Background: an optimization exercise with open tools, aiming at small area, a short achievable clock period and few clock cycles per item. Do not read the settings as production practice. RTL that was checked went through simulation tests only; none was proved equivalent to the original. Some runs may be left out. An edit can pass the tests and still lose a function that they never use. For runs 3 to 7 and 15, only the layout was checked, not whether the RTL still works.

Run 1, gate-type map:
(3 px per um)
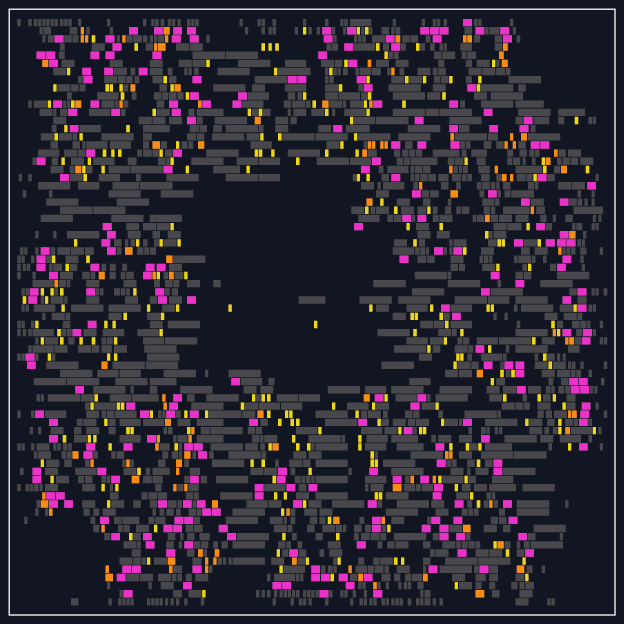
Run 1, drive-strength map:
(2 px per um)
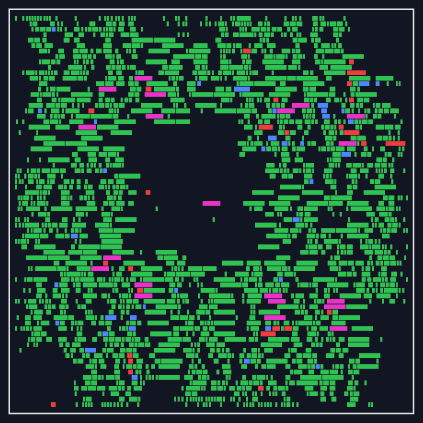
Run 1, final layout:
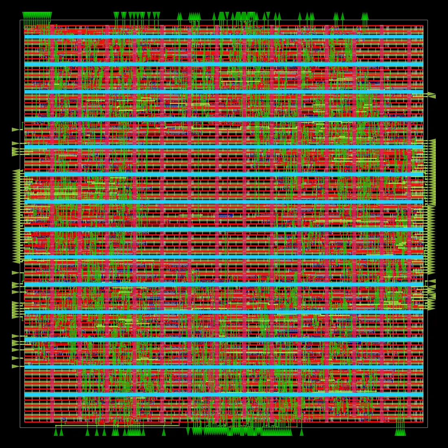
$ cat flow/constraint.sdc
create_clock -name core_clock -period 10.0 [get_ports {clk}]
set_input_delay 2.0000 -clock core_clock [delete_from_list [all_inputs] [get_ports {clk}]]
set_output_delay 2.0000 -clock core_clock [all_outputs]
set_load 0.01 [all_outputs]
$ cat flow/standard.sh
#!/bin/bash
# synth_recipe.tcl (not shown) runs the flow's synth.tcl, then flattens the netlist and writes it again
# the make line also repeats each setting of config.mk as NAME=value (left out here)
make -C /OpenROAD-flow-scripts/flow DESIGN_CONFIG=/design/flow/config.mk WORK_HOME=/design/flow/orfs CLKGATE_MAP_FILE= SYNTH_SCRIPT=/design/flow/synth_recipe.tcl "${@:-finish}"
$ cat flow/flow/run.sh
#!/bin/bash
# Standard layout (standard.sh, standard synthesis), with the port
# buffers made of sky130 buf_1 cells instead of the default pick (a delay
# buffer). Every port still gets its own buffer. make's full output goes to
# standard.log; ORFS keeps each step's log under orfs/logs.
set -euo pipefail
export BUFFER_PORTS_ARGS="-buffer_cell sky130_fd_sc_hd__buf_1"
bash standard.sh > standard.log 2>&1
$ cat flow/config.mk
export PLATFORM = sky130hd
export DESIGN_NAME = fft4
export DESIGN_NICKNAME = fft4
export VERILOG_FILES = /design/flow/design.v
export SDC_FILE = /design/flow/constraint.sdc
export NUM_CORES = 4
export LEC_CHECK = 0
export CAP_MARGIN = 20
export CORE_MARGIN = 2
export CORE_UTILIZATION = 40
export SETUP_SLACK_MARGIN = 3
export SLEW_MARGIN = 20
$ cat flow/design.v
module w0_pre (
    input  logic [15:0] b,
    output logic [15:0] bm,
    output logic        up
);
    logic [14:0] z;    
    logic        dn;
    always_comb begin
        logic [13:0] t;
        t = ~b[13:0];
        for (int l = 0; l < 4; l++)
            for (int i = 0; i < 14; i++)
                if ((i >> l) & 1) t[i] = t[i] & t[((i >> l) << l) - 1];
        z = {t, 1'b1};
    end
    assign dn = ~b[15] &  b[14] & ~z[14];
    assign up =  b[15] & (~b[14] | z[14]);
    assign bm = {b[15:14], b[13:0] ^ ({14{dn}} & z[13:0])};
endmodule
module add16 (
    input  logic [15:0] a,
    input  logic [15:0] b,
    input  logic        ci,
    output logic [15:0] s
);
    localparam int STYLE = 2;
    generate
        if (STYLE == 0) begin : g_plain
            logic [16:0] t;
            assign t = {a, 1'b1} + {b, ci};
            assign s = t[16:1];
        end else if (STYLE == 1) begin : g_ripple
            logic [16:0] c;
            always_comb begin
                c[0] = ci;
                for (int i = 0; i < 16; i++)
                    c[i+1] = (a[i] & b[i]) | (a[i] & c[i]) | (b[i] & c[i]);
            end
            assign s = a ^ b ^ c[15:0];
        end else begin : g_prefix
            logic [15:0] p, g, G, P;
            always_comb begin
                p = a ^ b;
                g = a & b;
                G = g; P = p;
                G[0] = g[0] | (p[0] & ci);
                if (STYLE == 2) begin
                    for (int l = 0; l < 4; l++)
                        for (int i = 15; i >= 0; i--)
                            if ((i >> l) & 1) begin
                                G[i] = G[i] | (P[i] & G[((i >> l) << l) - 1]);
                                P[i] = P[i] & P[((i >> l) << l) - 1];
                            end
                end else if (STYLE == 3) begin
                    for (int l = 0; l < 4; l++)
                        for (int i = 15; i >= 0; i--)
                            if (i >= (1 << l)) begin
                                G[i] = G[i] | (P[i] & G[i - (1 << l)]);
                                P[i] = P[i] & P[i - (1 << l)];
                            end
                end else begin
                    for (int l = 0; l < 4; l++)
                        for (int i = 0; i < 16; i++)
                            if ((i % (2 << l)) == (2 << l) - 1) begin
                                G[i] = G[i] | (P[i] & G[i - (1 << l)]);
                                P[i] = P[i] & P[i - (1 << l)];
                            end
                    for (int l = 2; l >= 0; l--)
                        for (int i = 0; i < 16; i++)
                            if ((i % (2 << l)) == (1 << l) - 1 && i >= (2 << l)) begin
                                G[i] = G[i] | (P[i] & G[i - (1 << l)]);
                                P[i] = P[i] & P[i - (1 << l)];
                            end
                end
            end
            assign s = p ^ {G[14:0], ci};
        end
    endgenerate
endmodule
module butterfly (
    input  logic [15:0] a,
    input  logic [15:0] bm,
    input  logic        up,
    output logic [15:0] out0,
    output logic [15:0] out1
);
    add16 u_add (.a(a), .b(bm),  .ci(up),  .s(out0));
    add16 u_sub (.a(a), .b(~bm), .ci(~up), .s(out1));
endmodule
module fft4 #(
    parameter int WIDTH = 32
)(
    input logic clk,
    input logic rst,
    input logic start,
    output logic done,
    input logic signed [WIDTH-1:0] in0,
    input logic signed [WIDTH-1:0] in1,
    input logic signed [WIDTH-1:0] in2,
    input logic signed [WIDTH-1:0] in3,
    output logic signed [WIDTH-1:0] out0,
    output logic signed [WIDTH-1:0] out1,
    output logic signed [WIDTH-1:0] out2,
    output logic signed [WIDTH-1:0] out3
);
    logic [15:0] b2r, b2i, b3r, b3i;
    logic        u2r, u2i, u3r, u3i;
    w0_pre p2r (.b(in2[31:16]), .bm(b2r), .up(u2r));
    w0_pre p2i (.b(in2[15:0]),  .bm(b2i), .up(u2i));
    w0_pre p3r (.b(in3[31:16]), .bm(b3r), .up(u3r));
    w0_pre p3i (.b(in3[15:0]),  .bm(b3i), .up(u3i));
    logic [15:0] e0r_d, e0i_d, e1r_d, e1i_d, o0r_d, o0i_d, o1r_d, o1i_d;
    butterfly bf_er (.a(in0[31:16]), .bm(b2r), .up(u2r), .out0(e0r_d), .out1(e1r_d));
    butterfly bf_ei (.a(in0[15:0]),  .bm(b2i), .up(u2i), .out0(e0i_d), .out1(e1i_d));
    butterfly bf_or (.a(in1[31:16]), .bm(b3r), .up(u3r), .out0(o0r_d), .out1(o1r_d));
    butterfly bf_oi (.a(in1[15:0]),  .bm(b3i), .up(u3i), .out0(o0i_d), .out1(o1i_d));
    logic [15:0] m0r_d, m0i_d;
    logic        v0r_d, v0i_d;
    w0_pre p0r (.b(o0r_d), .bm(m0r_d), .up(v0r_d));
    w0_pre p0i (.b(o0i_d), .bm(m0i_d), .up(v0i_d));
    logic [15:0] e0r, e0i, e1r, e1i, m0r, m0i, o1r, o1i;
    logic        v0r, v0i;
    always_ff @(posedge clk) begin
        if (start) begin
            e0r <= e0r_d; e0i <= e0i_d;
            e1r <= e1r_d; e1i <= e1i_d;
            m0r <= m0r_d; m0i <= m0i_d;
            v0r <= v0r_d; v0i <= v0i_d;
            o1r <= o1r_d; o1i <= o1i_d;
        end
    end
    always_ff @(posedge clk or posedge rst) begin
        if (rst) done <= 1'b0;
        else if (start) done <= 1'b1;
    end
    butterfly bf_0r (.a(e0r), .bm(m0r), .up(v0r), .out0(out0[31:16]), .out1(out2[31:16]));
    butterfly bf_0i (.a(e0i), .bm(m0i), .up(v0i), .out0(out0[15:0]),  .out1(out2[15:0]));
    add16 a1r (.a(e1r), .b(o1i),  .ci(1'b0), .s(out1[31:16]));
    add16 a3r (.a(e1r), .b(~o1i), .ci(1'b1), .s(out3[31:16]));
    add16 a1i (.a(e1i), .b(~o1r), .ci(1'b1), .s(out1[15:0]));
    add16 a3i (.a(e1i), .b(o1r),  .ci(1'b0), .s(out3[15:0]));
endmodule
==> out/metrics.csv, run 1 <==
stage,metric,value,unit
clock_network,clkSlewWorstSetupHoldPaths,0.06,ns
status,status,timing/DRC/antenna clean,
critical_path,arrival,6.94,ns
logic_synthesis,yosys.area_share.simple,13.13,%
logic_synthesis,avgSynthCellArea,9.332,sq um
logic_synthesis,yosys_warnings,3,
critical_path,ff2ff_path_depth,1,
critical_path,path_max_fanout,7,
clock_network,ctsLongestPathBuffers,2,
floorplan,core,38560,sq um
finish,fillers,3777,
timing,finClkSkew,0,ns
grt,grt_max_degree,74,
route,vias_per_cell,5.060,
critical_path,crit_cells,18,
finish,n_antenna_cell,0,
min_path,hp-start,done,
logic_synthesis,synthMuxAreaShare,0.3934,%
floorplan,dieArea,40560,sq um
grt,busiest_layer,met2,
logic_synthesis,ys_seq_area_share,24.82,%
grt,met3_usage,2.802,%
logic_synthesis,synth_edf_count,128,
grt,track_usage,19.57,%
grt,grt_pass1_wl,62.54,mm
min_path,min_to,done,
critical_path,worstPathBufferInverterCount,3,
timing,relSlewSlack,36.48,%
logic_synthesis,syn_area,15580,sq um
placement,dp_slack,2.170,ns
grt,grt_use_met1,26.12,%
logic_synthesis,synth-compound-area-share,13.50,%
finish,layout.cells.most_common,buf_1,
clock_network,ctsResizeCount,3,
finish,stdcell_area,17780,sq um
grt,grtUsageMet2,33.28,%
clock_network,clock-sinks,129,
placement,port_buffers,259,
critical_path,critical-path-max-stage-delay,0.62,ns
timing,fin_crit_sh,67.58,%
critical_path,crit_path_end,m0r[9],
critical_path,rrSetupSlack,9.23,ns
clock_network,cts_tree,yes,
floorplan,ios,260,
clock_network,cts_buffers,17,
placement,gp_congestion,0.9236,
min_path,hold_depth,1,
timing,fin_ws,3.242,ns
finish,mostFrequentLayoutCells,"buf_1 (258), inv_1 (257), ha_1 (218)",
clock_network,insertion_delay,0.43,ns
critical_path,endpoint_kind,register,
placement,hpwl,33.00,mm
clock_network,ctsHtreeMaxLevel,4,
route,avgRoutedWirePerCell,16.26,um
logic_synthesis,syn_inst,1670,
route,top_layer_used,met4,
logic_synthesis,synth_fa_ha_area_share,27.01,%
logic_synthesis,synth_xor_area_share,13.77,%
timing,drv_slew,0,
logic_synthesis,synth_cell_types,77,
grt,antenna_found_initial,0,
finish,num-nets-final,2336,
clock_network,cts_root_buf,clkbuf_16,
route,wl_met2,18.98,mm
critical_path,cpLargestDelayFamily,compound AO/OA/AOI/OAI gates,
logic_synthesis,ys_ff_latch,129,
timing,setup_viol,0,
finish,fin_util,46.11,%
clock_network,post_cts_buffers,1,
logic_synthesis,async_reset_ff_share,0.7752,%
timing,setup-tns-final,0,ns
clock_network,cts_hold_buf,0,
route,dr_total_vias,12370,
grt,grt_pass1_vias,12100,
placement,placedInstanceArea,17030,sq um
critical_path,worstSetupPathType,in2reg,
timing,timing.fmax,0.1480,GHz
timing,period_needed,6.758,ns
timing,rsz0062_at_grt,false,
critical_path,r2r-end,done,
timing,worstMarginPinSlew,0.9528,ns
floorplan,initial_utilization,40.42,%
timing,hold_viol_final,0,
route,drcViolationCount,0,
critical_path,path_common_cell,inv_1,
timing,whs,0.4654,ns
critical_path,cp.required,10.18,ns
min_path,hold_path_class,reg2reg,
Testbench counts for the RTL of run 1, summed over its fixed seeds: cycles 1,600, items 1,600.
## Picture notes: 'gate-type map'
[yellow] inv cells | cells: 257 | most used: inv_1 | where: all over the die
[magenta] xor and xnor cells | cells: 245 | most used: xnor2_1 | where: all over the die
[orange] nand cells | cells: 117 | most used: nand2_1 | where: all over the die

## Picture notes: 'drive-strength map'
[red] x3 and x4 | cells: 27
[green] x1 and smaller | cells: 1843
[blue] x2 | cells: 36
[magenta] x6 and larger | cells: 20

## Picture notes: 'final layout'
Layout Cells excl Fill: 2444
Total Wirelength: 39.73 mm
row count: 72
Die X: 201.4 um

==> run 1: cells in the mapped netlist (all sizes together) (14+ instances only) <==
cell | count | area, sq um
clkbuf | 33 | 123.9
nand2b | 23 | 146.4
xor2 | 91 | 797.0
o21bai | 37 | 277.8
and3 | 16 | 100.1
or3 | 20 | 135.1
a21o | 15 | 112.6
inv | 257 | 964.7
nor4 | 17 | 121.4
a31oi | 19 | 125.1
xnor2 | 154 | 1349
or2 | 17 | 108.9
o211ai | 22 | 170.2
nand3 | 18 | 90.09
edfxtp | 128 | 3844
nor2 | 96 | 360.4
nand2 | 60 | 225.2
fa | 74 | 1481
a211oi | 14 | 117.6
nor3 | 45 | 230.2
o21ai | 39 | 195.2
nor2b | 20 | 125.1
ha | 218 | 2728
a21oi | 86 | 437.9
a2111oi | 14 | 122.6
==> run 1: area by class of cell <==
type / instances / area (sq um) / share of cell area (%)
multi-input cells: 1240 / 10660 / 59.96
flip-flops and latches: 129 / 3869 / 21.76
repair buffers: 268 / 1044 / 5.869
inverters: 257 / 964.7 / 5.426
well taps: 518 / 648.1 / 3.645
clock buffers: 17 / 425.4 / 2.393
clock inverters: 15 / 168.9 / 0.9500
Run 1, M1 wires:
(3 px per um) Supply wires on this layer in grey. Cells faint in the background.
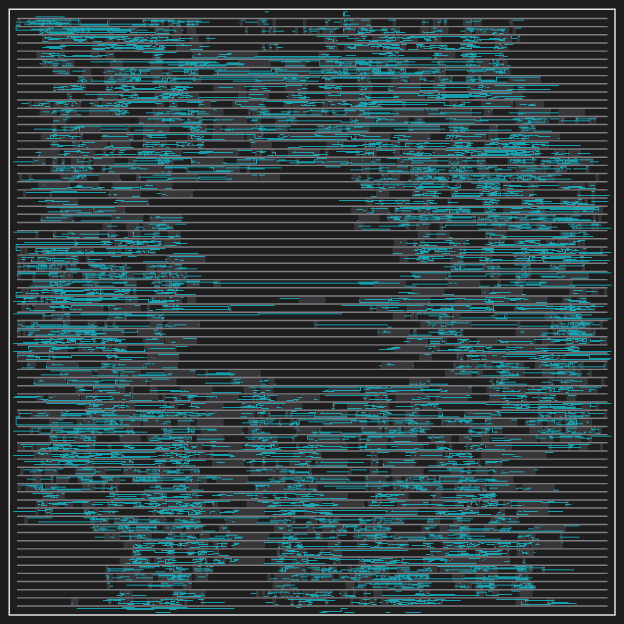

==> run 2: changes to the inputs <==
==> flow/run.sh (new file) <==
#!/bin/bash
# synth_recipe.tcl (not shown) runs the flow's synth.tcl, then flattens the netlist and writes it again
# the make line also repeats each setting of config.mk as NAME=value (left out here)
make -C /OpenROAD-flow-scripts/flow DESIGN_CONFIG=/design/flow/config.mk WORK_HOME=/design/flow/orfs CLKGATE_MAP_FILE= SYNTH_SCRIPT=/design/flow/synth_recipe.tcl finish
--- a/flow/config.mk
+++ b/flow/config.mk
@@ -8,5 +8,4 @@
 export CAP_MARGIN = 20
 export CORE_MARGIN = 2
 export CORE_UTILIZATION = 40
-export SETUP_SLACK_MARGIN = 3
 export SLEW_MARGIN = 20
removed: flow/flow/run.sh
removed: flow/standard.sh
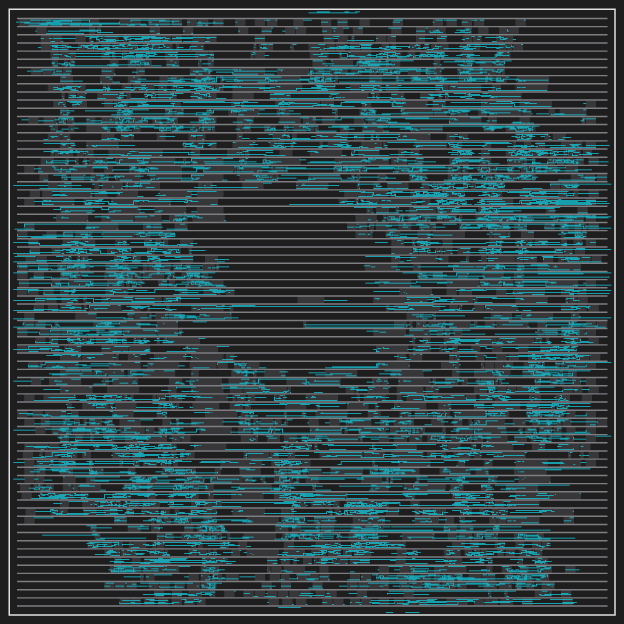
Run 2: M1 wires
(3 px per um) Supply wires on this layer in grey. Cells faint in the background.
longest straight run: 63.9 um
nets with wire on the layer: 2088

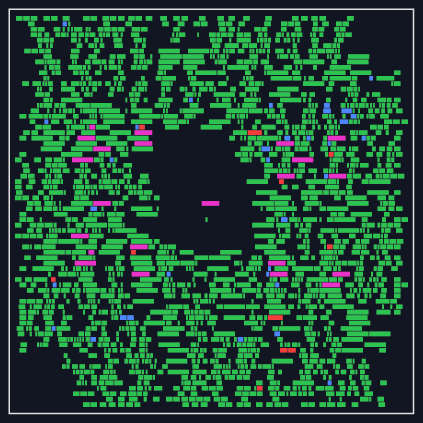
Run 2: drive-strength map
(2 px per um)
worst setup margin: 2.180 ns
Area growth syn-to-layout: 23.47%
Non-clk bufs: 260

==> run 2 against run 1 <==
  * Die area stayed put
  * Core utilization is 3.8 points higher
  * First-iteration DRC count is 13% lower
  * Critical path type unchanged
  * Largest cell class unchanged
==> out/metrics.csv, run 2 <==
stage,metric,value,unit
finish,mostFrequentLayoutCells,"clkdlybuf4s50_1 (258), inv_1 (257), ha_1 (218)",
grt,grt_pass1_wl,63.17,mm
floorplan,initial_utilization,40.42,%
grt,grt_max_degree,72,
finish,n_clock_buffer,18,
timing,hold_viol_final,0,
timing,whs,0.4811,ns
floorplan,rows,72,
critical_path,critical-path-max-stage-delay,0.84,ns
placement,hpwl,33.37,mm
timing,timing.fmax,0.1279,GHz
finish,regArea,3869,sq um
finish,fin_util,49.91,%
critical_path,arrival,7.99,ns
logic_synthesis,synth_cell_types,77,
placement,dp_slack,1.766,ns
critical_path,worstSetupPathType,in2reg,
critical_path,path_max_fanout,13,
clock_network,ctsLongestPathBuffers,2,
critical_path,endpoint_kind,register,
route,vias_per_cell,5.046,
logic_synthesis,yosys-top-cells-count,"inv_1 (257), ha_1 (218), xnor2_1 (154), edfxtp_1 (128), nor2_1 (96)",
finish,seq_share,20.11,%
finish,num-nets-final,2327,
logic_synthesis,avgSynthCellArea,9.332,sq um
clock_network,cts_root_buf,clkbuf_16,
critical_path,cpLargestDelayFamily,compound AO/OA/AOI/OAI gates,
logic_synthesis,syn_inst,1670,
critical_path,path_common_cell,fa_1,
logic_synthesis,yosysMostFrequentCell,inv_1,
clock_network,post_cts_buffers,0,
timing,drv_slew,0,
grt,grt_pass1_vias,12350,
finish,bufAreaShareNonClock,13.50,%
logic_synthesis,ys_ff_latch,129,
timing,finClkSkew,0,ns
timing,fin_crit_sh,78.20,%
logic_synthesis,async_reset_ff_share,0.7752,%
critical_path,rrSetupSlack,9.22,ns
status,status,timing/DRC/antenna clean,
route,avgRoutedWirePerCell,16.36,um
finish,multi_input_area,10570,sq um
critical_path,ff2ff_path_depth,1,
floorplan,fp.dieW,201.4,um
clock_network,cts_buffers,17,
finish,stdcell_area,19240,sq um
logic_synthesis,yosys-top-cells-area,"edfxtp_1 (25%), ha_1 (18%), fa_1 (9.5%), xnor2_1 (8.7%), inv_1 (6.2%)",
logic_synthesis,synth_top_area_cell,edfxtp_1,
placement,gp_congestion,0.8564,
route,dr_total_vias,12290,
timing,period_needed,7.820,ns
floorplan,dieArea,40560,sq um
finish,multi_input_area_share,54.92,%
-- run 2: cell types whose count changed in the layout (fill, tap and decap cells not counted), sizes merged --
| cell | before | now |
|---|---|---|
| clkinv | 8 | 7 |
| diode | 0 | 1 |
| clkdlybuf4s50 | 0 | 258 |
| clkinvlp | 4 | 2 |
| inv | 257 | 259 |
| buf | 267 | 2 |
| a221oi | 6 | 5 |
-- run 2: how the worst max path moves through the flow --
stage / to / slack (ns) / cells after the start
after floorplan: m0r[5] / 3.38 / 18
after global placement: m0r[11] / 1.91 / 18
after detailed placement: m0r[11] / 1.77 / 18
after CTS: m0r[11] / 2.25 / 18
after global routing: m0r[11] / 1.80 / 18
final: m0r[11] / 2.18 / 19
-- run 2: kinds of logic after synthesis --
kind of cell    count (synthesis)  share of synthesized area, %
compound gates                310                         13.50
fa+ha+maj                     292                         27.01
flops                         129                         24.82
buf+inv                       302                         7.370
xor+xnor                      245                         13.77
mux                             6                        0.3934
simple gates                  386                         13.13
-- run 2: per-layer routing --
layer	routed length, um	share of wire, %	vias up	track usage (%)
met1	18310	46	5854	25.69
met5	0	0	-	0
met4	646	1.6	0	4.753
met3	1600	4.0	31	2.770
li1	-	-	6159	-
met2	19290	48	249	34.38
==> run 3: changes to the inputs <==
==> flow/design.v (replaced) <==
module butterfly #(
    parameter int WIDTH   = 32,
    parameter bit MINUS_J = 1'b0
)(
    input  logic [WIDTH-1:0] A,
    input  logic [WIDTH-1:0] B,
    output logic [WIDTH-1:0] out0,
    output logic [WIDTH-1:0] out1
);
    localparam int HALF = WIDTH/2;
    function automatic logic [HALF-1:0] mulw0(input logic [HALF-1:0] b);
        logic dn, up;
        dn = ~b[HALF-1] &  b[HALF-2] &  (|b[HALF-3:0]);
        up =  b[HALF-1] & (~b[HALF-2] | ~(|b[HALF-3:0]));
        mulw0 = b - {{(HALF-1){1'b0}}, dn} + {{(HALF-1){1'b0}}, up};
    endfunction
    logic [HALF-1:0] a_r, a_i, bw_r, bw_i;
    assign a_r = A[WIDTH-1:HALF];
    assign a_i = A[HALF-1:0];
    generate
        if (MINUS_J) begin : g_mj
            assign bw_r = B[HALF-1:0];
            assign bw_i = -B[WIDTH-1:HALF];
        end else begin : g_w0
            assign bw_r = mulw0(B[WIDTH-1:HALF]);
            assign bw_i = mulw0(B[HALF-1:0]);
        end
    endgenerate
    assign out0 = {a_r + bw_r, a_i + bw_i};
    assign out1 = {a_r - bw_r, a_i - bw_i};
endmodule
module fft4 #(
    parameter int WIDTH = 32
)(
    input logic clk,
    input logic rst,
    input logic start,
    output logic done,
    input logic signed [WIDTH-1:0] in0,
    input logic signed [WIDTH-1:0] in1,
    input logic signed [WIDTH-1:0] in2,
    input logic signed [WIDTH-1:0] in3,
    output logic signed [WIDTH-1:0] out0,
    output logic signed [WIDTH-1:0] out1,
    output logic signed [WIDTH-1:0] out2,
    output logic signed [WIDTH-1:0] out3
);
    logic [WIDTH-1:0] e0_d, e1_d, o0_d, o1_d;
    logic [WIDTH-1:0] e0, e1, o0, o1;
    butterfly #(.WIDTH(WIDTH), .MINUS_J(1'b0)) bf_e (.A(in0), .B(in2), .out0(e0_d), .out1(e1_d));
    butterfly #(.WIDTH(WIDTH), .MINUS_J(1'b0)) bf_o (.A(in1), .B(in3), .out0(o0_d), .out1(o1_d));
    always_ff @(posedge clk) begin
        if (start) begin
            e0 <= e0_d;
            e1 <= e1_d;
            o0 <= o0_d;
            o1 <= o1_d;
        end
    end
    always_ff @(posedge clk or posedge rst) begin
        if (rst) done <= 1'b0;
        else if (start) done <= 1'b1;
    end
    butterfly #(.WIDTH(WIDTH), .MINUS_J(1'b0)) bf_0 (.A(e0), .B(o0), .out0(out0), .out1(out2));
    butterfly #(.WIDTH(WIDTH), .MINUS_J(1'b1)) bf_1 (.A(e1), .B(o1), .out0(out1), .out1(out3));
endmodule
==> run 3 against run 2 <==
  * Sequential share of layout area decreased by 4.7 points
  * Clock skew did not move
  * Maximum frequency decreased by 1.4%
  * Die area is 31% higher
  * Critical path depth increased by 4
  * Cell area up 27%
  * First-iteration DRC count rose by 89%
  * Hold slack lost 0.017 ns
  * Final cell count grew 38%
  * Synthesized cell count increased by 47%
==> out/metrics.csv, run 3 <==
stage,metric,value,unit
status,status,timing/DRC/antenna clean,
finish,layout.cells.non_filler,3360,
floorplan,core,50990,sq um
logic_synthesis,synth_top_family_by_area,adder cells,
floorplan,ios,260,
floorplan,initial_utilization,40.27,%
timing,period_needed,7.928,ns
finish,num-nets-final,3205,
route,vias_per_cell,5.342,
floorplan,fp.dieW,230.6,um
logic_synthesis,synthMuxAreaShare,0.3047,%
finish,area_delta_synth_final,18.59,%
critical_path,cp.required,8.00,ns
logic_synthesis,yosys-top-cells-area,"ha_1 (24%), edfxtp_1 (18%), xnor2_1 (8.5%), inv_1 (6.0%), a21oi_1 (5.3%)",
route,drcViolationCount,0,
placement,gp_congestion,0.9677,
logic_synthesis,synth_edf_count,124,
clock_network,cts_buffers,17,
finish,n_clock_buffer,17,
finish,nNonClkInverters,330,
logic_synthesis,synth_top_area_cell,ha_1,
clock_network,clock-sinks,125,
route,avgRoutedWirePerCell,17.15,um
clock_network,insertion_delay,0.44,ns
min_path,hp-start,done,
floorplan,dieArea,53160,sq um
timing,worstMarginPinSlew,0.8565,ns
finish,multi_input_area,15260,sq um
critical_path,path_max_fanout,13,
finish,clk_share,2.672,%
finish,n_antenna_cell,1,
logic_synthesis,async_reset_ff_share,0.8000,%
critical_path,ff2ff_path_depth,1,
clock_network,ctsLongestPathBuffers,2,
placement,port_buffers,259,
critical_path,arrival,5.93,ns
timing,fin_crit_sh,79.28,%
timing,setup_viol,0,
logic_synthesis,yosys.area_share.simple,14.31,%
grt,grt_pass1_wl,90.88,mm
clock_network,cts_hold_buf,0,
timing,drv_slew,0,
clock_network,cts_root_buf,clkbuf_16,
finish,fin_util,47.76,%
logic_synthesis,synth_fa_ha_area_share,25.66,%
placement,dp_slack,2.353,ns
timing,setup-tns-final,0,ns
grt,track_usage,21.38,%
finish,bufAreaShareNonClock,10.70,%
logic_synthesis,synth_xor_area_share,13.56,%
clock_network,ctsHtreeMaxLevel,4,
finish,multi_input_area_share,62.65,%
==> run 3: worst max-delay path, stage by stage, from the launching register on <==
cell and delay (ns):
edfxtp_1 0.41, inv_1 0.10, ha_1 0.17, nand4_1 0.09
nor4_1 0.26, o21ai_0 0.14, ha_1 0.29, inv_1 0.04
ha_1 0.20, fa_1 0.43, a21oi_1 0.15, o21bai_1 0.11
a21oi_1 0.22, a211o_1 0.20, o221a_2 0.22, nor2b_1 0.23
xnor2_1 0.10, ha_1 0.54, inv_1 0.18, nor3_1 0.26
nand2_1 0.11, o31ai_1 0.33, xnor2_1 0.16, clkdlybuf4s50_1 0.55
==> run 3: per-layer routing <==
metal / GRT usage, % / wire length [um] / up-vias / part of all wire, %
met5: 0 / 16 / - / 0.028
li1: - / - / 9032 / -
met1: 28.62 / 26940 / 8414 / 47
met3: 3.039 / 2505 / 70 / 4.3
met2: 35.52 / 26620 / 430 / 46
met4: 6.653 / 1555 / 2 / 2.7
==> run 3: path summary, 6_finish.rpt <==
path	endpoint	slack [ns]
hold reg to reg	done	0.46
setup / recovery	out0[15]	2.07
min in group asynchronous	done	1.71
setup reg to reg	done	9.23
max in group asynchronous	done	8.21
hold / removal	done	0.46
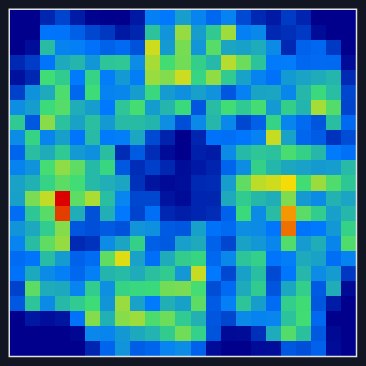
Run 3: wire density map
(1.5 px per um) The die is cut into 23 by 23 equal tiles; dark blue is low, red is high, scaled to the fullest tile. Values are wire area over tile area, all layers added.
emptiest ninth of the die: centre
fullest tile: 0.56
mean over tiles: 0.17

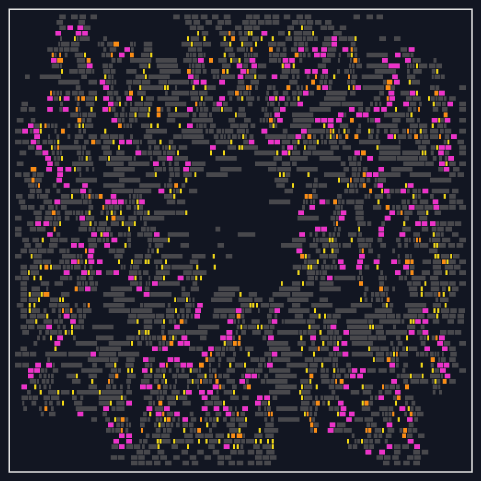
Run 3: gate-type map
(2 px per um)
[magenta] xor and xnor cells | cells: 317 | most used: xnor2_1 | where: all over the die
[yellow] inv cells | cells: 330 | most used: inv_1 | where: all over the die
[orange] nand cells | cells: 157 | most used: nand2_1 | where: all over the die

==> run 4: changes to the inputs <==
==> flow/design.v (replaced) <==
module butterfly #(
    parameter int WIDTH = 32
)(
    input  logic signed [WIDTH-1:0] A,
    input  logic signed [WIDTH-1:0] B,
    input  logic signed [WIDTH-1:0] W,
    output logic signed [WIDTH-1:0] out0,
    output logic signed [WIDTH-1:0] out1
);
    localparam int HALF = WIDTH/2;
    logic signed [HALF-1:0] A_real, A_imag, B_real, B_imag, W_real, W_imag;
    assign A_real = A[WIDTH-1:HALF];
    assign A_imag = A[HALF-1:0];
    assign B_real = B[WIDTH-1:HALF];
    assign B_imag = B[HALF-1:0];
    assign W_real = W[WIDTH-1:HALF];
    assign W_imag = W[HALF-1:0];
    logic signed [WIDTH-1:0] mult_ac, mult_bd, mult_ad, mult_bc;
    logic signed [WIDTH-1:0] temp_real, temp_imag;
    assign mult_ac  = B_real * W_real;
    assign mult_bd  = B_imag * W_imag;
    assign mult_ad  = B_real * W_imag;
    assign mult_bc  = B_imag * W_real;
    assign temp_real = mult_ac - mult_bd;
    assign temp_imag = mult_ad + mult_bc;
    logic signed [2*HALF-1:0] bw_real_full, bw_imag_full;
    logic signed [HALF-1:0]   bw_real, bw_imag;
    assign bw_real_full = (temp_real + (1 <<< 14)) >>> 15;
    assign bw_imag_full = (temp_imag + (1 <<< 14)) >>> 15;
    assign bw_real = bw_real_full[HALF-1:0];
    assign bw_imag = bw_imag_full[HALF-1:0];
    logic signed [HALF:0] sum0_r, sum0_i, sum1_r, sum1_i;
    assign sum0_r = A_real + bw_real;
    assign sum0_i = A_imag + bw_imag;
    assign sum1_r = A_real - bw_real;
    assign sum1_i = A_imag - bw_imag;
    assign out0 = {sum0_r[HALF-1:0], sum0_i[HALF-1:0]};
    assign out1 = {sum1_r[HALF-1:0], sum1_i[HALF-1:0]};
endmodule
module fft4 #(
    parameter int WIDTH = 32
)(
    input logic clk,
    input logic rst,
    input logic start,
    output logic done,
    input logic signed [WIDTH-1:0] in0,
    input logic signed [WIDTH-1:0] in1,
    input logic signed [WIDTH-1:0] in2,
    input logic signed [WIDTH-1:0] in3,
    output logic signed [WIDTH-1:0] out0,
    output logic signed [WIDTH-1:0] out1,
    output logic signed [WIDTH-1:0] out2,
    output logic signed [WIDTH-1:0] out3
);
    localparam logic signed [WIDTH-1:0] W0 = {16'sd32767,  16'sd0};           
    localparam logic signed [WIDTH-1:0] W1 = {16'sd0,     -16'sd32768};       
    localparam logic signed [WIDTH-1:0] W2 = {-16'sd32768, 16'sd0};           
    localparam logic signed [WIDTH-1:0] W3 = {16'sd0,      16'sd32767};       
    typedef enum logic [1:0] { 
        RESET = 2'b00,
        STAGE1 = 2'b01,
        STAGE2 = 2'b10,
        DONE = 2'b11
    } state;
    state current_state, next_state;
    logic signed [WIDTH-1:0] bf1_out1, bf1_out2;
    logic signed [WIDTH-1:0] bf2_out1, bf2_out2;
    logic signed [WIDTH-1:0] bf_in0, bf_in1, bf_in2, bf_in3;
    logic signed [WIDTH-1:0] tw_even, tw_odd;
    butterfly #(.WIDTH(WIDTH)) bfeven (
        .A(bf_in0),
        .B(bf_in1),
        .W(tw_even),
        .out0(bf1_out1),
        .out1(bf1_out2)
    );
    butterfly #(.WIDTH(WIDTH)) bfodd (
        .A(bf_in2),
        .B(bf_in3),
        .W(tw_odd),
        .out0(bf2_out1),
        .out1(bf2_out2)
    );
    always_comb begin : state_transition
        case (current_state)
            RESET: next_state = start ? STAGE1 : RESET;  
            STAGE1: next_state = STAGE2;
            STAGE2: next_state = DONE;
            DONE: next_state = start ? STAGE1 : DONE;  
            default next_state = RESET;  
        endcase
    end
    always_ff @(posedge clk or posedge rst) begin
        if (rst) begin
            current_state <= RESET;
        end else begin
            current_state <= next_state;
        end
    end
    always_ff @(posedge clk) begin
        case (current_state)
            RESET: begin
                done <= 0;
                out0 <= 0;
                out1 <= 0;
                out2 <= 0;
                out3 <= 0;
                if (start) begin
                    bf_in0 <= in0;
                    bf_in1 <= in2;
                    bf_in2 <= in1;
                    bf_in3 <= in3;
                    tw_even <= W0;  
                    tw_odd <= W0;   
                end
            end
            STAGE1: begin
                done <= 0;
                bf_in0 <= bf1_out1;  
                bf_in1 <= bf2_out1;  
                bf_in2 <= bf1_out2;  
                bf_in3 <= bf2_out2;  
                tw_even <= W0;  
                tw_odd <= W1;   
            end
            STAGE2: begin
                out0 <= bf1_out1;
                out2 <= bf1_out2;
                out1 <= bf2_out1;
                out3 <= bf2_out2;
                done <= 1;  
            end
            DONE: begin
                if (start) begin
                    done <= 0;
                    bf_in0 <= in0;
                    bf_in1 <= in2;
                    bf_in2 <= in1;
                    bf_in3 <= in3;
                    tw_even <= W0;
                    tw_odd <= W0;
                end
            end
        endcase
    end
endmodule
==> run 4 against run 3 <==
  * Die area is 110% higher
  * Register-to-register slack worse by 8.7 ns
  * Global-route usage is 0.082 points lower
  * Area after synthesis is 120% higher
  * Final cell count is 85% higher
  * Routed wire length is 100% higher
  * Clock skew is 0.029 ns higher
  * Synthesized cell count is 82% higher
  * Hold slack better by 0.16 ns
  * Critical endpoint is now bf_in0[31]
==> out/metrics.csv, run 4 <==
stage,metric,value,unit
status,status,timing/DRC/antenna clean,
finish,seq_cells,257,
finish,nNonClkInverters,1270,
clock_network,ctsLongestPathBuffers,3,
grt,grt_max_degree,73,
logic_synthesis,avgSynthCellArea,9.954,sq um
critical_path,cp.required,10.32,ns
clock_network,cts_root_buf,clkbuf_16,
logic_synthesis,synth_edf_count,255,
placement,placedInstanceArea,48840,sq um
floorplan,dieArea,113700,sq um
critical_path,endpoint_kind,register,
finish,area_delta_synth_final,12.78,%
clock_network,insertion_delay,0.60,ns
clock_network,clock-sinks,257,
clock_network,cts_tree,yes,
clock_network,ctsHtreeMaxLevel,2,
finish,fillers,10450,
logic_synthesis,async_reset_ff_share,0.7782,%
timing,timing.fmax,0.1055,GHz
floorplan,fp.dieW,337.2,um
logic_synthesis,ys_seq_area_share,17.35,%
timing,worstMarginPinSlew,1.014,ns
finish,comb.multi_input.count,2852,
clock_network,cts_buffers,37,
finish,clk_share,2.378,%
critical_path,crit_cells,30,
min_path,hp-start,current_state[1],
min_path,hold_path_class,reg2reg,
critical_path,r2r-end,bf_in0[31],
critical_path,worstPathBufferInverterCount,6,
finish,n_antenna_cell,4,
critical_path,rrSetupSlack,0.52,ns
finish,stdcell_area,50090,sq um
timing,whs,0.6246,ns
floorplan,initial_utilization,40.24,%
finish,n_clock_buffer,46,
logic_synthesis,synth_cell_types,79,
placement,port_buffers,259,
min_path,hold_depth,1,
finish,seq_share,15.39,%
critical_path,path_common_cell,fa_1,
timing,period_needed,9.476,ns
logic_synthesis,yosys-top-cells-count,"inv_1 (1269), ha_1 (747), fa_1 (639), edfxtp_1 (255), nor2_1 (225)",
finish,fin_util,45.39,%
clock_network,post_cts_buffers,0,
timing,hold_viol_final,0,
critical_path,cpLargestDelayFamily,adder cells,
route,drcViolationCount,0,
floorplan,rows,122,
timing,finClkSkew,0.02876,ns
finish,multi_input_area_share,63.23,%
critical_path,path_max_fanout,6,
route,vias_per_cell,4.818,
logic_synthesis,syn_area,44420,sq um
-- run 4: layer usage --
layer / track usage, % / wire (um)
met1: 28.84 / 51820
met2: 33.60 / 52570
met3: 5.575 / 8951
met4: 5.937 / 3282
met5: 0 / 57
-- run 4: metrics by stage --
| step | setup slack (ns) | cells |
|---|---|---|
| 3_3_place_gp | 0.3741 | 6158 |
| 3_5_place_dp | 0.2541 | 6159 |
| 5_1_grt | 0.01318 | 6227 |
| 2_1_floorplan | 0.7407 | 4462 |
| 4_1_cts | 0.2299 | 6225 |
| 6_report | 0.5241 | 6231 |
-- run 4: cells by family after synthesis --
group | Yosys count | share of synthesized area, %
multiplexers | 73 | 1.834
flip-flops | 257 | 17.35
adder cells (fa/ha/maj) | 1386 | 49.85
buffers and inverters | 1353 | 11.49
XOR/XNOR | 265 | 5.226
AO/OA/AOI/OAI | 482 | 7.026
AND/OR/NAND/NOR | 646 | 7.231
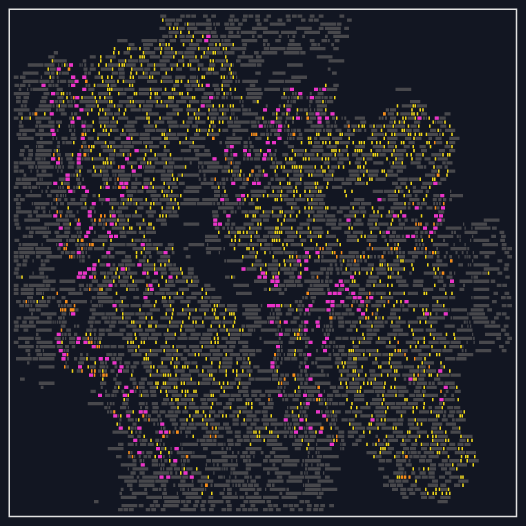
Run 4: gate-type map
(1.5 px per um)
[orange] nand cells | cells: 149 | most used: nand2_1
[magenta] xor and xnor cells | cells: 265 | most used: xnor2_1
[yellow] inv cells | cells: 1270 | most used: inv_1 | where: all over the die

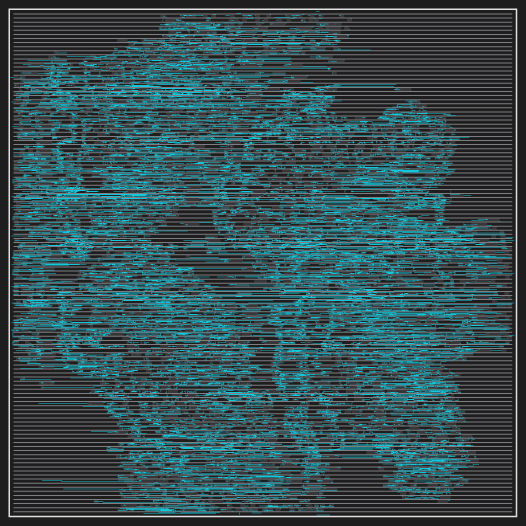
Run 4: M1 wires
(1.5 px per um) Supply wires on this layer in grey. Cells faint in the background.
met1 Use GR: 28.84%
via count: 30020
Total Wirelength: 116.7 mm

## Run 5: files that changed since run 4, shown whole
removed: flow/run.sh
==> flow/design.v <==
module zero_prefix (
    input  logic [15:0] b,
    output logic [14:0] z
);
    always_comb begin
        logic [13:0] t;
        t = ~b[13:0];
        for (int l = 0; l < 4; l++)
            for (int i = 13; i >= 0; i--)
                if ((i >> l) & 1) t[i] = t[i] & t[((i >> l) << l) - 1];
        z = {t, 1'b1};
    end
endmodule
module w0_flags (
    input  logic [1:0] top,    
    input  logic       z14,
    output logic       dn,
    output logic       up
);
    assign dn = ~top[1] &  top[0] & ~z14;
    assign up =  top[1] & (~top[0] | z14);
endmodule
module w0_pre (
    input  logic [15:0] b,
    output logic [15:0] bm,
    output logic        up
);
    logic [14:0] z;
    logic        dn;
    zero_prefix u_z (.b(b), .z(z));
    w0_flags    u_f (.top(b[15:14]), .z14(z[14]), .dn(dn), .up(up));
    assign bm = {b[15:14], b[13:0] ^ ({14{dn}} & z[13:0])};
endmodule
module add16 (
    input  logic [15:0] a,
    input  logic [15:0] b,
    input  logic        ci,
    output logic [15:0] s
);
    localparam int STYLE = 2;
    generate
        if (STYLE == 0) begin : g_plain
            logic [16:0] t;
            assign t = {a, 1'b1} + {b, ci};
            assign s = t[16:1];
        end else begin : g_prefix
            logic [15:0] p, g, G, P;
            always_comb begin
                p = a ^ b;
                g = a & b;
                G = g; P = p;
                if (STYLE == 2) begin
                    for (int l = 0; l < 4; l++)
                        for (int i = 15; i >= 0; i--)
                            if ((i >> l) & 1) begin
                                G[i] = G[i] | (P[i] & G[((i >> l) << l) - 1]);
                                P[i] = P[i] & P[((i >> l) << l) - 1];
                            end
                end else if (STYLE == 3) begin
                    for (int l = 0; l < 4; l++)
                        for (int i = 15; i >= 0; i--)
                            if (i >= (1 << l)) begin
                                G[i] = G[i] | (P[i] & G[i - (1 << l)]);
                                P[i] = P[i] & P[i - (1 << l)];
                            end
                end else begin
                    for (int l = 0; l < 4; l++)
                        for (int i = 0; i < 16; i++)
                            if ((i % (2 << l)) == (2 << l) - 1) begin
                                G[i] = G[i] | (P[i] & G[i - (1 << l)]);
                                P[i] = P[i] & P[i - (1 << l)];
                            end
                    for (int l = 2; l >= 0; l--)
                        for (int i = 0; i < 16; i++)
                            if ((i % (2 << l)) == (1 << l) - 1 && i >= (2 << l)) begin
                                G[i] = G[i] | (P[i] & G[i - (1 << l)]);
                                P[i] = P[i] & P[i - (1 << l)];
                            end
                end
            end
            assign s = p ^ ({G[14:0], 1'b0} | ({P[14:0], 1'b1} & {16{ci}}));
        end
    endgenerate
endmodule
module butterfly (
    input  logic [15:0] a,
    input  logic [15:0] bm,
    input  logic        up,
    output logic [15:0] out0,
    output logic [15:0] out1
);
    add16 u_add (.a(a), .b(bm),  .ci(up),  .s(out0));
    add16 u_sub (.a(a), .b(~bm), .ci(~up), .s(out1));
endmodule
module fft4 #(
    parameter int WIDTH = 32
)(
    input logic clk,
    input logic rst,
    input logic start,
    output logic done,
    input logic signed [WIDTH-1:0] in0,
    input logic signed [WIDTH-1:0] in1,
    input logic signed [WIDTH-1:0] in2,
    input logic signed [WIDTH-1:0] in3,
    output logic signed [WIDTH-1:0] out0,
    output logic signed [WIDTH-1:0] out1,
    output logic signed [WIDTH-1:0] out2,
    output logic signed [WIDTH-1:0] out3
);
    logic [15:0] b2r, b2i, b3r, b3i;
    logic        u2r, u2i, u3r, u3i;
    w0_pre p2r (.b(in2[31:16]), .bm(b2r), .up(u2r));
    w0_pre p2i (.b(in2[15:0]),  .bm(b2i), .up(u2i));
    w0_pre p3r (.b(in3[31:16]), .bm(b3r), .up(u3r));
    w0_pre p3i (.b(in3[15:0]),  .bm(b3i), .up(u3i));
    logic [15:0] e0r_d, e0i_d, e1r_d, e1i_d, o0r_d, o0i_d, o1r_d, o1i_d;
    butterfly bf_er (.a(in0[31:16]), .bm(b2r), .up(u2r), .out0(e0r_d), .out1(e1r_d));
    butterfly bf_ei (.a(in0[15:0]),  .bm(b2i), .up(u2i), .out0(e0i_d), .out1(e1i_d));
    butterfly bf_or (.a(in1[31:16]), .bm(b3r), .up(u3r), .out0(o0r_d), .out1(o1r_d));
    butterfly bf_oi (.a(in1[15:0]),  .bm(b3i), .up(u3i), .out0(o0i_d), .out1(o1i_d));
    logic dn0r_d, up0r_d, dn0i_d, up0i_d;
    w0_flags f0r (.top(o0r_d[15:14]), .z14(~|o0r_d[13:0]), .dn(dn0r_d), .up(up0r_d));
    w0_flags f0i (.top(o0i_d[15:14]), .z14(~|o0i_d[13:0]), .dn(dn0i_d), .up(up0i_d));
    logic [15:0] e0r, e0i, e1r, e1i, o0r, o0i, o1r, o1i;
    logic        dn0r, up0r, dn0i, up0i;
    always_ff @(posedge clk) begin
        if (start) begin
            e0r <= e0r_d; e0i <= e0i_d;
            e1r <= e1r_d; e1i <= e1i_d;
            o0r <= o0r_d; o0i <= o0i_d;
            o1r <= o1r_d; o1i <= o1i_d;
            dn0r <= dn0r_d; up0r <= up0r_d;
            dn0i <= dn0i_d; up0i <= up0i_d;
        end
    end
    always_ff @(posedge clk or posedge rst) begin
        if (rst) done <= 1'b0;
        else if (start) done <= 1'b1;
    end
    logic [14:0] z0r, z0i;
    logic [15:0] m0r, m0i;
    zero_prefix zp0r (.b(o0r), .z(z0r));
    zero_prefix zp0i (.b(o0i), .z(z0i));
    assign m0r = {o0r[15:14], o0r[13:0] ^ ({14{dn0r}} & z0r[13:0])};
    assign m0i = {o0i[15:14], o0i[13:0] ^ ({14{dn0i}} & z0i[13:0])};
    butterfly bf_0r (.a(e0r), .bm(m0r), .up(up0r), .out0(out0[31:16]), .out1(out2[31:16]));
    butterfly bf_0i (.a(e0i), .bm(m0i), .up(up0i), .out0(out0[15:0]),  .out1(out2[15:0]));
    add16 a1r (.a(e1r), .b(o1i),  .ci(1'b0), .s(out1[31:16]));
    add16 a3r (.a(e1r), .b(~o1i), .ci(1'b1), .s(out3[31:16]));
    add16 a1i (.a(e1i), .b(~o1r), .ci(1'b1), .s(out1[15:0]));
    add16 a3i (.a(e1i), .b(o1r),  .ci(1'b0), .s(out3[15:0]));
endmodule
==> flow/flow/run.sh <==
#!/bin/bash
# Standard layout (standard.sh, standard synthesis), with the port
# buffers made of sky130 buf_1 cells instead of the default pick (a delay
# buffer). Every port still gets its own buffer. make's full output goes to
# standard.log; ORFS keeps each step's log under orfs/logs.
set -euo pipefail
export BUFFER_PORTS_ARGS="-buffer_cell sky130_fd_sc_hd__buf_1"
bash standard.sh > standard.log 2>&1
==> flow/standard.sh <==
#!/bin/bash
# synth_recipe.tcl (not shown) runs the flow's synth.tcl, then flattens the netlist and writes it again
# the make line also repeats each setting of config.mk as NAME=value (left out here)
make -C /OpenROAD-flow-scripts/flow DESIGN_CONFIG=/design/flow/config.mk WORK_HOME=/design/flow/orfs CLKGATE_MAP_FILE= SYNTH_SCRIPT=/design/flow/synth_recipe.tcl "${@:-finish}"
==> flow/config.mk <==
export PLATFORM = sky130hd
export DESIGN_NAME = fft4
export DESIGN_NICKNAME = fft4
export VERILOG_FILES = /design/flow/design.v
export SDC_FILE = /design/flow/constraint.sdc
export NUM_CORES = 4
export LEC_CHECK = 0
export CAP_MARGIN = 20
export CORE_MARGIN = 2
export CORE_UTILIZATION = 40
export SETUP_SLACK_MARGIN = 3
export SLEW_MARGIN = 20
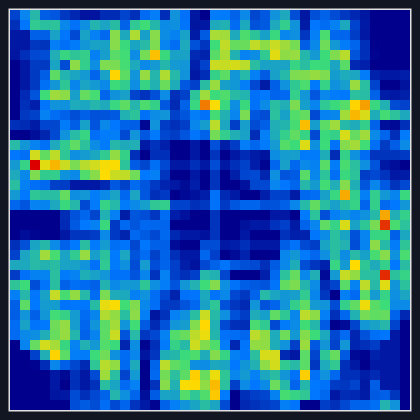
Run 5: wire density map
(2 px per um) The die is cut into 40 by 40 equal tiles; dark blue is low, red is high, scaled to the fullest tile. Values are wire area over tile area, all layers added.
via count: 12570
total track usage: 20.23%
Total Wirelength: 40.26 mm
wire per inst: 16.30 um

==> run 5 against run 4 <==
  * Still clean
  * Routed wire length down 66%
  * Core utilization up 0.80 points
  * Flip-flop and latch count down 128
  * Critical path depth down 15
  * Sequential share of layout area up 6.8 points
  * First-iteration DRC count down 54%
  * Die area down 65%
  * Synthesized cell count down 62%
  * Clock skew down 0.029 ns
  * Maximum frequency up 46%
  * Critical endpoint is now out2[31]
==> out/metrics.csv, run 5 <==
stage,metric,value,unit
critical_path,crit_cells,15,
logic_synthesis,avgSynthCellArea,9.002,sq um
finish,n_clock_buffer,17,
clock_network,cts_root_buf,clkbuf_16,
finish,mostFrequentLayoutCells,"buf_1 (258), ha_1 (250), inv_1 (206)",
finish,clk_share,3.673,%
critical_path,cp.required,8.00,ns
route,wl_met3,1.627,mm
logic_synthesis,async_reset_ff_share,0.7752,%
timing,hold_viol_final,0,
placement,hpwl,33.86,mm
finish,n_all_buffers,260,
timing,finClkSkew,0,ns
finish,seq_share,22.18,%
logic_synthesis,yosys-top-cells-count,"ha_1 (250), inv_1 (206), nor2_1 (149), xnor2_1 (149), xor2_1 (132)",
grt,antenna_found_initial,0,
clock_network,cts_tree,yes,
logic_synthesis,ys_ff_latch,129,
timing,setup_viol,0,
placement,port_buffers,259,
floorplan,tap_cells,511,
timing,setup-tns-final,0,ns
clock_network,post_cts_buffers,0,
timing,rsz0062_at_grt,false,
finish,nNonClkInverters,206,
floorplan,ios,260,
logic_synthesis,syn_area,15360,sq um
logic_synthesis,synth_edf_count,128,
route,vias_per_cell,5.092,
timing,period_needed,6.486,ns
timing,fin_crit_sh,64.86,%
floorplan,dieArea,39980,sq um
logic_synthesis,synth_cell_types,68,
status,status,timing/DRC/antenna clean,
finish,n_antenna_cell,1,
logic_synthesis,yosysMostFrequentCell,ha_1,
critical_path,arrival,4.49,ns
timing,timing.fmax,0.1542,GHz
route,top_layer_used,met4,
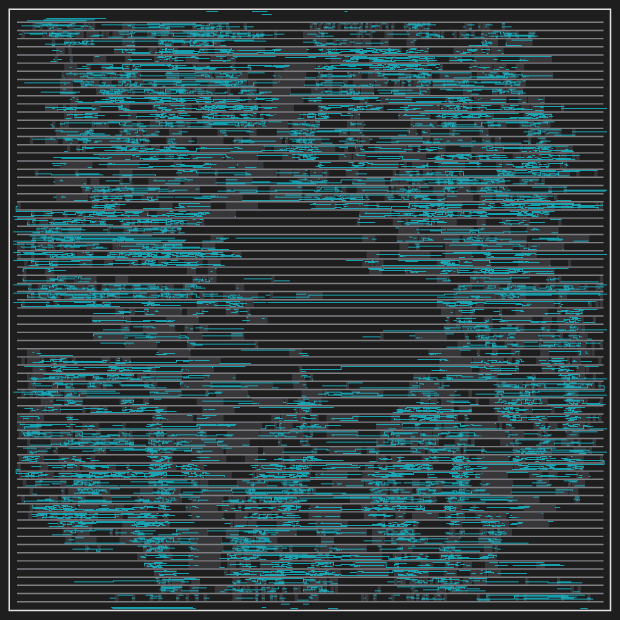
Run 5: M1 wires
(3 px per um) Supply wires on this layer in grey. Cells faint in the background.
share of all routed wire: 47%
longest straight run: 72.9 um
nets with wire on the layer: 2071

-- run 5: cell count changes after synthesis, moves of 63 or more --
cell	change
ha_1	-497
xor2_1	+63
edfxtp_1	-127
fa_1	-619
and2_1	-75
mux2_2	-64
inv_1	-1063
nor2_1	-76
-- run 5: cells by family (layout without fill, tap and decap cells) --
group	count (synthesis)	in the layout	share of synthesized area, %
simple gates	448	448	14.88
compound gates	332	332	14.63
xor+xnor	281	281	16.03
fa+ha+maj	270	270	22.98
buf+inv	246	497	6.298
flops	129	129	25.19
other cells	0	1	0
-- run 5: routing by layer --
layer / GRT usage (%) / vias up
met5: 0 / -
met4: 4.801 / 0
met3: 2.520 / 33
met2: 34.10 / 269
met1: 27.62 / 5909
li1: - / 6360
-- run 5: stage by stage --
step / area [sq um] / util [%] / hold WS (ns) / instances / worst slack, ns
CTS: 17430 / 46.16 / 0.4796 / 2468 / 3.323
detailed placement: 16790 / 44.46 / 0.4555 / 2437 / 3.070
global route: 17440 / 46.19 / 0.5072 / 2468 / 3.080
global placement: 16790 / 44.46 / 0.4525 / 2437 / 3.155
finish: 17440 / 46.19 / 0.4770 / 2469 / 3.514
floorplan: 15360 / - / 0.5121 / 1706 / 4.054
==> run 6: changes to the inputs <==
--- a/flow/config.mk
+++ b/flow/config.mk
@@ -5,6 +5,7 @@
 export SDC_FILE = /design/flow/constraint.sdc
 export NUM_CORES = 4
 export LEC_CHECK = 0
+export ABC_AREA = 1
 export CAP_MARGIN = 20
 export CORE_MARGIN = 2
 export CORE_UTILIZATION = 40
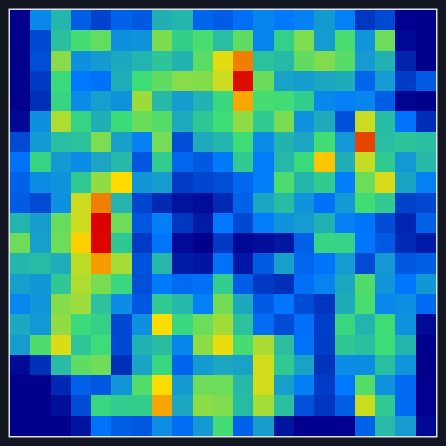
Run 6: wire density map
(2 px per um) The die is cut into 21 by 21 equal tiles; dark blue is low, red is high, scaled to the fullest tile. Values are wire area over tile area, all layers added.
tiles over half the peak: 21%
emptiest ninth of the die: centre
fullest tile: 0.49

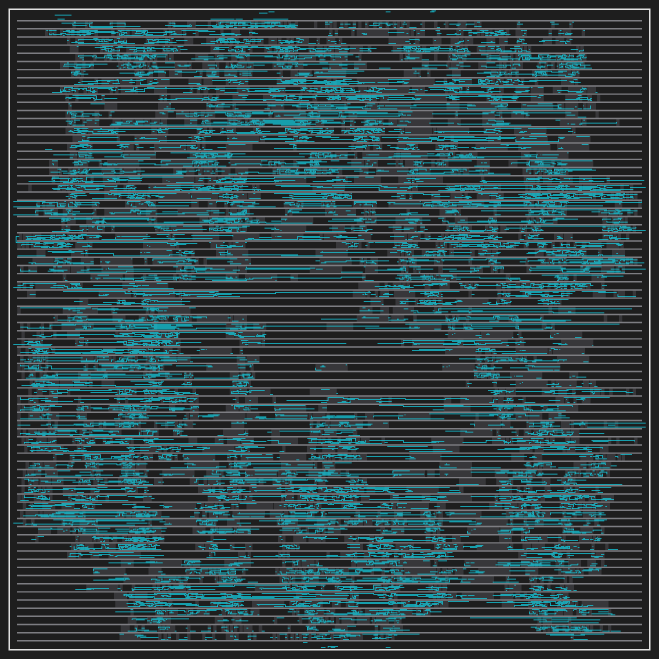
Run 6: M1 wires
(3 px per um) Supply wires on this layer in grey. Cells faint in the background.
met1 Use GR: 27.08%
via count: 15820
Total Wirelength: 48.30 mm

==> run 6 against run 5 <==
  * First-iteration DRC count is 57% higher
  * Area after synthesis is 14% higher
  * Flip-flop and latch count stayed put
  * Core utilization is 0.95 points lower
  * Critical path depth is 5 higher
  * Still clean on timing, DRC and antenna
  * Routed wire length is 20% higher
  * Final cell count is 31% higher
  * Highest routed layer is now met5
==> out/metrics.csv, run 6 <==
stage,metric,value,unit
timing,fin_ws,4.137,ns
logic_synthesis,synth_top_area_share,22.00,%
finish,num-nets-final,3041,
clock_network,ctsHtreeMaxLevel,4,
critical_path,critical-path-max-stage-delay,0.47,ns
grt,antenna_found_initial,4,
logic_synthesis,syn_inst,2405,
timing,period_needed,5.863,ns
critical_path,worstSetupPathType,reg2out,
critical_path,worstPathBufferInverterCount,4,
logic_synthesis,synth_top_area_cell,edfxtp_1,
critical_path,critPathSlowestCell,edfxtp_1,
floorplan,initial_utilization,40.56,%
floorplan,fp.dieW,213.0,um
min_path,hold_path_class,reg2reg,
floorplan,core,43080,sq um
floorplan,ios,260,
grt,grt_pass1_wl,75.38,mm
route,vias_per_cell,4.885,
timing,setup-tns-final,0,ns
timing,rsz0062_at_grt,false,
route,avgRoutedWirePerCell,14.91,um
placement,port_buffers,259,
grt,track_usage,21.12,%
min_path,hold_depth,1,
critical_path,arrival,3.86,ns
finish,fin_util,45.24,%
timing,setup_viol,0,
placement,dp_slack,4.279,ns
logic_synthesis,yosys_warnings,3,
min_path,hp-start,done,
logic_synthesis,yosys.area_share.simple,26.22,%
critical_path,cp.required,8.00,ns
min_path,min_to,done,
grt,grtUsageMet2,37.22,%
status,status,timing/DRC/antenna clean,
timing,worstMarginPinSlew,0.9791,ns
placement,gp_congestion,0.9338,
clock_network,clock-sinks,129,
logic_synthesis,synth-compound-area-share,9.331,%
timing,relSlewSlack,34.73,%
grt,grt_pass1_vias,14960,
==> run 6: cell count changes after synthesis, moves of 34 or more <==
cell,change
nand3_1,+152
a21oi_1,+34
inv_1,+218
nor3_1,-48
nor2_1,+96
xor2_1,+56
nand2_1,+404
xnor2_1,-114
==> run 6: area by class of cell <==
cell class | count | area [sq um] | area share (%)
multi-input combinational | 1797 | 11730 | 60.17
sequential | 129 | 3869 | 19.85
inverter | 433 | 1625 | 8.340
timing repair buffer | 262 | 998.5 | 5.124
tap | 585 | 732.0 | 3.756
clock buffer | 18 | 429.2 | 2.202
clock inverter | 14 | 105.1 | 0.5393
antenna | 1 | 2.502 | 0.01284
==> run 6: worst max-delay path by stage <==
stage,cells after the start,slack [ns],end
finish,20,4.14,out0[30]
CTS,20,4.08,out0[30]
global placement,23,4.32,e1i[13]
floorplan,20,4.96,e0r[8]
global route,20,3.74,out0[29]
detailed placement,19,4.28,e0r[8]
==> run 7: changes to the inputs <==
--- a/flow/config.mk
+++ b/flow/config.mk
@@ -5,9 +5,8 @@
 export SDC_FILE = /design/flow/constraint.sdc
 export NUM_CORES = 4
 export LEC_CHECK = 0
-export ABC_AREA = 1
 export CAP_MARGIN = 20
 export CORE_MARGIN = 2
 export CORE_UTILIZATION = 40
-export SETUP_SLACK_MARGIN = 3
+export SETUP_SLACK_MARGIN = 4
 export SLEW_MARGIN = 20
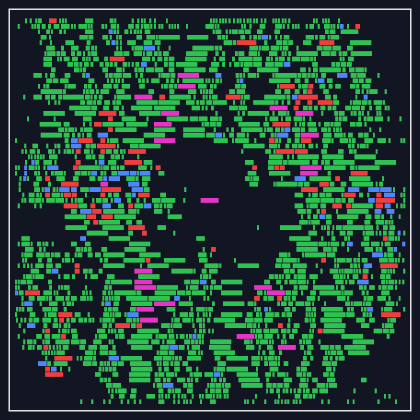
Run 7: drive-strength map
(2 px per um)
[red] x3 and x4 | cells: 89
[magenta] x6 and larger | cells: 23
[blue] x2 | cells: 78
[green] x1 and smaller | cells: 1807

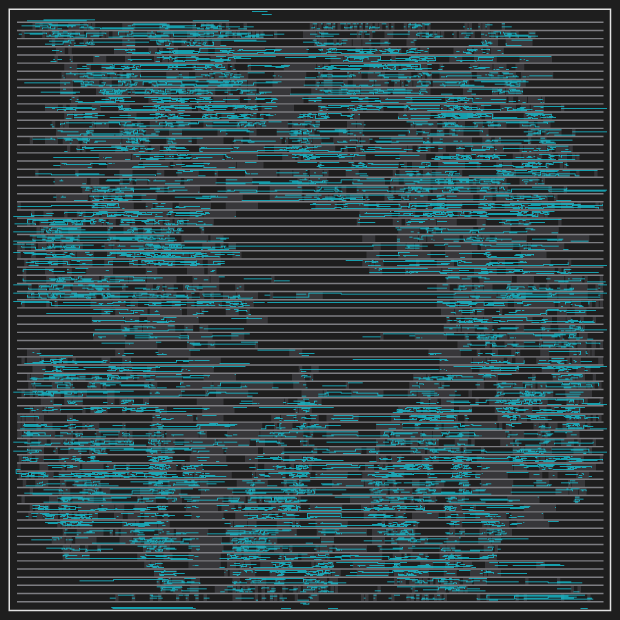
Run 7: M1 wires
(3 px per um) Supply wires on this layer in grey. Cells faint in the background.
Total Wirelength: 41.42 mm
via count: 12840
met1 Use GR: 27.69%

==> run 7 against run 6 <==
  * Global-route usage down 0.71 points
  * Worst setup slack worse by 0.17 ns
  * Hold slack worse by 0.0063 ns
  * Synthesized cell count down 29%
  * Core utilization up 3.6 points
  * Die area down 12%
  * Flip-flop and latch count unchanged
  * Critical endpoint is now out2[31]
==> out/metrics.csv, run 7 <==
stage,metric,value,unit
critical_path,critical-path-max-stage-delay,0.46,ns
critical_path,path_common_cell,buf_4,
logic_synthesis,synth-compound-area-share,14.63,%
logic_synthesis,synth_top_area_cell,edfxtp_1,
floorplan,core,37760,sq um
clock_network,cts_buffers,17,
finish,regArea,3869,sq um
placement,port_buffers,259,
logic_synthesis,yosys-top-cells-area,"edfxtp_1 (25%), ha_1 (20%), xnor2_1 (8.5%), xor2_1 (7.5%), inv_1 (5.0%)",
critical_path,worstSetupPathType,reg2out,
clock_network,cts_tree,yes,
clock_network,ctsHtreeMaxLevel,4,
grt,antenna_found_initial,1,
critical_path,path_max_fanout,4,
finish,n_antenna_cell,0,
min_path,hold_path_class,reg2reg,
finish,mostFrequentLayoutCells,"buf_1 (250), ha_1 (238), inv_1 (206)",
logic_synthesis,ys_ff_latch,129,
grt,grt_pass1_vias,12240,
finish,stdcell_area,18450,sq um
clock_network,ctsResizeCount,43,
logic_synthesis,synth_xor_area_share,16.03,%
timing,fin_ws,3.964,ns
logic_synthesis,syn_inst,1706,
critical_path,crit_cells,15,
critical_path,endpoint_kind,output pin,
finish,fillers,3695,
logic_synthesis,yosys.area_share.simple,14.88,%
critical_path,rrSetupSlack,9.22,ns
placement,placedInstanceArea,16790,sq um
finish,layout.cells.non_filler,2508,
clock_network,clock-sinks,129,
timing,timing.fmax,0.1657,GHz
floorplan,initial_utilization,40.68,%
floorplan,ios,260,
timing,worstMarginPinSlew,0.9402,ns
logic_synthesis,synth_edf_count,128,
logic_synthesis,ys_seq_area_share,25.19,%
finish,area_delta_synth_final,20.11,%
logic_synthesis,syn_area,15360,sq um
logic_synthesis,yosysMostFrequentCell,ha_1,
grt,track_usage,20.41,%
clock_network,cts_hold_buf,0,
logic_synthesis,avgSynthCellArea,9.002,sq um
route,vias_per_cell,5.119,
clock_network,ctsLongestPathBuffers,2,
critical_path,cpLargestDelayFamily,simple AND/OR/NAND/NOR gates,
critical_path,worstPathBufferInverterCount,4,
placement,dp_slack,3.070,ns
critical_path,arrival,4.04,ns
grt,grt_max_degree,71,
logic_synthesis,synth_fa_ha_area_share,22.98,%
status,status,timing/DRC/antenna clean,
logic_synthesis,yosys_warnings,3,
timing,setup-tns-final,0,ns
finish,layout.cells.most_common,buf_1,
finish,num-nets-final,2386,
critical_path,critPathSlowestCell,edfxtp_1,
critical_path,cp.required,8.00,ns
logic_synthesis,synth_top_family_by_area,adder cells,
timing,setup_viol,0,
timing,fin_crit_sh,60.36,%
logic_synthesis,synth_top_area_share,25.03,%
floorplan,rows,71,
logic_synthesis,yosys-top-cells-count,"ha_1 (250), inv_1 (206), nor2_1 (149), xnor2_1 (149), xor2_1 (132)",
clock_network,insertion_delay,0.43,ns
logic_synthesis,async_reset_ff_share,0.7752,%
floorplan,dieArea,39980,sq um
logic_synthesis,synthMuxAreaShare,0,%
critical_path,crit_path_cell_trace,nor4b_4 -> nor2b_4 -> buf_4 -> xor2_2 -> inv_1 -> ha_2 -> or3_4 -> o22ai_4 -> o211ai_1 -> buf_4 -> a311oi_4 -> nor2_2 -> o41ai_2 -> xnor2_1 -> buf_2,
finish,multi_input_area,11230,sq um
timing,finClkSkew,0,ns
min_path,hold_depth,1,
timing,period_needed,6.036,ns
placement,gp_congestion,0.9047,
clock_network,post_cts_buffers,12,
route,drcViolationCount,0,
floorplan,fp.dieW,199.9,um
grt,grt_pass1_wl,63.49,mm
logic_synthesis,synth_cell_types,68,
## run 7: cell count changes in the layout (fill, tap and decap cells not counted), sizes merged, moves of 32 or more
cell   delta
nand2   -436
inv     -230
nand3   -159
nor2    -118
xnor2   +114
xor2     -58
a21oi    -45
nor3     +39
buf      +32
## run 7: logic make-up (layout without fill, tap and decap cells)
kind of cell,Yosys count,after routing
compound gates,332,332
xor+xnor,281,281
buf+inv,246,537
simple gates,448,448
fa+ha+maj,270,270
flops,129,129
## run 7: metal layers
| layer | GRT usage [%] | wire (um) | share of wire [%] |
|---|---|---|---|
| met2 | 34.56 | 19690 | 48 |
| met3 | 2.537 | 1705 | 4.1 |
| met1 | 27.69 | 19180 | 46 |
| met5 | 0 | 12 | 0.029 |
| met4 | 4.966 | 836 | 2.0 |
## run 7: worst paths after layout
path / to / from
setup / recovery: out2[31] / o0r[0]
hold / removal: done / done
setup reg to reg: done / done
hold reg to reg: done / done
max in group asynchronous: done / rst
min in group asynchronous: done / rst
## run 7: cell type report
class                   instances  share of cell area, %
multi-input cells            1331                  60.86
flip-flops and latches        129                  20.97
repair buffers                300                  7.034
inverters                     206                  4.192
well taps                     511                  3.466
clock buffers                  17                  2.306
clock inverters                14                  1.167
Run 7, gate-type map:
(3 px per um)
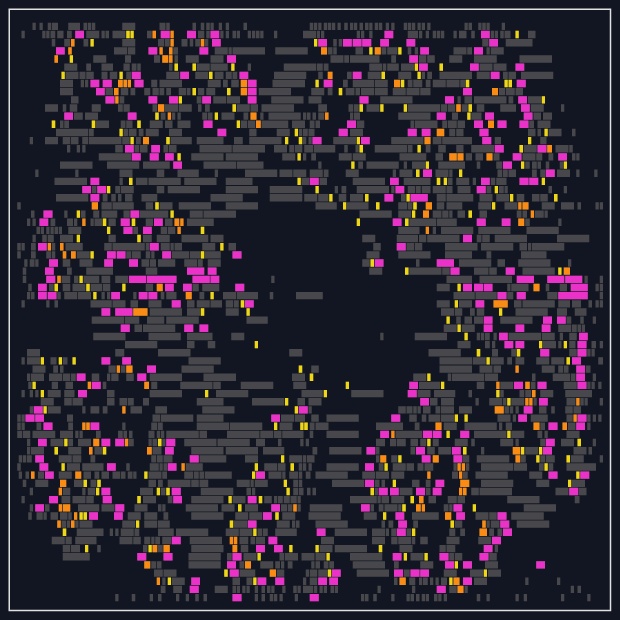

--- run 8 (changed files replaced; the others as in run 7) ---
==> flow/design.v <==
module w0_flags (
    input  logic [1:0] top,    
    input  logic       nz,
    output logic       dn,
    output logic       up
);
    assign dn = ~top[1] &  top[0] & nz;
    assign up =  top[1] & (~top[0] | ~nz);
endmodule
module w0_dec (
    input  logic [15:0] b,
    input  logic        dn,
    output logic [15:0] bm
);
    logic [13:0] z;    
    always_comb begin
        logic [13:0] t;
        t = {~b[12:0], 1'b1};
        for (int l = 0; l < 4; l++)
            for (int i = 13; i >= 0; i--)
                if ((i >> l) & 1) t[i] = t[i] & t[((i >> l) << l) - 1];
        z = t;
    end
    assign bm = {b[15:14], b[13:0] ^ ({14{dn}} & z)};
endmodule
module w0_pre (
    input  logic [15:0] b,
    output logic [15:0] bm,
    output logic        up
);
    logic dn;
    w0_flags u_f (.top(b[15:14]), .nz(|b[13:0]), .dn(dn), .up(up));
    w0_dec   u_d (.b(b), .dn(dn), .bm(bm));
endmodule
module add16 #(
    parameter bit SUB = 1'b0,
    parameter int CI  = 2
)(
    input  logic [15:0] a,
    input  logic [15:0] b,
    input  logic        ci,
    output logic [15:0] s
);
    logic [15:0] bb, p, g, G, P;
    logic        c;
    assign bb = SUB ? ~b : b;
    assign c  = (CI == 2) ? ci : (CI == 3) ? ~ci : CI[0];
    always_comb begin
        p = a ^ bb;
        g = a & bb;
        G = g; P = p;
        for (int l = 0; l < 4; l++)
            for (int i = 0; i < 16; i++)
                if ((i % (2 << l)) == (2 << l) - 1) begin
                    G[i] = G[i] | (P[i] & G[i - (1 << l)]);
                    P[i] = P[i] & P[i - (1 << l)];
                end
        for (int l = 2; l >= 0; l--)
            for (int i = 0; i < 16; i++)
                if ((i % (2 << l)) == (1 << l) - 1 && i >= (2 << l)) begin
                    G[i] = G[i] | (P[i] & G[i - (1 << l)]);
                    P[i] = P[i] & P[i - (1 << l)];
                end
    end
    assign s = p ^ ({G[14:0], 1'b0} | ({P[14:0], 1'b1} & {16{c}}));
endmodule
module butterfly (
    input  logic [15:0] a,
    input  logic [15:0] bm,
    input  logic        up,
    output logic [15:0] out0,
    output logic [15:0] out1
);
    add16 #(.SUB(1'b0), .CI(2)) u_add (.a(a), .b(bm), .ci(up),  .s(out0));
    add16 #(.SUB(1'b1), .CI(3)) u_sub (.a(a), .b(bm), .ci(up), .s(out1));
endmodule
module fft4 #(
    parameter int WIDTH = 32
)(
    input logic clk,
    input logic rst,
    input logic start,
    output logic done,
    input logic signed [WIDTH-1:0] in0,
    input logic signed [WIDTH-1:0] in1,
    input logic signed [WIDTH-1:0] in2,
    input logic signed [WIDTH-1:0] in3,
    output logic signed [WIDTH-1:0] out0,
    output logic signed [WIDTH-1:0] out1,
    output logic signed [WIDTH-1:0] out2,
    output logic signed [WIDTH-1:0] out3
);
    logic [15:0] b2r, b2i, b3r, b3i;
    logic        u2r, u2i, u3r, u3i;
    w0_pre p2r (.b(in2[31:16]), .bm(b2r), .up(u2r));
    w0_pre p2i (.b(in2[15:0]),  .bm(b2i), .up(u2i));
    w0_pre p3r (.b(in3[31:16]), .bm(b3r), .up(u3r));
    w0_pre p3i (.b(in3[15:0]),  .bm(b3i), .up(u3i));
    logic [15:0] e0r_d, e0i_d, e1r_d, e1i_d, o0r_d, o0i_d, o1r_d, o1i_d;
    butterfly bf_er (.a(in0[31:16]), .bm(b2r), .up(u2r), .out0(e0r_d), .out1(e1r_d));
    butterfly bf_ei (.a(in0[15:0]),  .bm(b2i), .up(u2i), .out0(e0i_d), .out1(e1i_d));
    butterfly bf_or (.a(in1[31:16]), .bm(b3r), .up(u3r), .out0(o0r_d), .out1(o1r_d));
    butterfly bf_oi (.a(in1[15:0]),  .bm(b3i), .up(u3i), .out0(o0i_d), .out1(o1i_d));
    logic dn0r_d, up0r_d, dn0i_d, up0i_d;
    w0_flags f0r (.top(o0r_d[15:14]), .nz(|o0r_d[13:0]), .dn(dn0r_d), .up(up0r_d));
    w0_flags f0i (.top(o0i_d[15:14]), .nz(|o0i_d[13:0]), .dn(dn0i_d), .up(up0i_d));
    logic [15:0] e0r, e0i, o0r, o0i;
    logic [15:1] e1r_h, e1i_h, o1r_h, o1i_h;
    logic        dn0r, up0r, dn0i, up0i;
    always_ff @(posedge clk) begin
        if (start) begin
            e0r <= e0r_d; e0i <= e0i_d;
            e1r_h <= e1r_d[15:1]; e1i_h <= e1i_d[15:1];
            o0r <= o0r_d; o0i <= o0i_d;
            o1r_h <= o1r_d[15:1]; o1i_h <= o1i_d[15:1];
            dn0r <= dn0r_d; up0r <= up0r_d;
            dn0i <= dn0i_d; up0i <= up0i_d;
        end
    end
    logic [15:0] e1r, e1i, o1r, o1i;
    assign e1r = {e1r_h, e0r[0]};
    assign e1i = {e1i_h, e0i[0]};
    assign o1r = {o1r_h, o0r[0]};
    assign o1i = {o1i_h, o0i[0]};
    always_ff @(posedge clk or posedge rst) begin
        if (rst) done <= 1'b0;
        else if (start) done <= 1'b1;
    end
    logic [15:0] m0r, m0i;
    w0_dec d0r (.b(o0r), .dn(dn0r), .bm(m0r));
    w0_dec d0i (.b(o0i), .dn(dn0i), .bm(m0i));
    butterfly bf_0r (.a(e0r), .bm(m0r), .up(up0r), .out0(out0[31:16]), .out1(out2[31:16]));
    butterfly bf_0i (.a(e0i), .bm(m0i), .up(up0i), .out0(out0[15:0]),  .out1(out2[15:0]));
    add16 #(.SUB(1'b0), .CI(0)) a1r (.a(e1r), .b(o1i), .ci(1'b0), .s(out1[31:16]));
    add16 #(.SUB(1'b1), .CI(1)) a3r (.a(e1r), .b(o1i), .ci(1'b0), .s(out3[31:16]));
    add16 #(.SUB(1'b1), .CI(1)) a1i (.a(e1i), .b(o1r), .ci(1'b0), .s(out1[15:0]));
    add16 #(.SUB(1'b0), .CI(0)) a3i (.a(e1i), .b(o1r), .ci(1'b0), .s(out3[15:0]));
endmodule
==> flow/config.mk <==
export PLATFORM = sky130hd
export DESIGN_NAME = fft4
export DESIGN_NICKNAME = fft4
export VERILOG_FILES = /design/flow/design.v
export SDC_FILE = /design/flow/constraint.sdc
export NUM_CORES = 4
export LEC_CHECK = 0
export ABC_AREA = 1
export CAP_MARGIN = 20
export CORE_MARGIN = 2
export CORE_UTILIZATION = 40
export SETUP_SLACK_MARGIN = 5
export SLEW_MARGIN = 20
export SYNTH_HIERARCHICAL = 1
export SYNTH_MINIMUM_KEEP_SIZE = 0
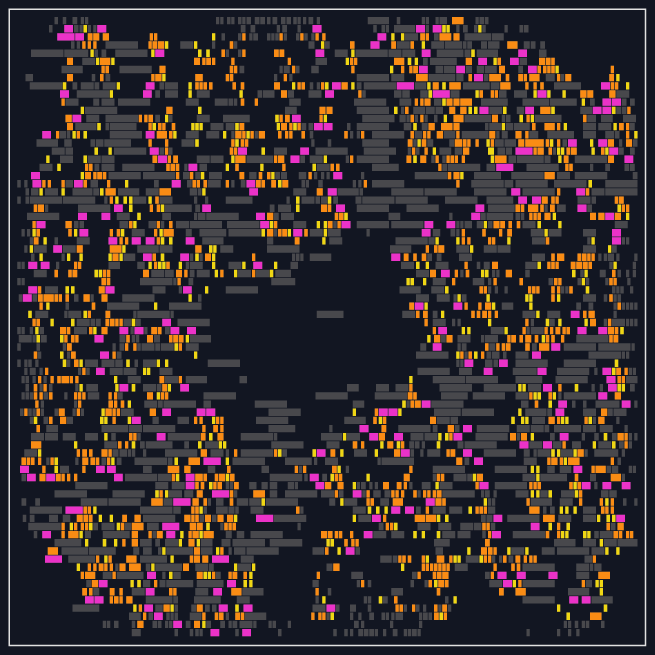
Run 8: gate-type map
(3 px per um)
[yellow] inv cells | cells: 417 | most used: inv_1 | where: all over the die
[orange] nand cells | cells: 866 | most used: nand2_1 | where: all over the die
[magenta] xor and xnor cells | cells: 208 | most used: xor2_1 | where: all over the die

==> run 8 against run 7 <==
  * Still clean on timing, DRC and antenna
  * Maximum frequency grew 19%
  * Via count grew 21%
  * Count of clock-buffer cells in the layout is the same
  * Flip-flop and latch count is the same
  * Critical path depth grew 3
  * Non-clock buffer count grew 4
  * Sequential share of layout area shrank 2.5 points
  * Global-route usage grew 0.46 points
  * Routed wire length grew 13%
  * Critical endpoint is now out2[30]
  * Largest cell class unchanged
==> out/metrics.csv, run 8 <==
stage,metric,value,unit
floorplan,initial_utilization,40.29,%
route,vias_per_cell,4.797,
critical_path,worstReg2RegStart,done,
grt,grt_max_degree,76,
route,ant_nets,0,
critical_path,path_max_fanout,5,
finish,comb.multi_input.count,1817,
grt,track_usage,20.87,%
timing,drv_slew,0,
timing,setup_viol,0,
placement,dp_slack,4.532,ns
timing,fin_ws,4.928,ns
logic_synthesis,syn_nets,2780,
clock_network,ctsResizeCount,78,
finish,fillers,4305,
route,drcViolationCount,0,
clock_network,clock-sinks,129,
timing,whs,0.4729,ns
finish,layout.cells.most_common,nand2_1,
finish,n_antenna_cell,2,
critical_path,r2r-end,done,
logic_synthesis,avgSynthCellArea,7.252,sq um
timing,worstMarginPinSlew,1.000,ns
critical_path,worstSetupPathType,reg2out,
route,drt_iter0_drc,688,
clock_network,post_cts_buffers,15,
critical_path,critPathSlowestCell,edfxtp_1,
critical_path,endpoint_kind,output pin,
critical_path,crit_cells,18,
critical_path,arrival,3.07,ns
clock_network,insertion_delay,0.44,ns
critical_path,path_common_cell,nand2_2,
placement,port_buffers,259,
finish,regArea,3869,sq um
finish,seq_cells,129,
route,avgRoutedWirePerCell,14.46,um
min_path,hold_path_class,reg2reg,
grt,grt.overflow.total,0,
critical_path,worstPathBufferInverterCount,4,
clock_network,cts_buffers,17,
finish,num-nets-final,3089,
finish,n_all_buffers,304,
flow_run,drv_cap,0,
clock_network,cts_hold_buf,0,
clock_network,cts_tree,yes,
finish,multi_input_area,12730,sq um
logic_synthesis,syn_area,17240,sq um
timing,rsz0062_at_grt,true,
placement,placedInstanceArea,18800,sq um
clock_network,ctsHtreeMaxLevel,4,
min_path,hold_depth,1,
critical_path,cp-startpoint,o0r[0],
timing,timing.fmax,0.1972,GHz
critical_path,rrSetupSlack,9.22,ns
critical_path,ff2ff_path_depth,1,
logic_synthesis,syn_inst,2377,
finish,largest_class,multi-input combinational cells,
finish,stdcell_area,20900,sq um
floorplan,ios,260,
finish,mostFrequentLayoutCells,"nand2_1 (555), inv_1 (380), ha_1 (207)",
finish,nNonClkInverters,417,
timing,period_needed,5.072,ns
route,routed_wl,46.96,mm
grt,antenna_found_initial,3,
critical_path,cp.required,8.00,ns
status,status,timing/DRC/antenna clean,
placement,dp_cells,3169,
clock_network,clkSlewWorstSetupHoldPaths,0.06,ns
critical_path,crit_path_end,out2[30],
placement,gp_congestion,0.9165,
finish,n_clock_buffer,17,
timing,relSlewSlack,33.31,%
floorplan,core,42790,sq um
placement,hpwl,39.33,mm
finish,drive_gt1_share,19.30,%
finish,clk_share,2.945,%
timing,hold_viol_final,0,
timing,finClkSkew,0,ns
floorplan,dieArea,44770,sq um
critical_path,crit_path_cell_trace,inv_2 -> nand2_4 -> nor2_4 -> xor2_2 -> inv_2 -> ha_4 -> nand2_2 -> inv_2 -> nand2_1 -> nand2_2 -> nand2_2 -> nand2_2 -> nand2_2 -> nand2_4 -> nand2_4 -> nand2_4 -> xor2_2 -> buf_2,
critical_path,cpLargestDelayFamily,simple AND/OR/NAND/NOR gates,
finish,bufAreaShareNonClock,6.859,%
clock_network,ctsLongestPathBuffers,2,
grt,grt_pass1_vias,15220,
timing,fin_crit_sh,50.72,%
finish,area_delta_synth_final,21.26,%
grt,grt_pass1_wl,73.84,mm
route,dr.pass1.iters,5,
critical_path,critical-path-max-stage-delay,0.50,ns
timing,setup-tns-final,0,ns
floorplan,tap_cells,546,
finish,seq_share,18.51,%
route,dr_total_vias,15580,
clock_network,cts_root_buf,clkbuf_16,
critical_path,start_kind,register,
finish,multi_input_area_share,60.90,%
logic_synthesis,yosys_warnings,12,
Testbench counts for the RTL of run 8, summed over its fixed seeds: cycles 1,600, items 1,600.
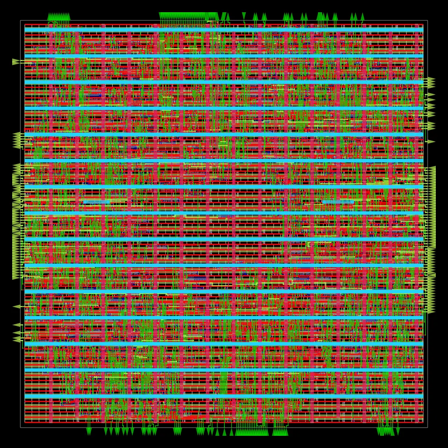
Run 8: final layout
Layout Cells excl Fill: 3247
row count: 76
fin util: 48.85%
chip height: 211.6 um
Die X: 211.6 um

run 8: cell count changes in the layout (fill, tap and decap cells not counted), sizes merged, moves of 19 or more:
| cell | previous run | this run |
|---|---|---|
| o21a | 20 | 0 |
| nor3 | 67 | 20 |
| clkbuf | 24 | 43 |
| or3 | 21 | 0 |
| nand2 | 60 | 718 |
| xnor2 | 149 | 84 |
| nor2 | 149 | 270 |
| nand3 | 17 | 130 |
| nor4 | 21 | 0 |
| o21ai | 41 | 12 |
| nand2b | 31 | 0 |
| inv | 206 | 417 |
run 8: per-layer routing:
layer	vias to the layer above	track usage, %	share of wire [%]
li1	8106	-	-
met1	7129	25.98	45
met2	288	36.85	49
met3	49	4.139	4.7
met4	4	5.221	1.8
met5	-	0	0.055
run 8: how the worst min path moves through the flow:
stage / to / slack [ns] / from
after floorplan: done / 0.51 / done
after global placement: done / 0.45 / done
after detailed placement: done / 0.46 / done
after CTS: done / 0.48 / done
final: done / 0.47 / done
after global routing: done / 0.52 / done
==> run 9: changes to the inputs <==
--- a/flow/config.mk
+++ b/flow/config.mk
@@ -9,7 +9,7 @@
 export CAP_MARGIN = 20
 export CORE_MARGIN = 2
 export CORE_UTILIZATION = 40
-export SETUP_SLACK_MARGIN = 5
+export SETUP_SLACK_MARGIN = 3
 export SLEW_MARGIN = 20
 export SYNTH_HIERARCHICAL = 1
 export SYNTH_MINIMUM_KEEP_SIZE = 0
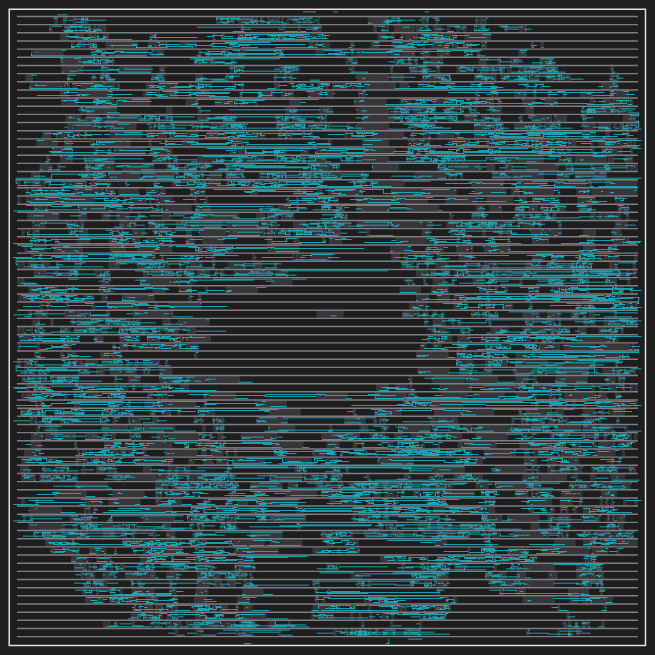
Run 9: M1 wires
(3 px per um) Supply wires on this layer in grey. Cells faint in the background.
longest straight run: 55.4 um
main direction: horizontal
wire length on this layer: 20.5 mm
nets with wire on the layer: 2867

==> run 9 against run 8 <==
  * Still clean
  * Routed wire length decreased by 3.9%
  * Area after synthesis unchanged
  * First-iteration DRC count increased by 20%
  * Flip-flop and latch count unchanged
  * Sequential share of layout area increased by 1.4 points
  * Register-to-register slack about the same
  * Critical path type unchanged
==> out/metrics.csv, run 9 <==
stage,metric,value,unit
status,status,timing/DRC/antenna clean,
clock_network,insertion_delay,0.44,ns
timing,relSlewSlack,31.69,%
timing,rsz0062_at_grt,false,
placement,dp_slack,4.532,ns
placement,port_buffers,259,
logic_synthesis,avgSynthCellArea,7.252,sq um
critical_path,rrSetupSlack,9.22,ns
logic_synthesis,syn_area,17240,sq um
critical_path,arrival,3.35,ns
finish,num-nets-final,3045,
floorplan,ios,260,
logic_synthesis,syn_inst,2377,
placement,hpwl,39.33,mm
grt,grt_use_met1,25.82,%
route,vias_per_cell,4.768,
clock_network,cts_buffers,17,
route,wl_met1,20.46,mm
timing,fin_ws,4.647,ns
floorplan,initial_utilization,40.29,%
logic_synthesis,syn_nets,2780,
timing,setup_viol,0,
critical_path,path_max_fanout,5,
timing,timing.fmax,0.1868,GHz
timing,setup-tns-final,0,ns
clock_network,ctsResizeCount,0,
route,drcViolationCount,0,
clock_network,clock-sinks,129,
timing,drv_slew,0,
critical_path,start_kind,register,
critical_path,endpoint_kind,output pin,
timing,period_needed,5.353,ns
route,drt_iter0_drc,823,
critical_path,worstPathBufferInverterCount,1,
floorplan,rows,76,
critical_path,critical-path-max-stage-delay,0.54,ns
finish,area_delta_synth_final,12.66,%
grt,grtUsageMet2,36.30,%
finish,mostFrequentLayoutCells,"nand2_1 (602), inv_1 (389), buf_1 (258)",
critical_path,path_common_cell,nand2_1,
critical_path,cp.required,8.00,ns
critical_path,worstSetupPathType,reg2out,
grt,grt_max_degree,76,
route,dr.pass1.iters,7,
critical_path,cpLargestDelayFamily,simple AND/OR/NAND/NOR gates,
clock_network,clkSlewWorstSetupHoldPaths,0.06,ns
finish,fin_util,45.39,%
grt,grt.overflow.total,0,
grt,grt_pass1_vias,14990,
clock_network,cts_tree,yes,
floorplan,die_h,211.6,um
route,wl_met3,2.272,mm
flow_run,drv_cap,0,
floorplan,dieArea,44770,sq um
logic_synthesis,yosys_warnings,12,
grt,busiest_layer,met2,
grt,antenna_found_initial,3,
clock_network,cts_hold_buf,0,
route,wl_met2,21.70,mm
min_path,hold_path_class,reg2reg,
floorplan,core,42790,sq um
route,top_layer_used,met5,
timing,hold_viol_final,0,
timing,finClkSkew,0,ns
clock_network,post_cts_buffers,0,
route,ant_nets,0,
critical_path,crit_path_cell_trace,nor2_1 -> nand2_1 -> nor2_1 -> nand2_1 -> nand2_1 -> nand2_1 -> ha_1 -> nand2_1 -> nor2_1 -> nand3_1 -> nand2_1 -> nor2_1 -> nand2_2 -> nand2_2 -> nand2_2 -> xor2_1 -> buf_1,
timing,worstMarginPinSlew,1.025,ns
floorplan,fp.dieW,211.6,um
finish,drive_gt1_share,9.642,%
grt,grt_pass1_wl,72.77,mm
critical_path,critPathSlowestCell,edfxtp_1,
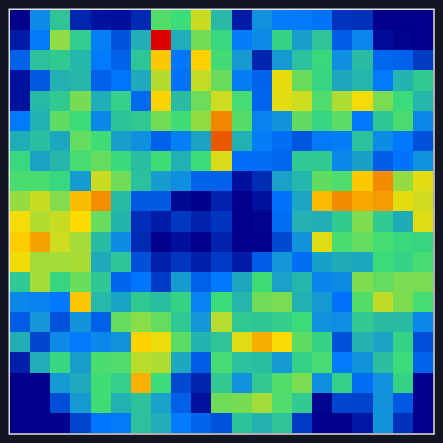
Run 9: wire density map
(2 px per um) The die is cut into 21 by 21 equal tiles; dark blue is low, red is high, scaled to the fullest tile. Values are wire area over tile area, all layers added.
via count: 15270
total track usage: 20.57%
Total Wirelength: 45.14 mm
wire per inst: 14.09 um

-- run 9: changes by cell type in the layout (fill, tap and decap cells not counted), moves of 15 or more --
cell      previous run  this run
buf_1              205       258
nand2_1            555       602
buf_4               38         1
ha_1               207       244
ha_4                34         0
nand2_2            143       114
buf_2               25         0
clkbuf_2            25         0
nor2_1             195       218
nand2_4             20         2
nand3_1             99       114
-- run 9: stage by stage --
step	instances	hold WS [ns]	instance area (sq um)
after floorplan	2377	0.5121	17240
after global routing	3201	0.5167	19420
after CTS	3201	0.4767	19420
final	3203	0.4733	19420
after detailed placement	3169	0.4615	18800
after global placement	3169	0.4528	18800
-- run 9: final timing paths --
path,from,to,cells past startpoint
max in group asynchronous,rst,done,2
min in group asynchronous,rst,done,2
max reg2reg,done,done,1
min,done,done,1
max,o0r[0],out0[30],17
min reg2reg,done,done,1
-- run 9: area by class of cell --
class                   count  area (sq um)
diodes                      2         5.005
clock buffers              17         425.4
clock inverters            15         190.2
fillers                  4452         23370
inverters                 417          1565
multi-input cells        1817         11700
flip-flops and latches    129          3869
well taps                 546         683.2
repair buffers            260         983.4
==> run 10: changes to the inputs <==
--- a/flow/config.mk
+++ b/flow/config.mk
@@ -9,6 +9,8 @@
 export CAP_MARGIN = 20
 export CORE_MARGIN = 2
 export CORE_UTILIZATION = 40
+export CTS_CLUSTER_DIAMETER = 300
+export CTS_CLUSTER_SIZE = 40
 export SETUP_SLACK_MARGIN = 3
 export SLEW_MARGIN = 20
 export SYNTH_HIERARCHICAL = 1
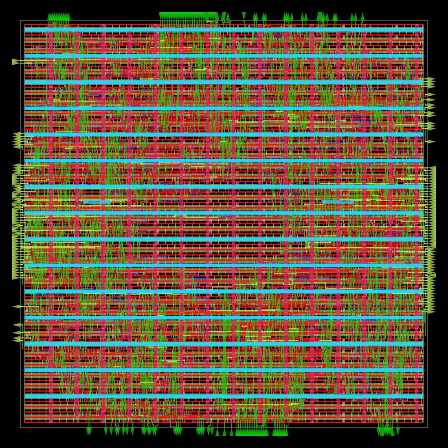
Run 10: final layout
num ports: 260
fin util: 45.39%
Die ar.: 44770 sq um
Layout Cells excl Fill: 3203

==> run 10 against run 9 <==
  * Non-clock buffer count is the same
  * Highest routed layer unchanged
==> out/metrics.csv, run 10 <==
stage,metric,value,unit
status,status,timing/DRC/antenna clean,
timing,hold_viol_final,0,
timing,relSlewSlack,31.69,%
clock_network,cts_buffers,17,
min_path,hold_path_class,reg2reg,
critical_path,critPathSlowestCell,edfxtp_1,
route,dr_total_vias,15270,
clock_network,post_cts_buffers,0,
placement,placedInstanceArea,18800,sq um
timing,drv_slew,0,
grt,track_usage,20.57,%
timing,period_needed,5.353,ns
critical_path,path_common_cell,nand2_1,
logic_synthesis,syn_area,17240,sq um
critical_path,crit_path_cell_trace,nor2_1 -> nand2_1 -> nor2_1 -> nand2_1 -> nand2_1 -> nand2_1 -> ha_1 -> nand2_1 -> nor2_1 -> nand3_1 -> nand2_1 -> nor2_1 -> nand2_2 -> nand2_2 -> nand2_2 -> xor2_1 -> buf_1,
route,dr.pass1.iters,7,
timing,finClkSkew,0,ns
floorplan,fp.dieW,211.6,um
finish,num-nets-final,3045,
route,drt_iter0_drc,823,
floorplan,initial_utilization,40.29,%
timing,setup_viol,0,
grt,antenna_found_initial,3,
clock_network,cts_tree,yes,
floorplan,die_h,211.6,um
route,ant_nets,0,
timing,setup-tns-final,0,ns
clock_network,insertion_delay,0.44,ns
flow_run,drv_cap,0,
clock_network,clkSlewWorstSetupHoldPaths,0.06,ns
timing,timing.fmax,0.1868,GHz
route,vias_per_cell,4.768,
critical_path,path_max_fanout,5,
clock_network,clock-sinks,129,
clock_network,ctsHtreeMaxLevel,4,
timing,rsz0062_at_grt,false,
route,drcViolationCount,0,
placement,dp_slack,4.532,ns
critical_path,cp.required,8.00,ns
route,avgRoutedWirePerCell,14.09,um
logic_synthesis,yosys_warnings,12,
placement,gp_congestion,0.9165,
clock_network,cts_hold_buf,0,
clock_network,cts_root_buf,clkbuf_16,
timing,fin_crit_sh,53.53,%
placement,port_buffers,259,
floorplan,rows,76,
grt,grt_pass1_wl,72.77,mm
logic_synthesis,syn_nets,2780,
finish,layout.cells.most_common,nand2_1,
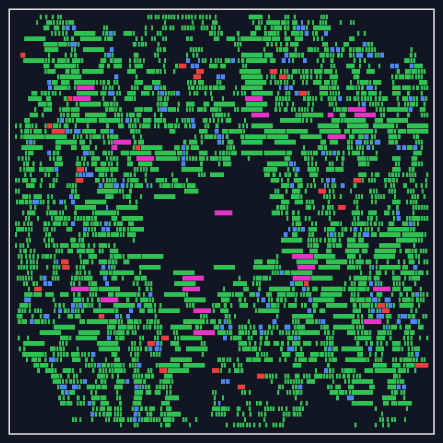
Run 10: drive-strength map
(2 px per um)
worst setup margin: 4.647 ns
fin area: 19420 sq um
Area growth syn-to-layout: 12.66%

[run 10: path summary, 6_finish.rpt]
path                        start  endpoint  slack [ns]  cells past startpoint
setup / recovery           o0r[0]  out0[30]        4.65                     17
hold / removal               done      done        0.47                      1
setup reg to reg             done      done        9.22                      1
hold reg to reg              done      done        0.47                      1
max in group asynchronous     rst      done        8.56                      2
min in group asynchronous     rst      done        1.35                      2
[run 10: per-layer routing]
layer  GRT usage, %  part of all wire, %  vias up
met5              0                0.058        -
met4          4.760                  1.5        4
met3          4.035                  5.0       39
met2          36.30                   48      289
met1          25.82                   45     6913
li1               -                    -     8027
[run 10: worst max-delay path, delay by kind of cell (launching register included)]
kind,cells,cell delay [ns]
buffers and inverters,1,0.22
xor gates and xnor gates,1,0.26
and+or+nand+nor,14,1.51
DFF,1,0.54
adders and majority gates,1,0.38
[run 10: area by class of cell]
class	instances	area [sq um]
sequential	129	3869
multi-input combinational	1817	11700
timing repair buffer	260	983.4
clock inverter	15	190.2
tap	546	683.2
inverter	417	1565
clock buffer	17	425.4
antenna	2	5.005
fill	4452	23370
==> run 11: changes to the inputs <==
--- a/flow/config.mk
+++ b/flow/config.mk
@@ -8,10 +8,8 @@
 export ABC_AREA = 1
 export CAP_MARGIN = 20
 export CORE_MARGIN = 2
-export CORE_UTILIZATION = 40
-export CTS_CLUSTER_DIAMETER = 300
-export CTS_CLUSTER_SIZE = 40
-export SETUP_SLACK_MARGIN = 3
+export CORE_UTILIZATION = 60
+export SETUP_SLACK_MARGIN = 4
 export SLEW_MARGIN = 20
 export SYNTH_HIERARCHICAL = 1
 export SYNTH_MINIMUM_KEEP_SIZE = 0
==> run 11 against run 10 <==
  * Global-route usage is 7.9 points higher
  * Count of clock-buffer cells in the layout unchanged
  * Via count increased by 1.4%
  * Largest cell class unchanged
==> out/metrics.csv, run 11 <==
stage,metric,value,unit
critical_path,worstSetupPathType,reg2out,
finish,n_all_buffers,260,
timing,period_needed,5.217,ns
timing,drv_slew,0,
grt,grt.overflow.total,0,
route,wl_met2,20.14,mm
critical_path,crit_path_end,out2[31],
critical_path,crit_cells,20,
critical_path,cpLargestDelayFamily,simple AND/OR/NAND/NOR gates,
timing,hold_viol_final,0,
finish,layout.cells.most_common,nand2_1,
min_path,hold_path_class,reg2reg,
clock_network,insertion_delay,0.43,ns
timing,worstMarginPinSlew,1.002,ns
grt,grt_pass1_vias,14830,
critical_path,path_common_cell,nand2_1,
finish,n_clock_buffer,17,
critical_path,cp-startpoint,o0r[0],
route,wl_met3,2.900,mm
route,drt_iter0_drc,874,
finish,multi_input_area_share,60.74,%
placement,dp_slack,4.561,ns
critical_path,cp.required,8.00,ns
grt,met3_usage,5.811,%
critical_path,worstPathBufferInverterCount,2,
placement,gp_congestion,0.9440,
grt,busiest_layer,met2,
finish,multi_input_area,11700,sq um
finish,area_delta_synth_final,11.74,%
timing,timing.fmax,0.1917,GHz
flow_run,drv_cap,0,
finish,clk_share,3.416,%
critical_path,arrival,3.22,ns
finish,mostFrequentLayoutCells,"nand2_1 (602), inv_1 (389), buf_1 (258)",
logic_synthesis,syn_area,17240,sq um
status,status,timing/DRC/antenna clean,
clock_network,post_cts_buffers,0,
route,wl_met1,18.20,mm
grt,grt_max_degree,77,
finish,fillers,2535,
placement,port_buffers,259,
critical_path,endpoint_kind,output pin,
clock_network,ctsResizeCount,0,
finish,regArea,3869,sq um
timing,relSlewSlack,33.21,%
floorplan,dieArea,30100,sq um
clock_network,ctsHtreeMaxLevel,4,
floorplan,rows,62,
route,drcViolationCount,0,
clock_network,ctsLongestPathBuffers,2,
critical_path,crit_path_cell_trace,nor2_1 -> nand2_1 -> nor2_1 -> nand2_1 -> nand2_1 -> inv_1 -> ha_1 -> nand2_1 -> nand2_1 -> nand2_1 -> a21oi_1 -> nor2_1 -> nand2_2 -> nand2_2 -> nand2_2 -> nand2_2 -> nand2_1 -> nand2_1 -> nand2_1 -> buf_1,
critical_path,start_kind,register,
grt,grt_use_met1,35.32,%
grt,grt_pass1_wl,69.39,mm
finish,bufAreaShareNonClock,5.105,%
route,avgRoutedWirePerCell,13.95,um
floorplan,core,28470,sq um
logic_synthesis,syn_nets,2780,
route,vias_per_cell,5.089,
route,dr_total_vias,15480,
critical_path,path_max_fanout,5,
grt,grtUsageMet2,49.67,%
placement,placedInstanceArea,18600,sq um
critical_path,worstReg2RegStart,done,
logic_synthesis,syn_inst,2377,
floorplan,ios,260,
logic_synthesis,yosys_warnings,12,
critical_path,critical-path-max-stage-delay,0.48,ns
critical_path,rrSetupSlack,9.22,ns
timing,finClkSkew,0,ns
finish,stdcell_area,19260,sq um
grt,track_usage,28.46,%
grt,antenna_found_initial,5,
finish,num-nets-final,3045,
route,ant_nets,0,
route,dr.pass1.iters,6,
clock_network,cts_tree,yes,
timing,setup_viol,0,
timing,setup-tns-final,0,ns
-- run 11: worst min path at each step --
stage               start  endpoint  slack, ns  cells past startpoint
floorplan            done      done       0.51                      1
detailed placement   done      done       0.47                      1
global route         done      done       0.49                      1
CTS                  done      done       0.48                      1
global placement     done      done       0.45                      1
finish               done      done       0.48                      1
-- run 11: stage by stage --
| step | hold WS (ns) | utilization, % | cells |
|---|---|---|---|
| 2_1_floorplan | 0.5121 | - | 2377 |
| 3_3_place_gp | 0.4527 | 65.32 | 3007 |
| 3_5_place_dp | 0.4665 | 65.32 | 3007 |
| 4_1_cts | 0.4818 | 67.64 | 3039 |
| 5_1_grt | 0.4899 | 67.65 | 3041 |
| 6_report | 0.4763 | 67.66 | 3042 |
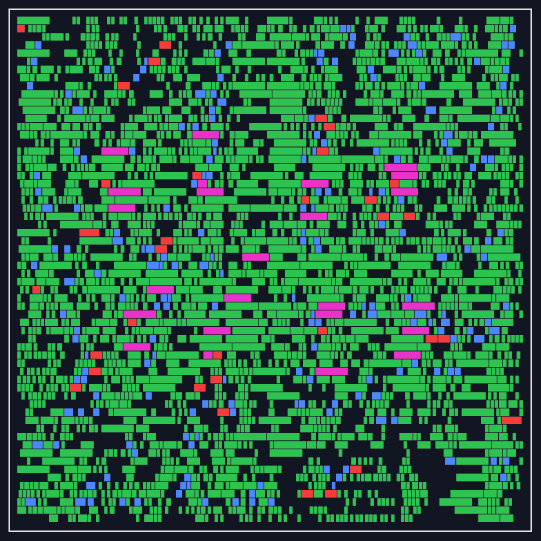
Run 11: drive-strength map
(3 px per um)
[blue] x2 | cells: 202
[red] x3 and x4 | cells: 33
[magenta] x6 and larger | cells: 24
[green] x1 and smaller | cells: 2396

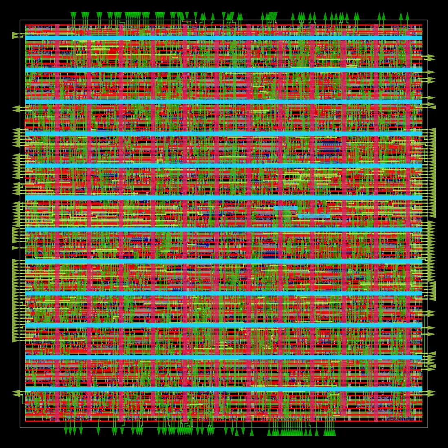
Run 11: final layout
Die X: 173.5 um
Layout Cells excl Fill: 3042
Total Wirelength: 42.44 mm

==> run 12: changes to the inputs <==
--- a/flow/config.mk
+++ b/flow/config.mk
@@ -9,7 +9,7 @@
 export CAP_MARGIN = 20
 export CORE_MARGIN = 2
 export CORE_UTILIZATION = 60
-export SETUP_SLACK_MARGIN = 4
+export SETUP_SLACK_MARGIN = 3
 export SLEW_MARGIN = 20
 export SYNTH_HIERARCHICAL = 1
 export SYNTH_MINIMUM_KEEP_SIZE = 0
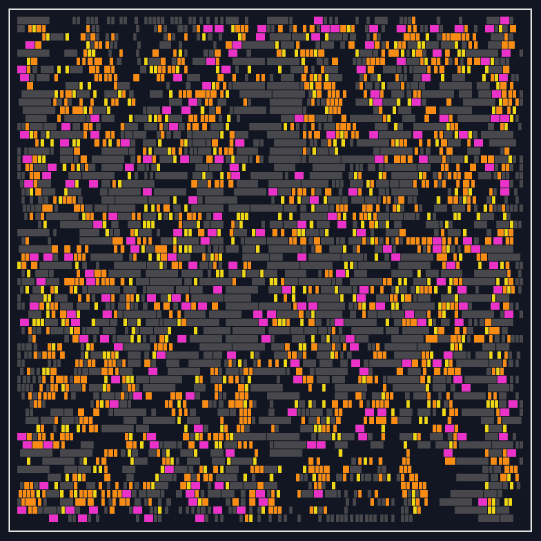
Run 12: gate-type map
(3 px per um)
[orange] nand cells | cells: 866 | most used: nand2_1 | where: all over the die
[yellow] inv cells | cells: 417 | most used: inv_1 | where: all over the die
[magenta] xor and xnor cells | cells: 208 | most used: xor2_1 | where: all over the die

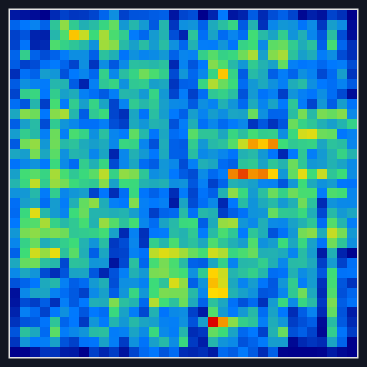
Run 12: wire density map
(2 px per um) The die is cut into 35 by 35 equal tiles; dark blue is low, red is high, scaled to the fullest tile. Values are wire area over tile area, all layers added.
fullest tile: 0.69
nearly empty tiles: 1.5%
tiles over half the peak: 14%
mean over tiles: 0.23

==> run 12 against run 11 <==
  * Critical path depth stayed put
  * Final cell count unchanged
  * Via count stayed put
  * Count of clock-buffer cells in the layout unchanged
  * Critical path type unchanged
==> out/metrics.csv, run 12 <==
stage,metric,value,unit
status,status,timing/DRC/antenna clean,
critical_path,worstPathBufferInverterCount,2,
timing,hold_viol_final,0,
critical_path,crit_cells,20,
finish,stdcell_area,19260,sq um
clock_network,clock-sinks,129,
critical_path,rrSetupSlack,9.22,ns
route,wl_met2,20.14,mm
critical_path,worstSetupPathType,reg2out,
critical_path,cp-startpoint,o0r[0],
clock_network,cts_buffers,17,
clock_network,ctsHtreeMaxLevel,4,
clock_network,cts_tree,yes,
grt,grt_pass1_wl,69.39,mm
critical_path,endpoint_kind,output pin,
timing,relSlewSlack,33.21,%
clock_network,cts_hold_buf,0,
placement,gp_congestion,0.9440,
critical_path,ff2ff_path_depth,1,
grt,track_usage,28.46,%
flow_run,drv_cap,0,
placement,placedInstanceArea,18600,sq um
timing,worstMarginPinSlew,1.002,ns
finish,drive_gt1_share,9.755,%
logic_synthesis,syn_nets,2780,
critical_path,critical-path-max-stage-delay,0.48,ns
timing,timing.fmax,0.1917,GHz
timing,finClkSkew,0,ns
floorplan,rows,62,
critical_path,path_common_cell,nand2_1,
route,drt_iter0_drc,874,
floorplan,ios,260,
floorplan,fp.dieW,173.5,um
critical_path,cpLargestDelayFamily,simple AND/OR/NAND/NOR gates,
route,dr_total_vias,15480,
finish,fin_util,67.66,%
critical_path,worstReg2RegStart,done,
placement,port_buffers,259,
finish,mostFrequentLayoutCells,"nand2_1 (602), inv_1 (389), buf_1 (258)",
route,dr.pass1.iters,6,
floorplan,dieArea,30100,sq um
clock_network,cts_root_buf,clkbuf_16,
logic_synthesis,avgSynthCellArea,7.252,sq um
critical_path,r2r-end,done,
logic_synthesis,syn_inst,2377,
critical_path,path_max_fanout,5,
floorplan,die_h,173.5,um
route,routed_wl,42.44,mm
critical_path,critPathSlowestCell,edfxtp_1,
grt,busiest_layer,met2,
finish,layout.cells.most_common,nand2_1,
critical_path,cp.required,8.00,ns
route,ant_nets,0,
grt,grt_max_degree,77,
grt,met3_usage,5.811,%
route,wl_met3,2.900,mm
timing,rsz0062_at_grt,false,
grt,grt.overflow.total,0,
clock_network,clkSlewWorstSetupHoldPaths,0.07,ns
route,avgRoutedWirePerCell,13.95,um
critical_path,arrival,3.22,ns
floorplan,initial_utilization,60.55,%
floorplan,core,28470,sq um
critical_path,start_kind,register,
timing,setup_viol,0,
grt,grt_use_met1,35.32,%
route,vias_per_cell,5.089,
logic_synthesis,syn_area,17240,sq um
placement,hpwl,36.09,mm
finish,area_delta_synth_final,11.74,%
timing,setup-tns-final,0,ns
min_path,hold_path_class,reg2reg,
timing,fin_crit_sh,52.17,%
critical_path,crit_path_end,out2[31],
-- run 12: layout make-up --
type	instances	area (sq um)
multi-input cells	1817	11700
flip-flops and latches	129	3869
clock inverters	15	232.7
diodes	3	7.507
clock buffers	17	425.4
fillers	2535	9206
inverters	417	1565
repair buffers	260	983.4
well taps	384	480.5
-- run 12: worst min-delay path by stage --
| stage | from | end | slack [ns] | depth (start not counted) |
|---|---|---|---|---|
| 2_1_floorplan | done | done | 0.51 | 1 |
| 5_1_grt | done | done | 0.49 | 1 |
| 3_3_place_gp | done | done | 0.45 | 1 |
| 3_5_place_dp | done | done | 0.47 | 1 |
| 6_report | done | done | 0.48 | 1 |
| 4_1_cts | done | done | 0.48 | 1 |
-- run 12: through the flow --
step	hold slack (ns)	cells	setup WS (ns)
floorplan	0.5121	2377	5.313
global placement	0.4527	3007	4.676
detailed placement	0.4665	3007	4.561
CTS	0.4818	3039	4.805
global route	0.4899	3041	4.471
finish	0.4763	3042	4.783
==> run 13: changes to the inputs <==
--- a/flow/config.mk
+++ b/flow/config.mk
@@ -9,6 +9,8 @@
 export CAP_MARGIN = 20
 export CORE_MARGIN = 2
 export CORE_UTILIZATION = 60
+export GPL_ROUTABILITY_DRIVEN = 0
+export GPL_TIMING_DRIVEN = 1
 export SETUP_SLACK_MARGIN = 3
 export SLEW_MARGIN = 20
 export SYNTH_HIERARCHICAL = 1
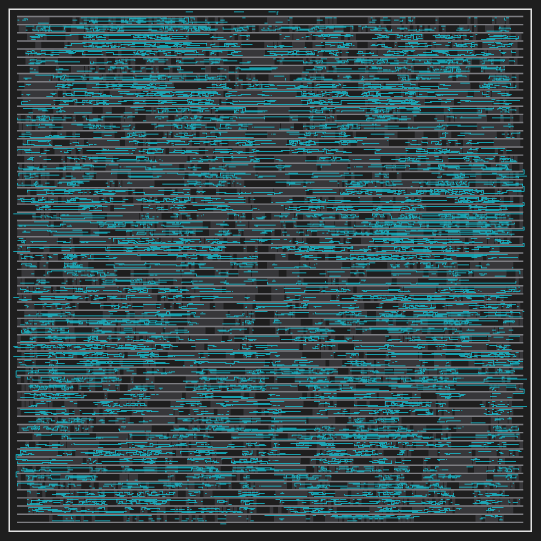
Run 13: M1 wires
(3 px per um) Supply wires on this layer in grey. Cells faint in the background.
Total Wirelength: 40.51 mm
met1 Use GR: 34.02%
via count: 15360

==> run 13 against run 12 <==
  * Area after synthesis did not move
  * Synthesized cell count stayed put
  * Still clean on timing, DRC and antenna
  * Via count is 0.76% lower
  * Core utilization fell by 0.42 points
  * Register-to-register slack about the same
  * Critical path type unchanged
  * Global-route usage shrank 1.1 points
  * Die area stayed put
  * First-iteration DRC count increased by 1.1%
  * Cell area shrank 0.62%
==> out/metrics.csv, run 13 <==
stage,metric,value,unit
status,status,timing/DRC/antenna clean,
clock_network,insertion_delay,0.43,ns
timing,setup-tns-final,0,ns
timing,drv_slew,0,
finish,layout.cells.most_common,nand2_1,
placement,port_buffers,259,
route,ant_nets,0,
clock_network,ctsLongestPathBuffers,2,
flow_run,drv_cap,0,
timing,fin_ws,4.730,ns
timing,period_needed,5.270,ns
grt,track_usage,27.34,%
route,avgRoutedWirePerCell,13.32,um
timing,fin_crit_sh,52.70,%
route,drcViolationCount,0,
critical_path,critPathSlowestCell,edfxtp_1,
timing,finClkSkew,0,ns
finish,stdcell_area,19140,sq um
route,drt_iter0_drc,884,
grt,antenna_found_initial,2,
clock_network,cts_buffers,17,
logic_synthesis,yosys_warnings,12,
critical_path,endpoint_kind,output pin,
finish,drive_gt1_share,9.605,%
clock_network,cts_tree,yes,
route,vias_per_cell,5.054,
logic_synthesis,syn_nets,2780,
logic_synthesis,syn_inst,2377,
grt,grt_pass1_vias,14750,
floorplan,core,28470,sq um
timing,setup_viol,0,
clock_network,clkSlewWorstSetupHoldPaths,0.06,ns
timing,rsz0062_at_grt,false,
critical_path,worstPathBufferInverterCount,2,
floorplan,fp.dieW,173.5,um
critical_path,cpLargestDelayFamily,simple AND/OR/NAND/NOR gates,
floorplan,ios,260,
placement,placedInstanceArea,18600,sq um
clock_network,ctsResizeCount,0,
clock_network,clock-sinks,129,
placement,hpwl,34.97,mm
timing,whs,0.4849,ns
critical_path,start_kind,register,
logic_synthesis,avgSynthCellArea,7.252,sq um
clock_network,post_cts_buffers,0,
clock_network,cts_root_buf,clkbuf_16,
finish,area_delta_synth_final,11.05,%
finish,mostFrequentLayoutCells,"nand2_1 (602), inv_1 (389), buf_1 (258)",
critical_path,path_max_fanout,5,
clock_network,cts_hold_buf,0,
critical_path,critical-path-max-stage-delay,0.47,ns
timing,hold_viol_final,0,
logic_synthesis,syn_area,17240,sq um
critical_path,path_common_cell,nand2_1,
critical_path,worstSetupPathType,reg2out,
min_path,hold_path_class,reg2reg,
grt,grt_max_degree,75,
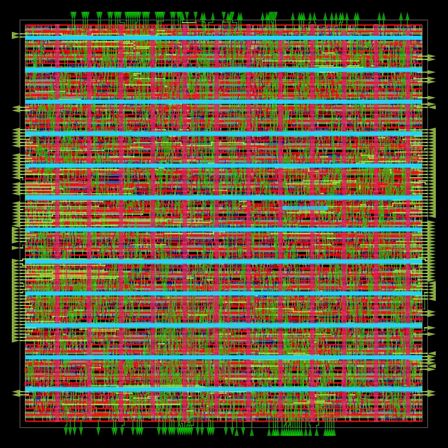
Run 13: final layout
row count: 62
fin util: 67.25%
Layout Cells excl Fill: 3040
chip height: 173.5 um
Die ar.: 30100 sq um

-- run 13: metal layers --
metal  global-route usage, %  wire, um  up-vias
li1                        -         -     8025
met1                   34.02     17670     6903
met2                   47.68     19220      368
met3                   5.263      2571       65
met4                   8.898      1032        2
met5                       0        17        -
-- run 13: path summary, 6_finish.rpt --
kind / slack (ns) / start / endpoint / cells after the start
max: 4.73 / o0r[0] / out2[30] / 17
min in group asynchronous: 1.36 / rst / done / 2
min: 0.48 / done / done / 1
max in group asynchronous: 8.55 / rst / done / 2
min reg2reg: 0.48 / done / done / 1
max reg2reg: 9.21 / done / done / 1
-- run 13: layout make-up --
type,instances,area [sq um],area share (%)
timing repair buffer,260,983.4,5.137
clock buffer,18,429.2,2.242
tap,384,480.5,2.510
antenna,1,2.502,0.01307
clock inverter,14,115.1,0.6013
sequential,129,3869,20.21
inverter,417,1565,8.176
multi-input combinational,1817,11700,61.11
==> run 14: changes to the inputs <==
--- a/flow/config.mk
+++ b/flow/config.mk
@@ -8,9 +8,7 @@
 export ABC_AREA = 1
 export CAP_MARGIN = 20
 export CORE_MARGIN = 2
-export CORE_UTILIZATION = 60
-export GPL_ROUTABILITY_DRIVEN = 0
-export GPL_TIMING_DRIVEN = 1
+export CORE_UTILIZATION = 75
 export SETUP_SLACK_MARGIN = 3
 export SLEW_MARGIN = 20
 export SYNTH_HIERARCHICAL = 1
==> run 14 against run 13 <==
  * First-iteration DRC count rose by 58%
  * Area after synthesis did not move
  * Non-clock buffer count did not move
  * Clock skew did not move
  * Global-route usage rose by 12 points
==> out/metrics.csv, run 14 <==
stage,metric,value,unit
critical_path,critical-path-max-stage-delay,0.48,ns
logic_synthesis,syn_area,17240,sq um
timing,period_needed,5.451,ns
critical_path,path_max_fanout,5,
critical_path,crit_path_cell_trace,nor2_1 -> nand2_1 -> nor2_1 -> nand2_1 -> nand2_1 -> inv_1 -> ha_1 -> nand2_1 -> nand2_1 -> nand2_1 -> a21oi_1 -> nor2_1 -> nand2_2 -> nand2_2 -> nand2_2 -> nand2_2 -> nand2_1 -> nand2_1 -> nand2_1 -> buf_1,
clock_network,clkSlewWorstSetupHoldPaths,0.06,ns
timing,hold_viol_final,0,
timing,drv_slew,0,
route,ant_nets,0,
grt,grt_pass1_wl,74.78,mm
critical_path,critPathSlowestCell,edfxtp_1,
critical_path,crit_path_end,out2[31],
timing,relSlewSlack,35.33,%
timing,timing.fmax,0.1835,GHz
critical_path,path_common_cell,nand2_1,
finish,layout.cells.most_common,nand2_1,
placement,hpwl,38.10,mm
timing,fin_ws,4.549,ns
floorplan,rows,55,
floorplan,dieArea,24210,sq um
logic_synthesis,syn_nets,2780,
clock_network,post_cts_buffers,0,
critical_path,arrival,3.45,ns
route,drt_iter0_drc,1393,
timing,setup-tns-final,0,ns
finish,mostFrequentLayoutCells,"nand2_1 (602), inv_1 (389), buf_1 (258)",
logic_synthesis,avgSynthCellArea,7.252,sq um
clock_network,cts_tree,yes,
placement,port_buffers,259,
grt,grt.overflow.total,0,
grt,grt_pass1_vias,16250,
finish,fin_util,84.31,%
logic_synthesis,yosys_warnings,12,
timing,setup_viol,0,
critical_path,cp-startpoint,o0r[0],
clock_network,cts_root_buf,clkbuf_16,
critical_path,endpoint_kind,output pin,
route,dr_total_vias,16740,
timing,finClkSkew,0,ns
placement,placedInstanceArea,18470,sq um
flow_run,drv_cap,0,
clock_network,ctsLongestPathBuffers,2,
clock_network,ctsResizeCount,0,
critical_path,start_kind,register,
floorplan,die_h,155.6,um
route,avgRoutedWirePerCell,16.27,um
placement,dp_slack,4.518,ns
finish,layout.cells.non_filler,2941,
critical_path,worstReg2RegStart,done,
critical_path,cp.required,8.00,ns
floorplan,core,22570,sq um
placement,dp_cells,2908,
clock_network,ctsHtreeMaxLevel,4,
clock_network,cts_buffers,17,
critical_path,r2r-end,done,
timing,rsz0062_at_grt,false,
clock_network,insertion_delay,0.43,ns
timing,whs,0.4792,ns
grt,antenna_found_initial,3,
min_path,hp-start,done,
clock_network,cts_hold_buf,0,
floorplan,fp.dieW,155.6,um
timing,worstMarginPinSlew,0.9700,ns
floorplan,ios,260,
grt,track_usage,38.85,%
clock_network,clock-sinks,129,
logic_synthesis,syn_inst,2377,
finish,area_delta_synth_final,10.39,%
status,status,timing/DRC/antenna clean,
critical_path,ff2ff_path_depth,1,
grt,grt_max_degree,71,
route,vias_per_cell,5.693,
placement,gp_congestion,0.9314,
## run 14: cell types whose count changed in the layout (fill, tap and decap cells not counted), sizes merged
| cell | previous run | this run |
|---|---|---|
| diode | 1 | 2 |
| clkinv | 10 | 9 |
| bufinv | 1 | 2 |
| clkbuf | 19 | 20 |
| clkinvlp | 2 | 3 |
| inv | 418 | 415 |
## run 14: layout make-up
class	instances	area [sq um]
multi-input combinational	1817	11700
sequential	129	3869
fill	1311	3541
inverter	417	1565
timing repair buffer	260	983.4
clock buffer	19	432.9
tap	285	356.6
clock inverter	12	118.9
antenna	2	5.005
## run 14: worst max-delay path, delay by kind of cell (launching register included)
family          cells  cell delay [ns]
compound gates      1             0.16
simple gates       16             1.73
flops               1             0.48
buf+inv             2             0.31
fa+ha+maj           1             0.34
## run 14: layer usage
layer / track usage, % / up-vias / wire (um)
li1: - / 8044 / -
met1: 44.59 / 7670 / 18200
met2: 68.84 / 825 / 23320
met3: 7.667 / 201 / 3923
met4: 19.92 / 4 / 2381
met5: 0 / - / 24
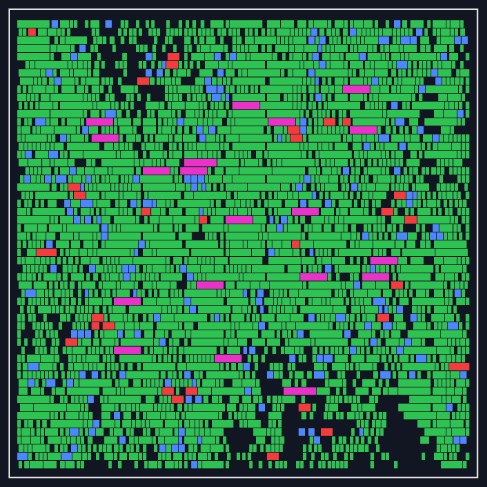
Run 14: drive-strength map
(3 px per um)
[red] x3 and x4 | cells: 30
[blue] x2 | cells: 205
[green] x1 and smaller | cells: 2400
[magenta] x6 and larger | cells: 19

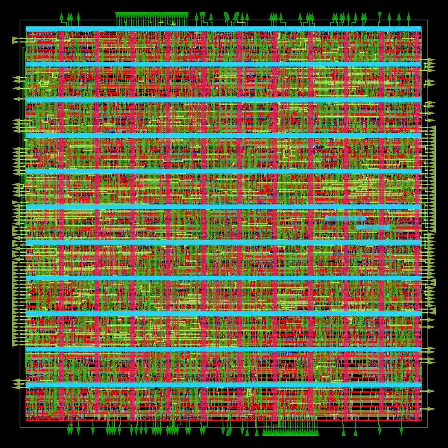
Run 14: final layout
fin area: 19030 sq um
Total Wirelength: 47.84 mm

==> run 15: changes to the inputs <==
--- a/flow/design.v
+++ b/flow/design.v
@@ -1,36 +1,24 @@
-module w0_flags (
-    input  logic [1:0] top,    
-    input  logic       nz,
-    output logic       dn,
-    output logic       up
+module w0_pre (
+    input  logic [15:0] b,
+    output logic [15:0] bm,
+    output logic        up
 );
-    assign dn = ~top[1] &  top[0] & nz;
-    assign up =  top[1] & (~top[0] | ~nz);
-endmodule
-module w0_dec (
-    input  logic [15:0] b,
-    input  logic        dn,
-    output logic [15:0] bm
-);
-    logic [13:0] z;    
+    logic [13:0] z, s;    
     always_comb begin
-        logic [13:0] t;
+        logic [13:0] t, u;
         t = {~b[12:0], 1'b1};
         for (int l = 0; l < 4; l++)
             for (int i = 13; i >= 0; i--)
                 if ((i >> l) & 1) t[i] = t[i] & t[((i >> l) << l) - 1];
         z = t;
+        u = b[13:0];
+        for (int l = 0; l < 4; l++)
+            for (int j = 13; j >= 0; j--)
+                if ((j >> l) & 1) u[13 - j] = u[13 - j] | u[13 - (((j >> l) << l) - 1)];
+        s = u;
     end
-    assign bm = {b[15:14], b[13:0] ^ ({14{dn}} & z)};
-endmodule
-module w0_pre (
-    input  logic [15:0] b,
-    output logic [15:0] bm,
-    output logic        up
-);
-    logic dn;
-    w0_flags u_f (.top(b[15:14]), .nz(|b[13:0]), .dn(dn), .up(up));
-    w0_dec   u_d (.b(b), .dn(dn), .bm(bm));
+    assign up = b[15] & (~b[14] | ~s[0]);
+    assign bm = {b[15:14], b[13:0] ^ ({14{~b[15] & b[14]}} & z & s)};
 endmodule
 module add16 #(
     parameter bit SUB = 1'b0,
@@ -101,34 +89,29 @@
     butterfly bf_ei (.a(in0[15:0]),  .bm(b2i), .up(u2i), .out0(e0i_d), .out1(e1i_d));
     butterfly bf_or (.a(in1[31:16]), .bm(b3r), .up(u3r), .out0(o0r_d), .out1(o1r_d));
     butterfly bf_oi (.a(in1[15:0]),  .bm(b3i), .up(u3i), .out0(o0i_d), .out1(o1i_d));
-    logic dn0r_d, up0r_d, dn0i_d, up0i_d;
-    w0_flags f0r (.top(o0r_d[15:14]), .nz(|o0r_d[13:0]), .dn(dn0r_d), .up(up0r_d));
-    w0_flags f0i (.top(o0i_d[15:14]), .nz(|o0i_d[13:0]), .dn(dn0i_d), .up(up0i_d));
-    logic [15:0] e0r, e0i, o0r, o0i;
-    logic [15:1] e1r_h, e1i_h, o1r_h, o1i_h;
-    logic        dn0r, up0r, dn0i, up0i;
+    logic [15:0] m0r_d, m0i_d;
+    logic        up0r_d, up0i_d;
+    w0_pre p0r (.b(o0r_d), .bm(m0r_d), .up(up0r_d));
+    w0_pre p0i (.b(o0i_d), .bm(m0i_d), .up(up0i_d));
+    logic [15:0] e0r, e0i, m0r, m0i, o1r, o1i;
+    logic [15:1] e1r_h, e1i_h;
+    logic        up0r, up0i;
     always_ff @(posedge clk) begin
         if (start) begin
             e0r <= e0r_d; e0i <= e0i_d;
             e1r_h <= e1r_d[15:1]; e1i_h <= e1i_d[15:1];
-            o0r <= o0r_d; o0i <= o0i_d;
-            o1r_h <= o1r_d[15:1]; o1i_h <= o1i_d[15:1];
-            dn0r <= dn0r_d; up0r <= up0r_d;
-            dn0i <= dn0i_d; up0i <= up0i_d;
+            m0r <= m0r_d; m0i <= m0i_d;
+            up0r <= up0r_d; up0i <= up0i_d;
+            o1r <= o1r_d; o1i <= o1i_d;
         end
     end
-    logic [15:0] e1r, e1i, o1r, o1i;
+    logic [15:0] e1r, e1i;
     assign e1r = {e1r_h, e0r[0]};
     assign e1i = {e1i_h, e0i[0]};
-    assign o1r = {o1r_h, o0r[0]};
-    assign o1i = {o1i_h, o0i[0]};
     always_ff @(posedge clk or posedge rst) begin
         if (rst) done <= 1'b0;
         else if (start) done <= 1'b1;
     end
-    logic [15:0] m0r, m0i;
-    w0_dec d0r (.b(o0r), .dn(dn0r), .bm(m0r));
-    w0_dec d0i (.b(o0i), .dn(dn0i), .bm(m0i));
     butterfly bf_0r (.a(e0r), .bm(m0r), .up(up0r), .out0(out0[31:16]), .out1(out2[31:16]));
     butterfly bf_0i (.a(e0i), .bm(m0i), .up(up0i), .out0(out0[15:0]),  .out1(out2[15:0]));
     add16 #(.SUB(1'b0), .CI(0)) a1r (.a(e1r), .b(o1i), .ci(1'b0), .s(out1[31:16]));
--- a/flow/config.mk
+++ b/flow/config.mk
@@ -8,7 +8,9 @@
 export ABC_AREA = 1
 export CAP_MARGIN = 20
 export CORE_MARGIN = 2
-export CORE_UTILIZATION = 75
+export CORE_UTILIZATION = 60
+export GPL_ROUTABILITY_DRIVEN = 0
+export GPL_TIMING_DRIVEN = 1
 export SETUP_SLACK_MARGIN = 3
 export SLEW_MARGIN = 20
 export SYNTH_HIERARCHICAL = 1
==> run 15 against run 14 <==
  * Still clean
  * Via count decreased by 6.5%
  * Die area increased by 27%
  * Hold slack got worse by 0.011 ns
  * Maximum frequency increased by 8.1%
  * Highest routed layer unchanged
==> out/metrics.csv, run 15 <==
stage,metric,value,unit
timing,relSlewSlack,30.49,%
floorplan,fp.dieW,175.2,um
clock_network,post_cts_buffers,0,
route,routed_wl,41.82,mm
route,dr.pass1.iters,5,
clock_network,cts_tree,yes,
grt,met3_usage,4.983,%
status,status,timing/DRC/antenna clean,
grt,grt_max_degree,70,
critical_path,critical-path-max-stage-delay,0.58,ns
timing,setup_viol,0,
timing,timing.fmax,0.1984,GHz
timing,setup-tns-final,0,ns
grt,grtUsageMet2,50.71,%
finish,area_delta_synth_final,10.73,%
finish,fillers,2548,
critical_path,cpLargestDelayFamily,adder cells,
timing,hold_viol_final,0,
grt,grt_pass1_vias,15180,
critical_path,rrSetupSlack,9.42,ns
grt,track_usage,27.73,%
clock_network,clkSlewWorstSetupHoldPaths,0.06,ns
critical_path,cp.required,8.00,ns
route,vias_per_cell,5.058,
grt,antenna_found_initial,1,
critical_path,crit_path_cell_trace,ha_1 -> fa_1 -> nand3_1 -> nand3_2 -> nand2_1 -> nand2_2 -> nand2_2 -> nand2_2 -> nand2_1 -> nand2_1 -> fa_1 -> xnor2_1 -> buf_1,
critical_path,worstSetupPathType,reg2out,
placement,placedInstanceArea,18870,sq um
grt,busiest_layer,met2,
clock_network,ctsResizeCount,0,
timing,drv_slew,0,
clock_network,ctsLongestPathBuffers,2,
flow_run,drv_cap,0,
finish,layout.cells.most_common,nand2_1,
grt,grt_use_met1,32.86,%
finish,mostFrequentLayoutCells,"nand2_1 (607), inv_1 (453), buf_1 (258)",
critical_path,worstPathBufferInverterCount,1,
critical_path,path_max_fanout,7,
[run 15: path summary, 6_finish.rpt]
kind                         from  endpoint  cells past startpoint
max                        e0i[0]  out3[15]                     13
min                          done      done                      2
max reg2reg                  done      done                      2
min reg2reg                  done      done                      2
max in group asynchronous     rst      done                      2
min in group asynchronous     rst      done                      2
[run 15: through the flow]
step | instances | hold slack [ns]
2_1_floorplan | 2441 | 0.4928
3_3_place_gp | 3065 | 0.4347
3_5_place_dp | 3065 | 0.4527
4_1_cts | 3096 | 0.4669
5_1_grt | 3096 | 0.4779
6_report | 3097 | 0.4684
[run 15: cell type report]
type | instances | area (sq um) | area share, %
Clock inverter | 13 | 162.7 | 0.8357
Multi-Input combinational cell | 1807 | 11720 | 60.19
Timing Repair Buffer | 260 | 983.4 | 5.053
Antenna cell | 1 | 2.502 | 0.01286
Clock buffer | 18 | 429.2 | 2.205
Inverter | 485 | 1821 | 9.354
Sequential cell | 129 | 3869 | 19.88
Tap cell | 384 | 480.5 | 2.469
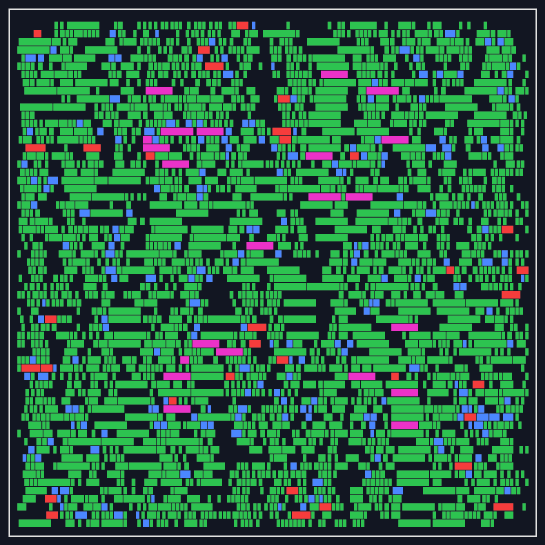
Run 15: drive-strength map
(3 px per um)
[green] x1 and smaller | cells: 2439
[blue] x2 | cells: 218
[magenta] x6 and larger | cells: 22
[red] x3 and x4 | cells: 33

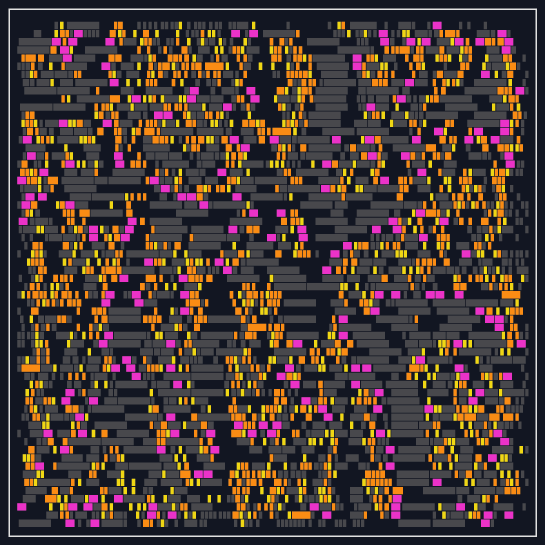
Run 15: gate-type map
(3 px per um)
Layout Cells excl Fill: 3097
multi-input combinational area share: 60.19%

-- afterwards: timing with drivers on the ports --
The results above use ideal ports. As a check the final layouts listed here were re-extracted and re-timed, cells and wires unchanged. Step 1, drivers: a clkbuf_16 drives clk and a buf_2 each remaining input, both assumed. Step 2, shift: input delay + t, output delay - t, t = (earliest + latest rising clock arrival at the registers) / 2. This alone moves slack from input paths to output paths. a / b / c = ideal / step 1 / step 2; a / b = the first two.
| run | t, ns | setup slack, ns | clock arrival spread, ns | slew at the worst register clock pin (ns) |
|---|---|---|---|---|
| run 1 | 0.481 | 3.242 / 3.266 / 2.785 | 0.012 / 0.012 | 0.06 / 0.06 |
| run 2 | 0.471 | 2.180 / 2.198 / 1.727 | 0.012 / 0.012 | 0.06 / 0.06 |
| run 3 | 0.495 | 2.072 / 2.017 / 2.342 | 0.010 / 0.010 | 0.06 / 0.06 |
| run 4 | 0.649 | 0.524 / 0.524 / 0.524 | 0.029 / 0.029 | 0.07 / 0.07 |
| run 5 | 0.474 | 3.514 / 3.461 / 3.175 | 0.015 / 0.015 | 0.07 / 0.07 |
| run 6 | 0.477 | 4.137 / 4.084 / 4.212 | 0.011 / 0.011 | 0.07 / 0.07 |
| run 7 | 0.475 | 3.964 / 3.911 / 3.752 | 0.012 / 0.012 | 0.07 / 0.07 |
| run 8 | 0.490 | 4.928 / 4.876 / 4.833 | 0.009 / 0.009 | 0.06 / 0.06 |
| run 9 | 0.490 | 4.647 / 4.596 / 4.471 | 0.009 / 0.009 | 0.06 / 0.06 |
| run 10 | 0.490 | 4.647 / 4.596 / 4.471 | 0.009 / 0.009 | 0.06 / 0.06 |
| run 11 | 0.476 | 4.783 / 4.731 / 4.479 | 0.015 / 0.015 | 0.07 / 0.07 |
| run 12 | 0.476 | 4.783 / 4.731 / 4.479 | 0.015 / 0.015 | 0.07 / 0.07 |
| run 13 | 0.478 | 4.730 / 4.677 / 4.635 | 0.015 / 0.015 | 0.06 / 0.06 |
| run 14 | 0.478 | 4.549 / 4.501 / 4.451 | 0.010 / 0.010 | 0.06 / 0.06 |
| run 15 | 0.474 | 4.959 / 4.909 / 4.682 | 0.011 / 0.011 | 0.06 / 0.06 |
After both steps every run listed still meets setup and hold. For run 1, which loses most, drivers alone change the setup slack by +0.024 ns; drivers and shift together by -0.457 ns.
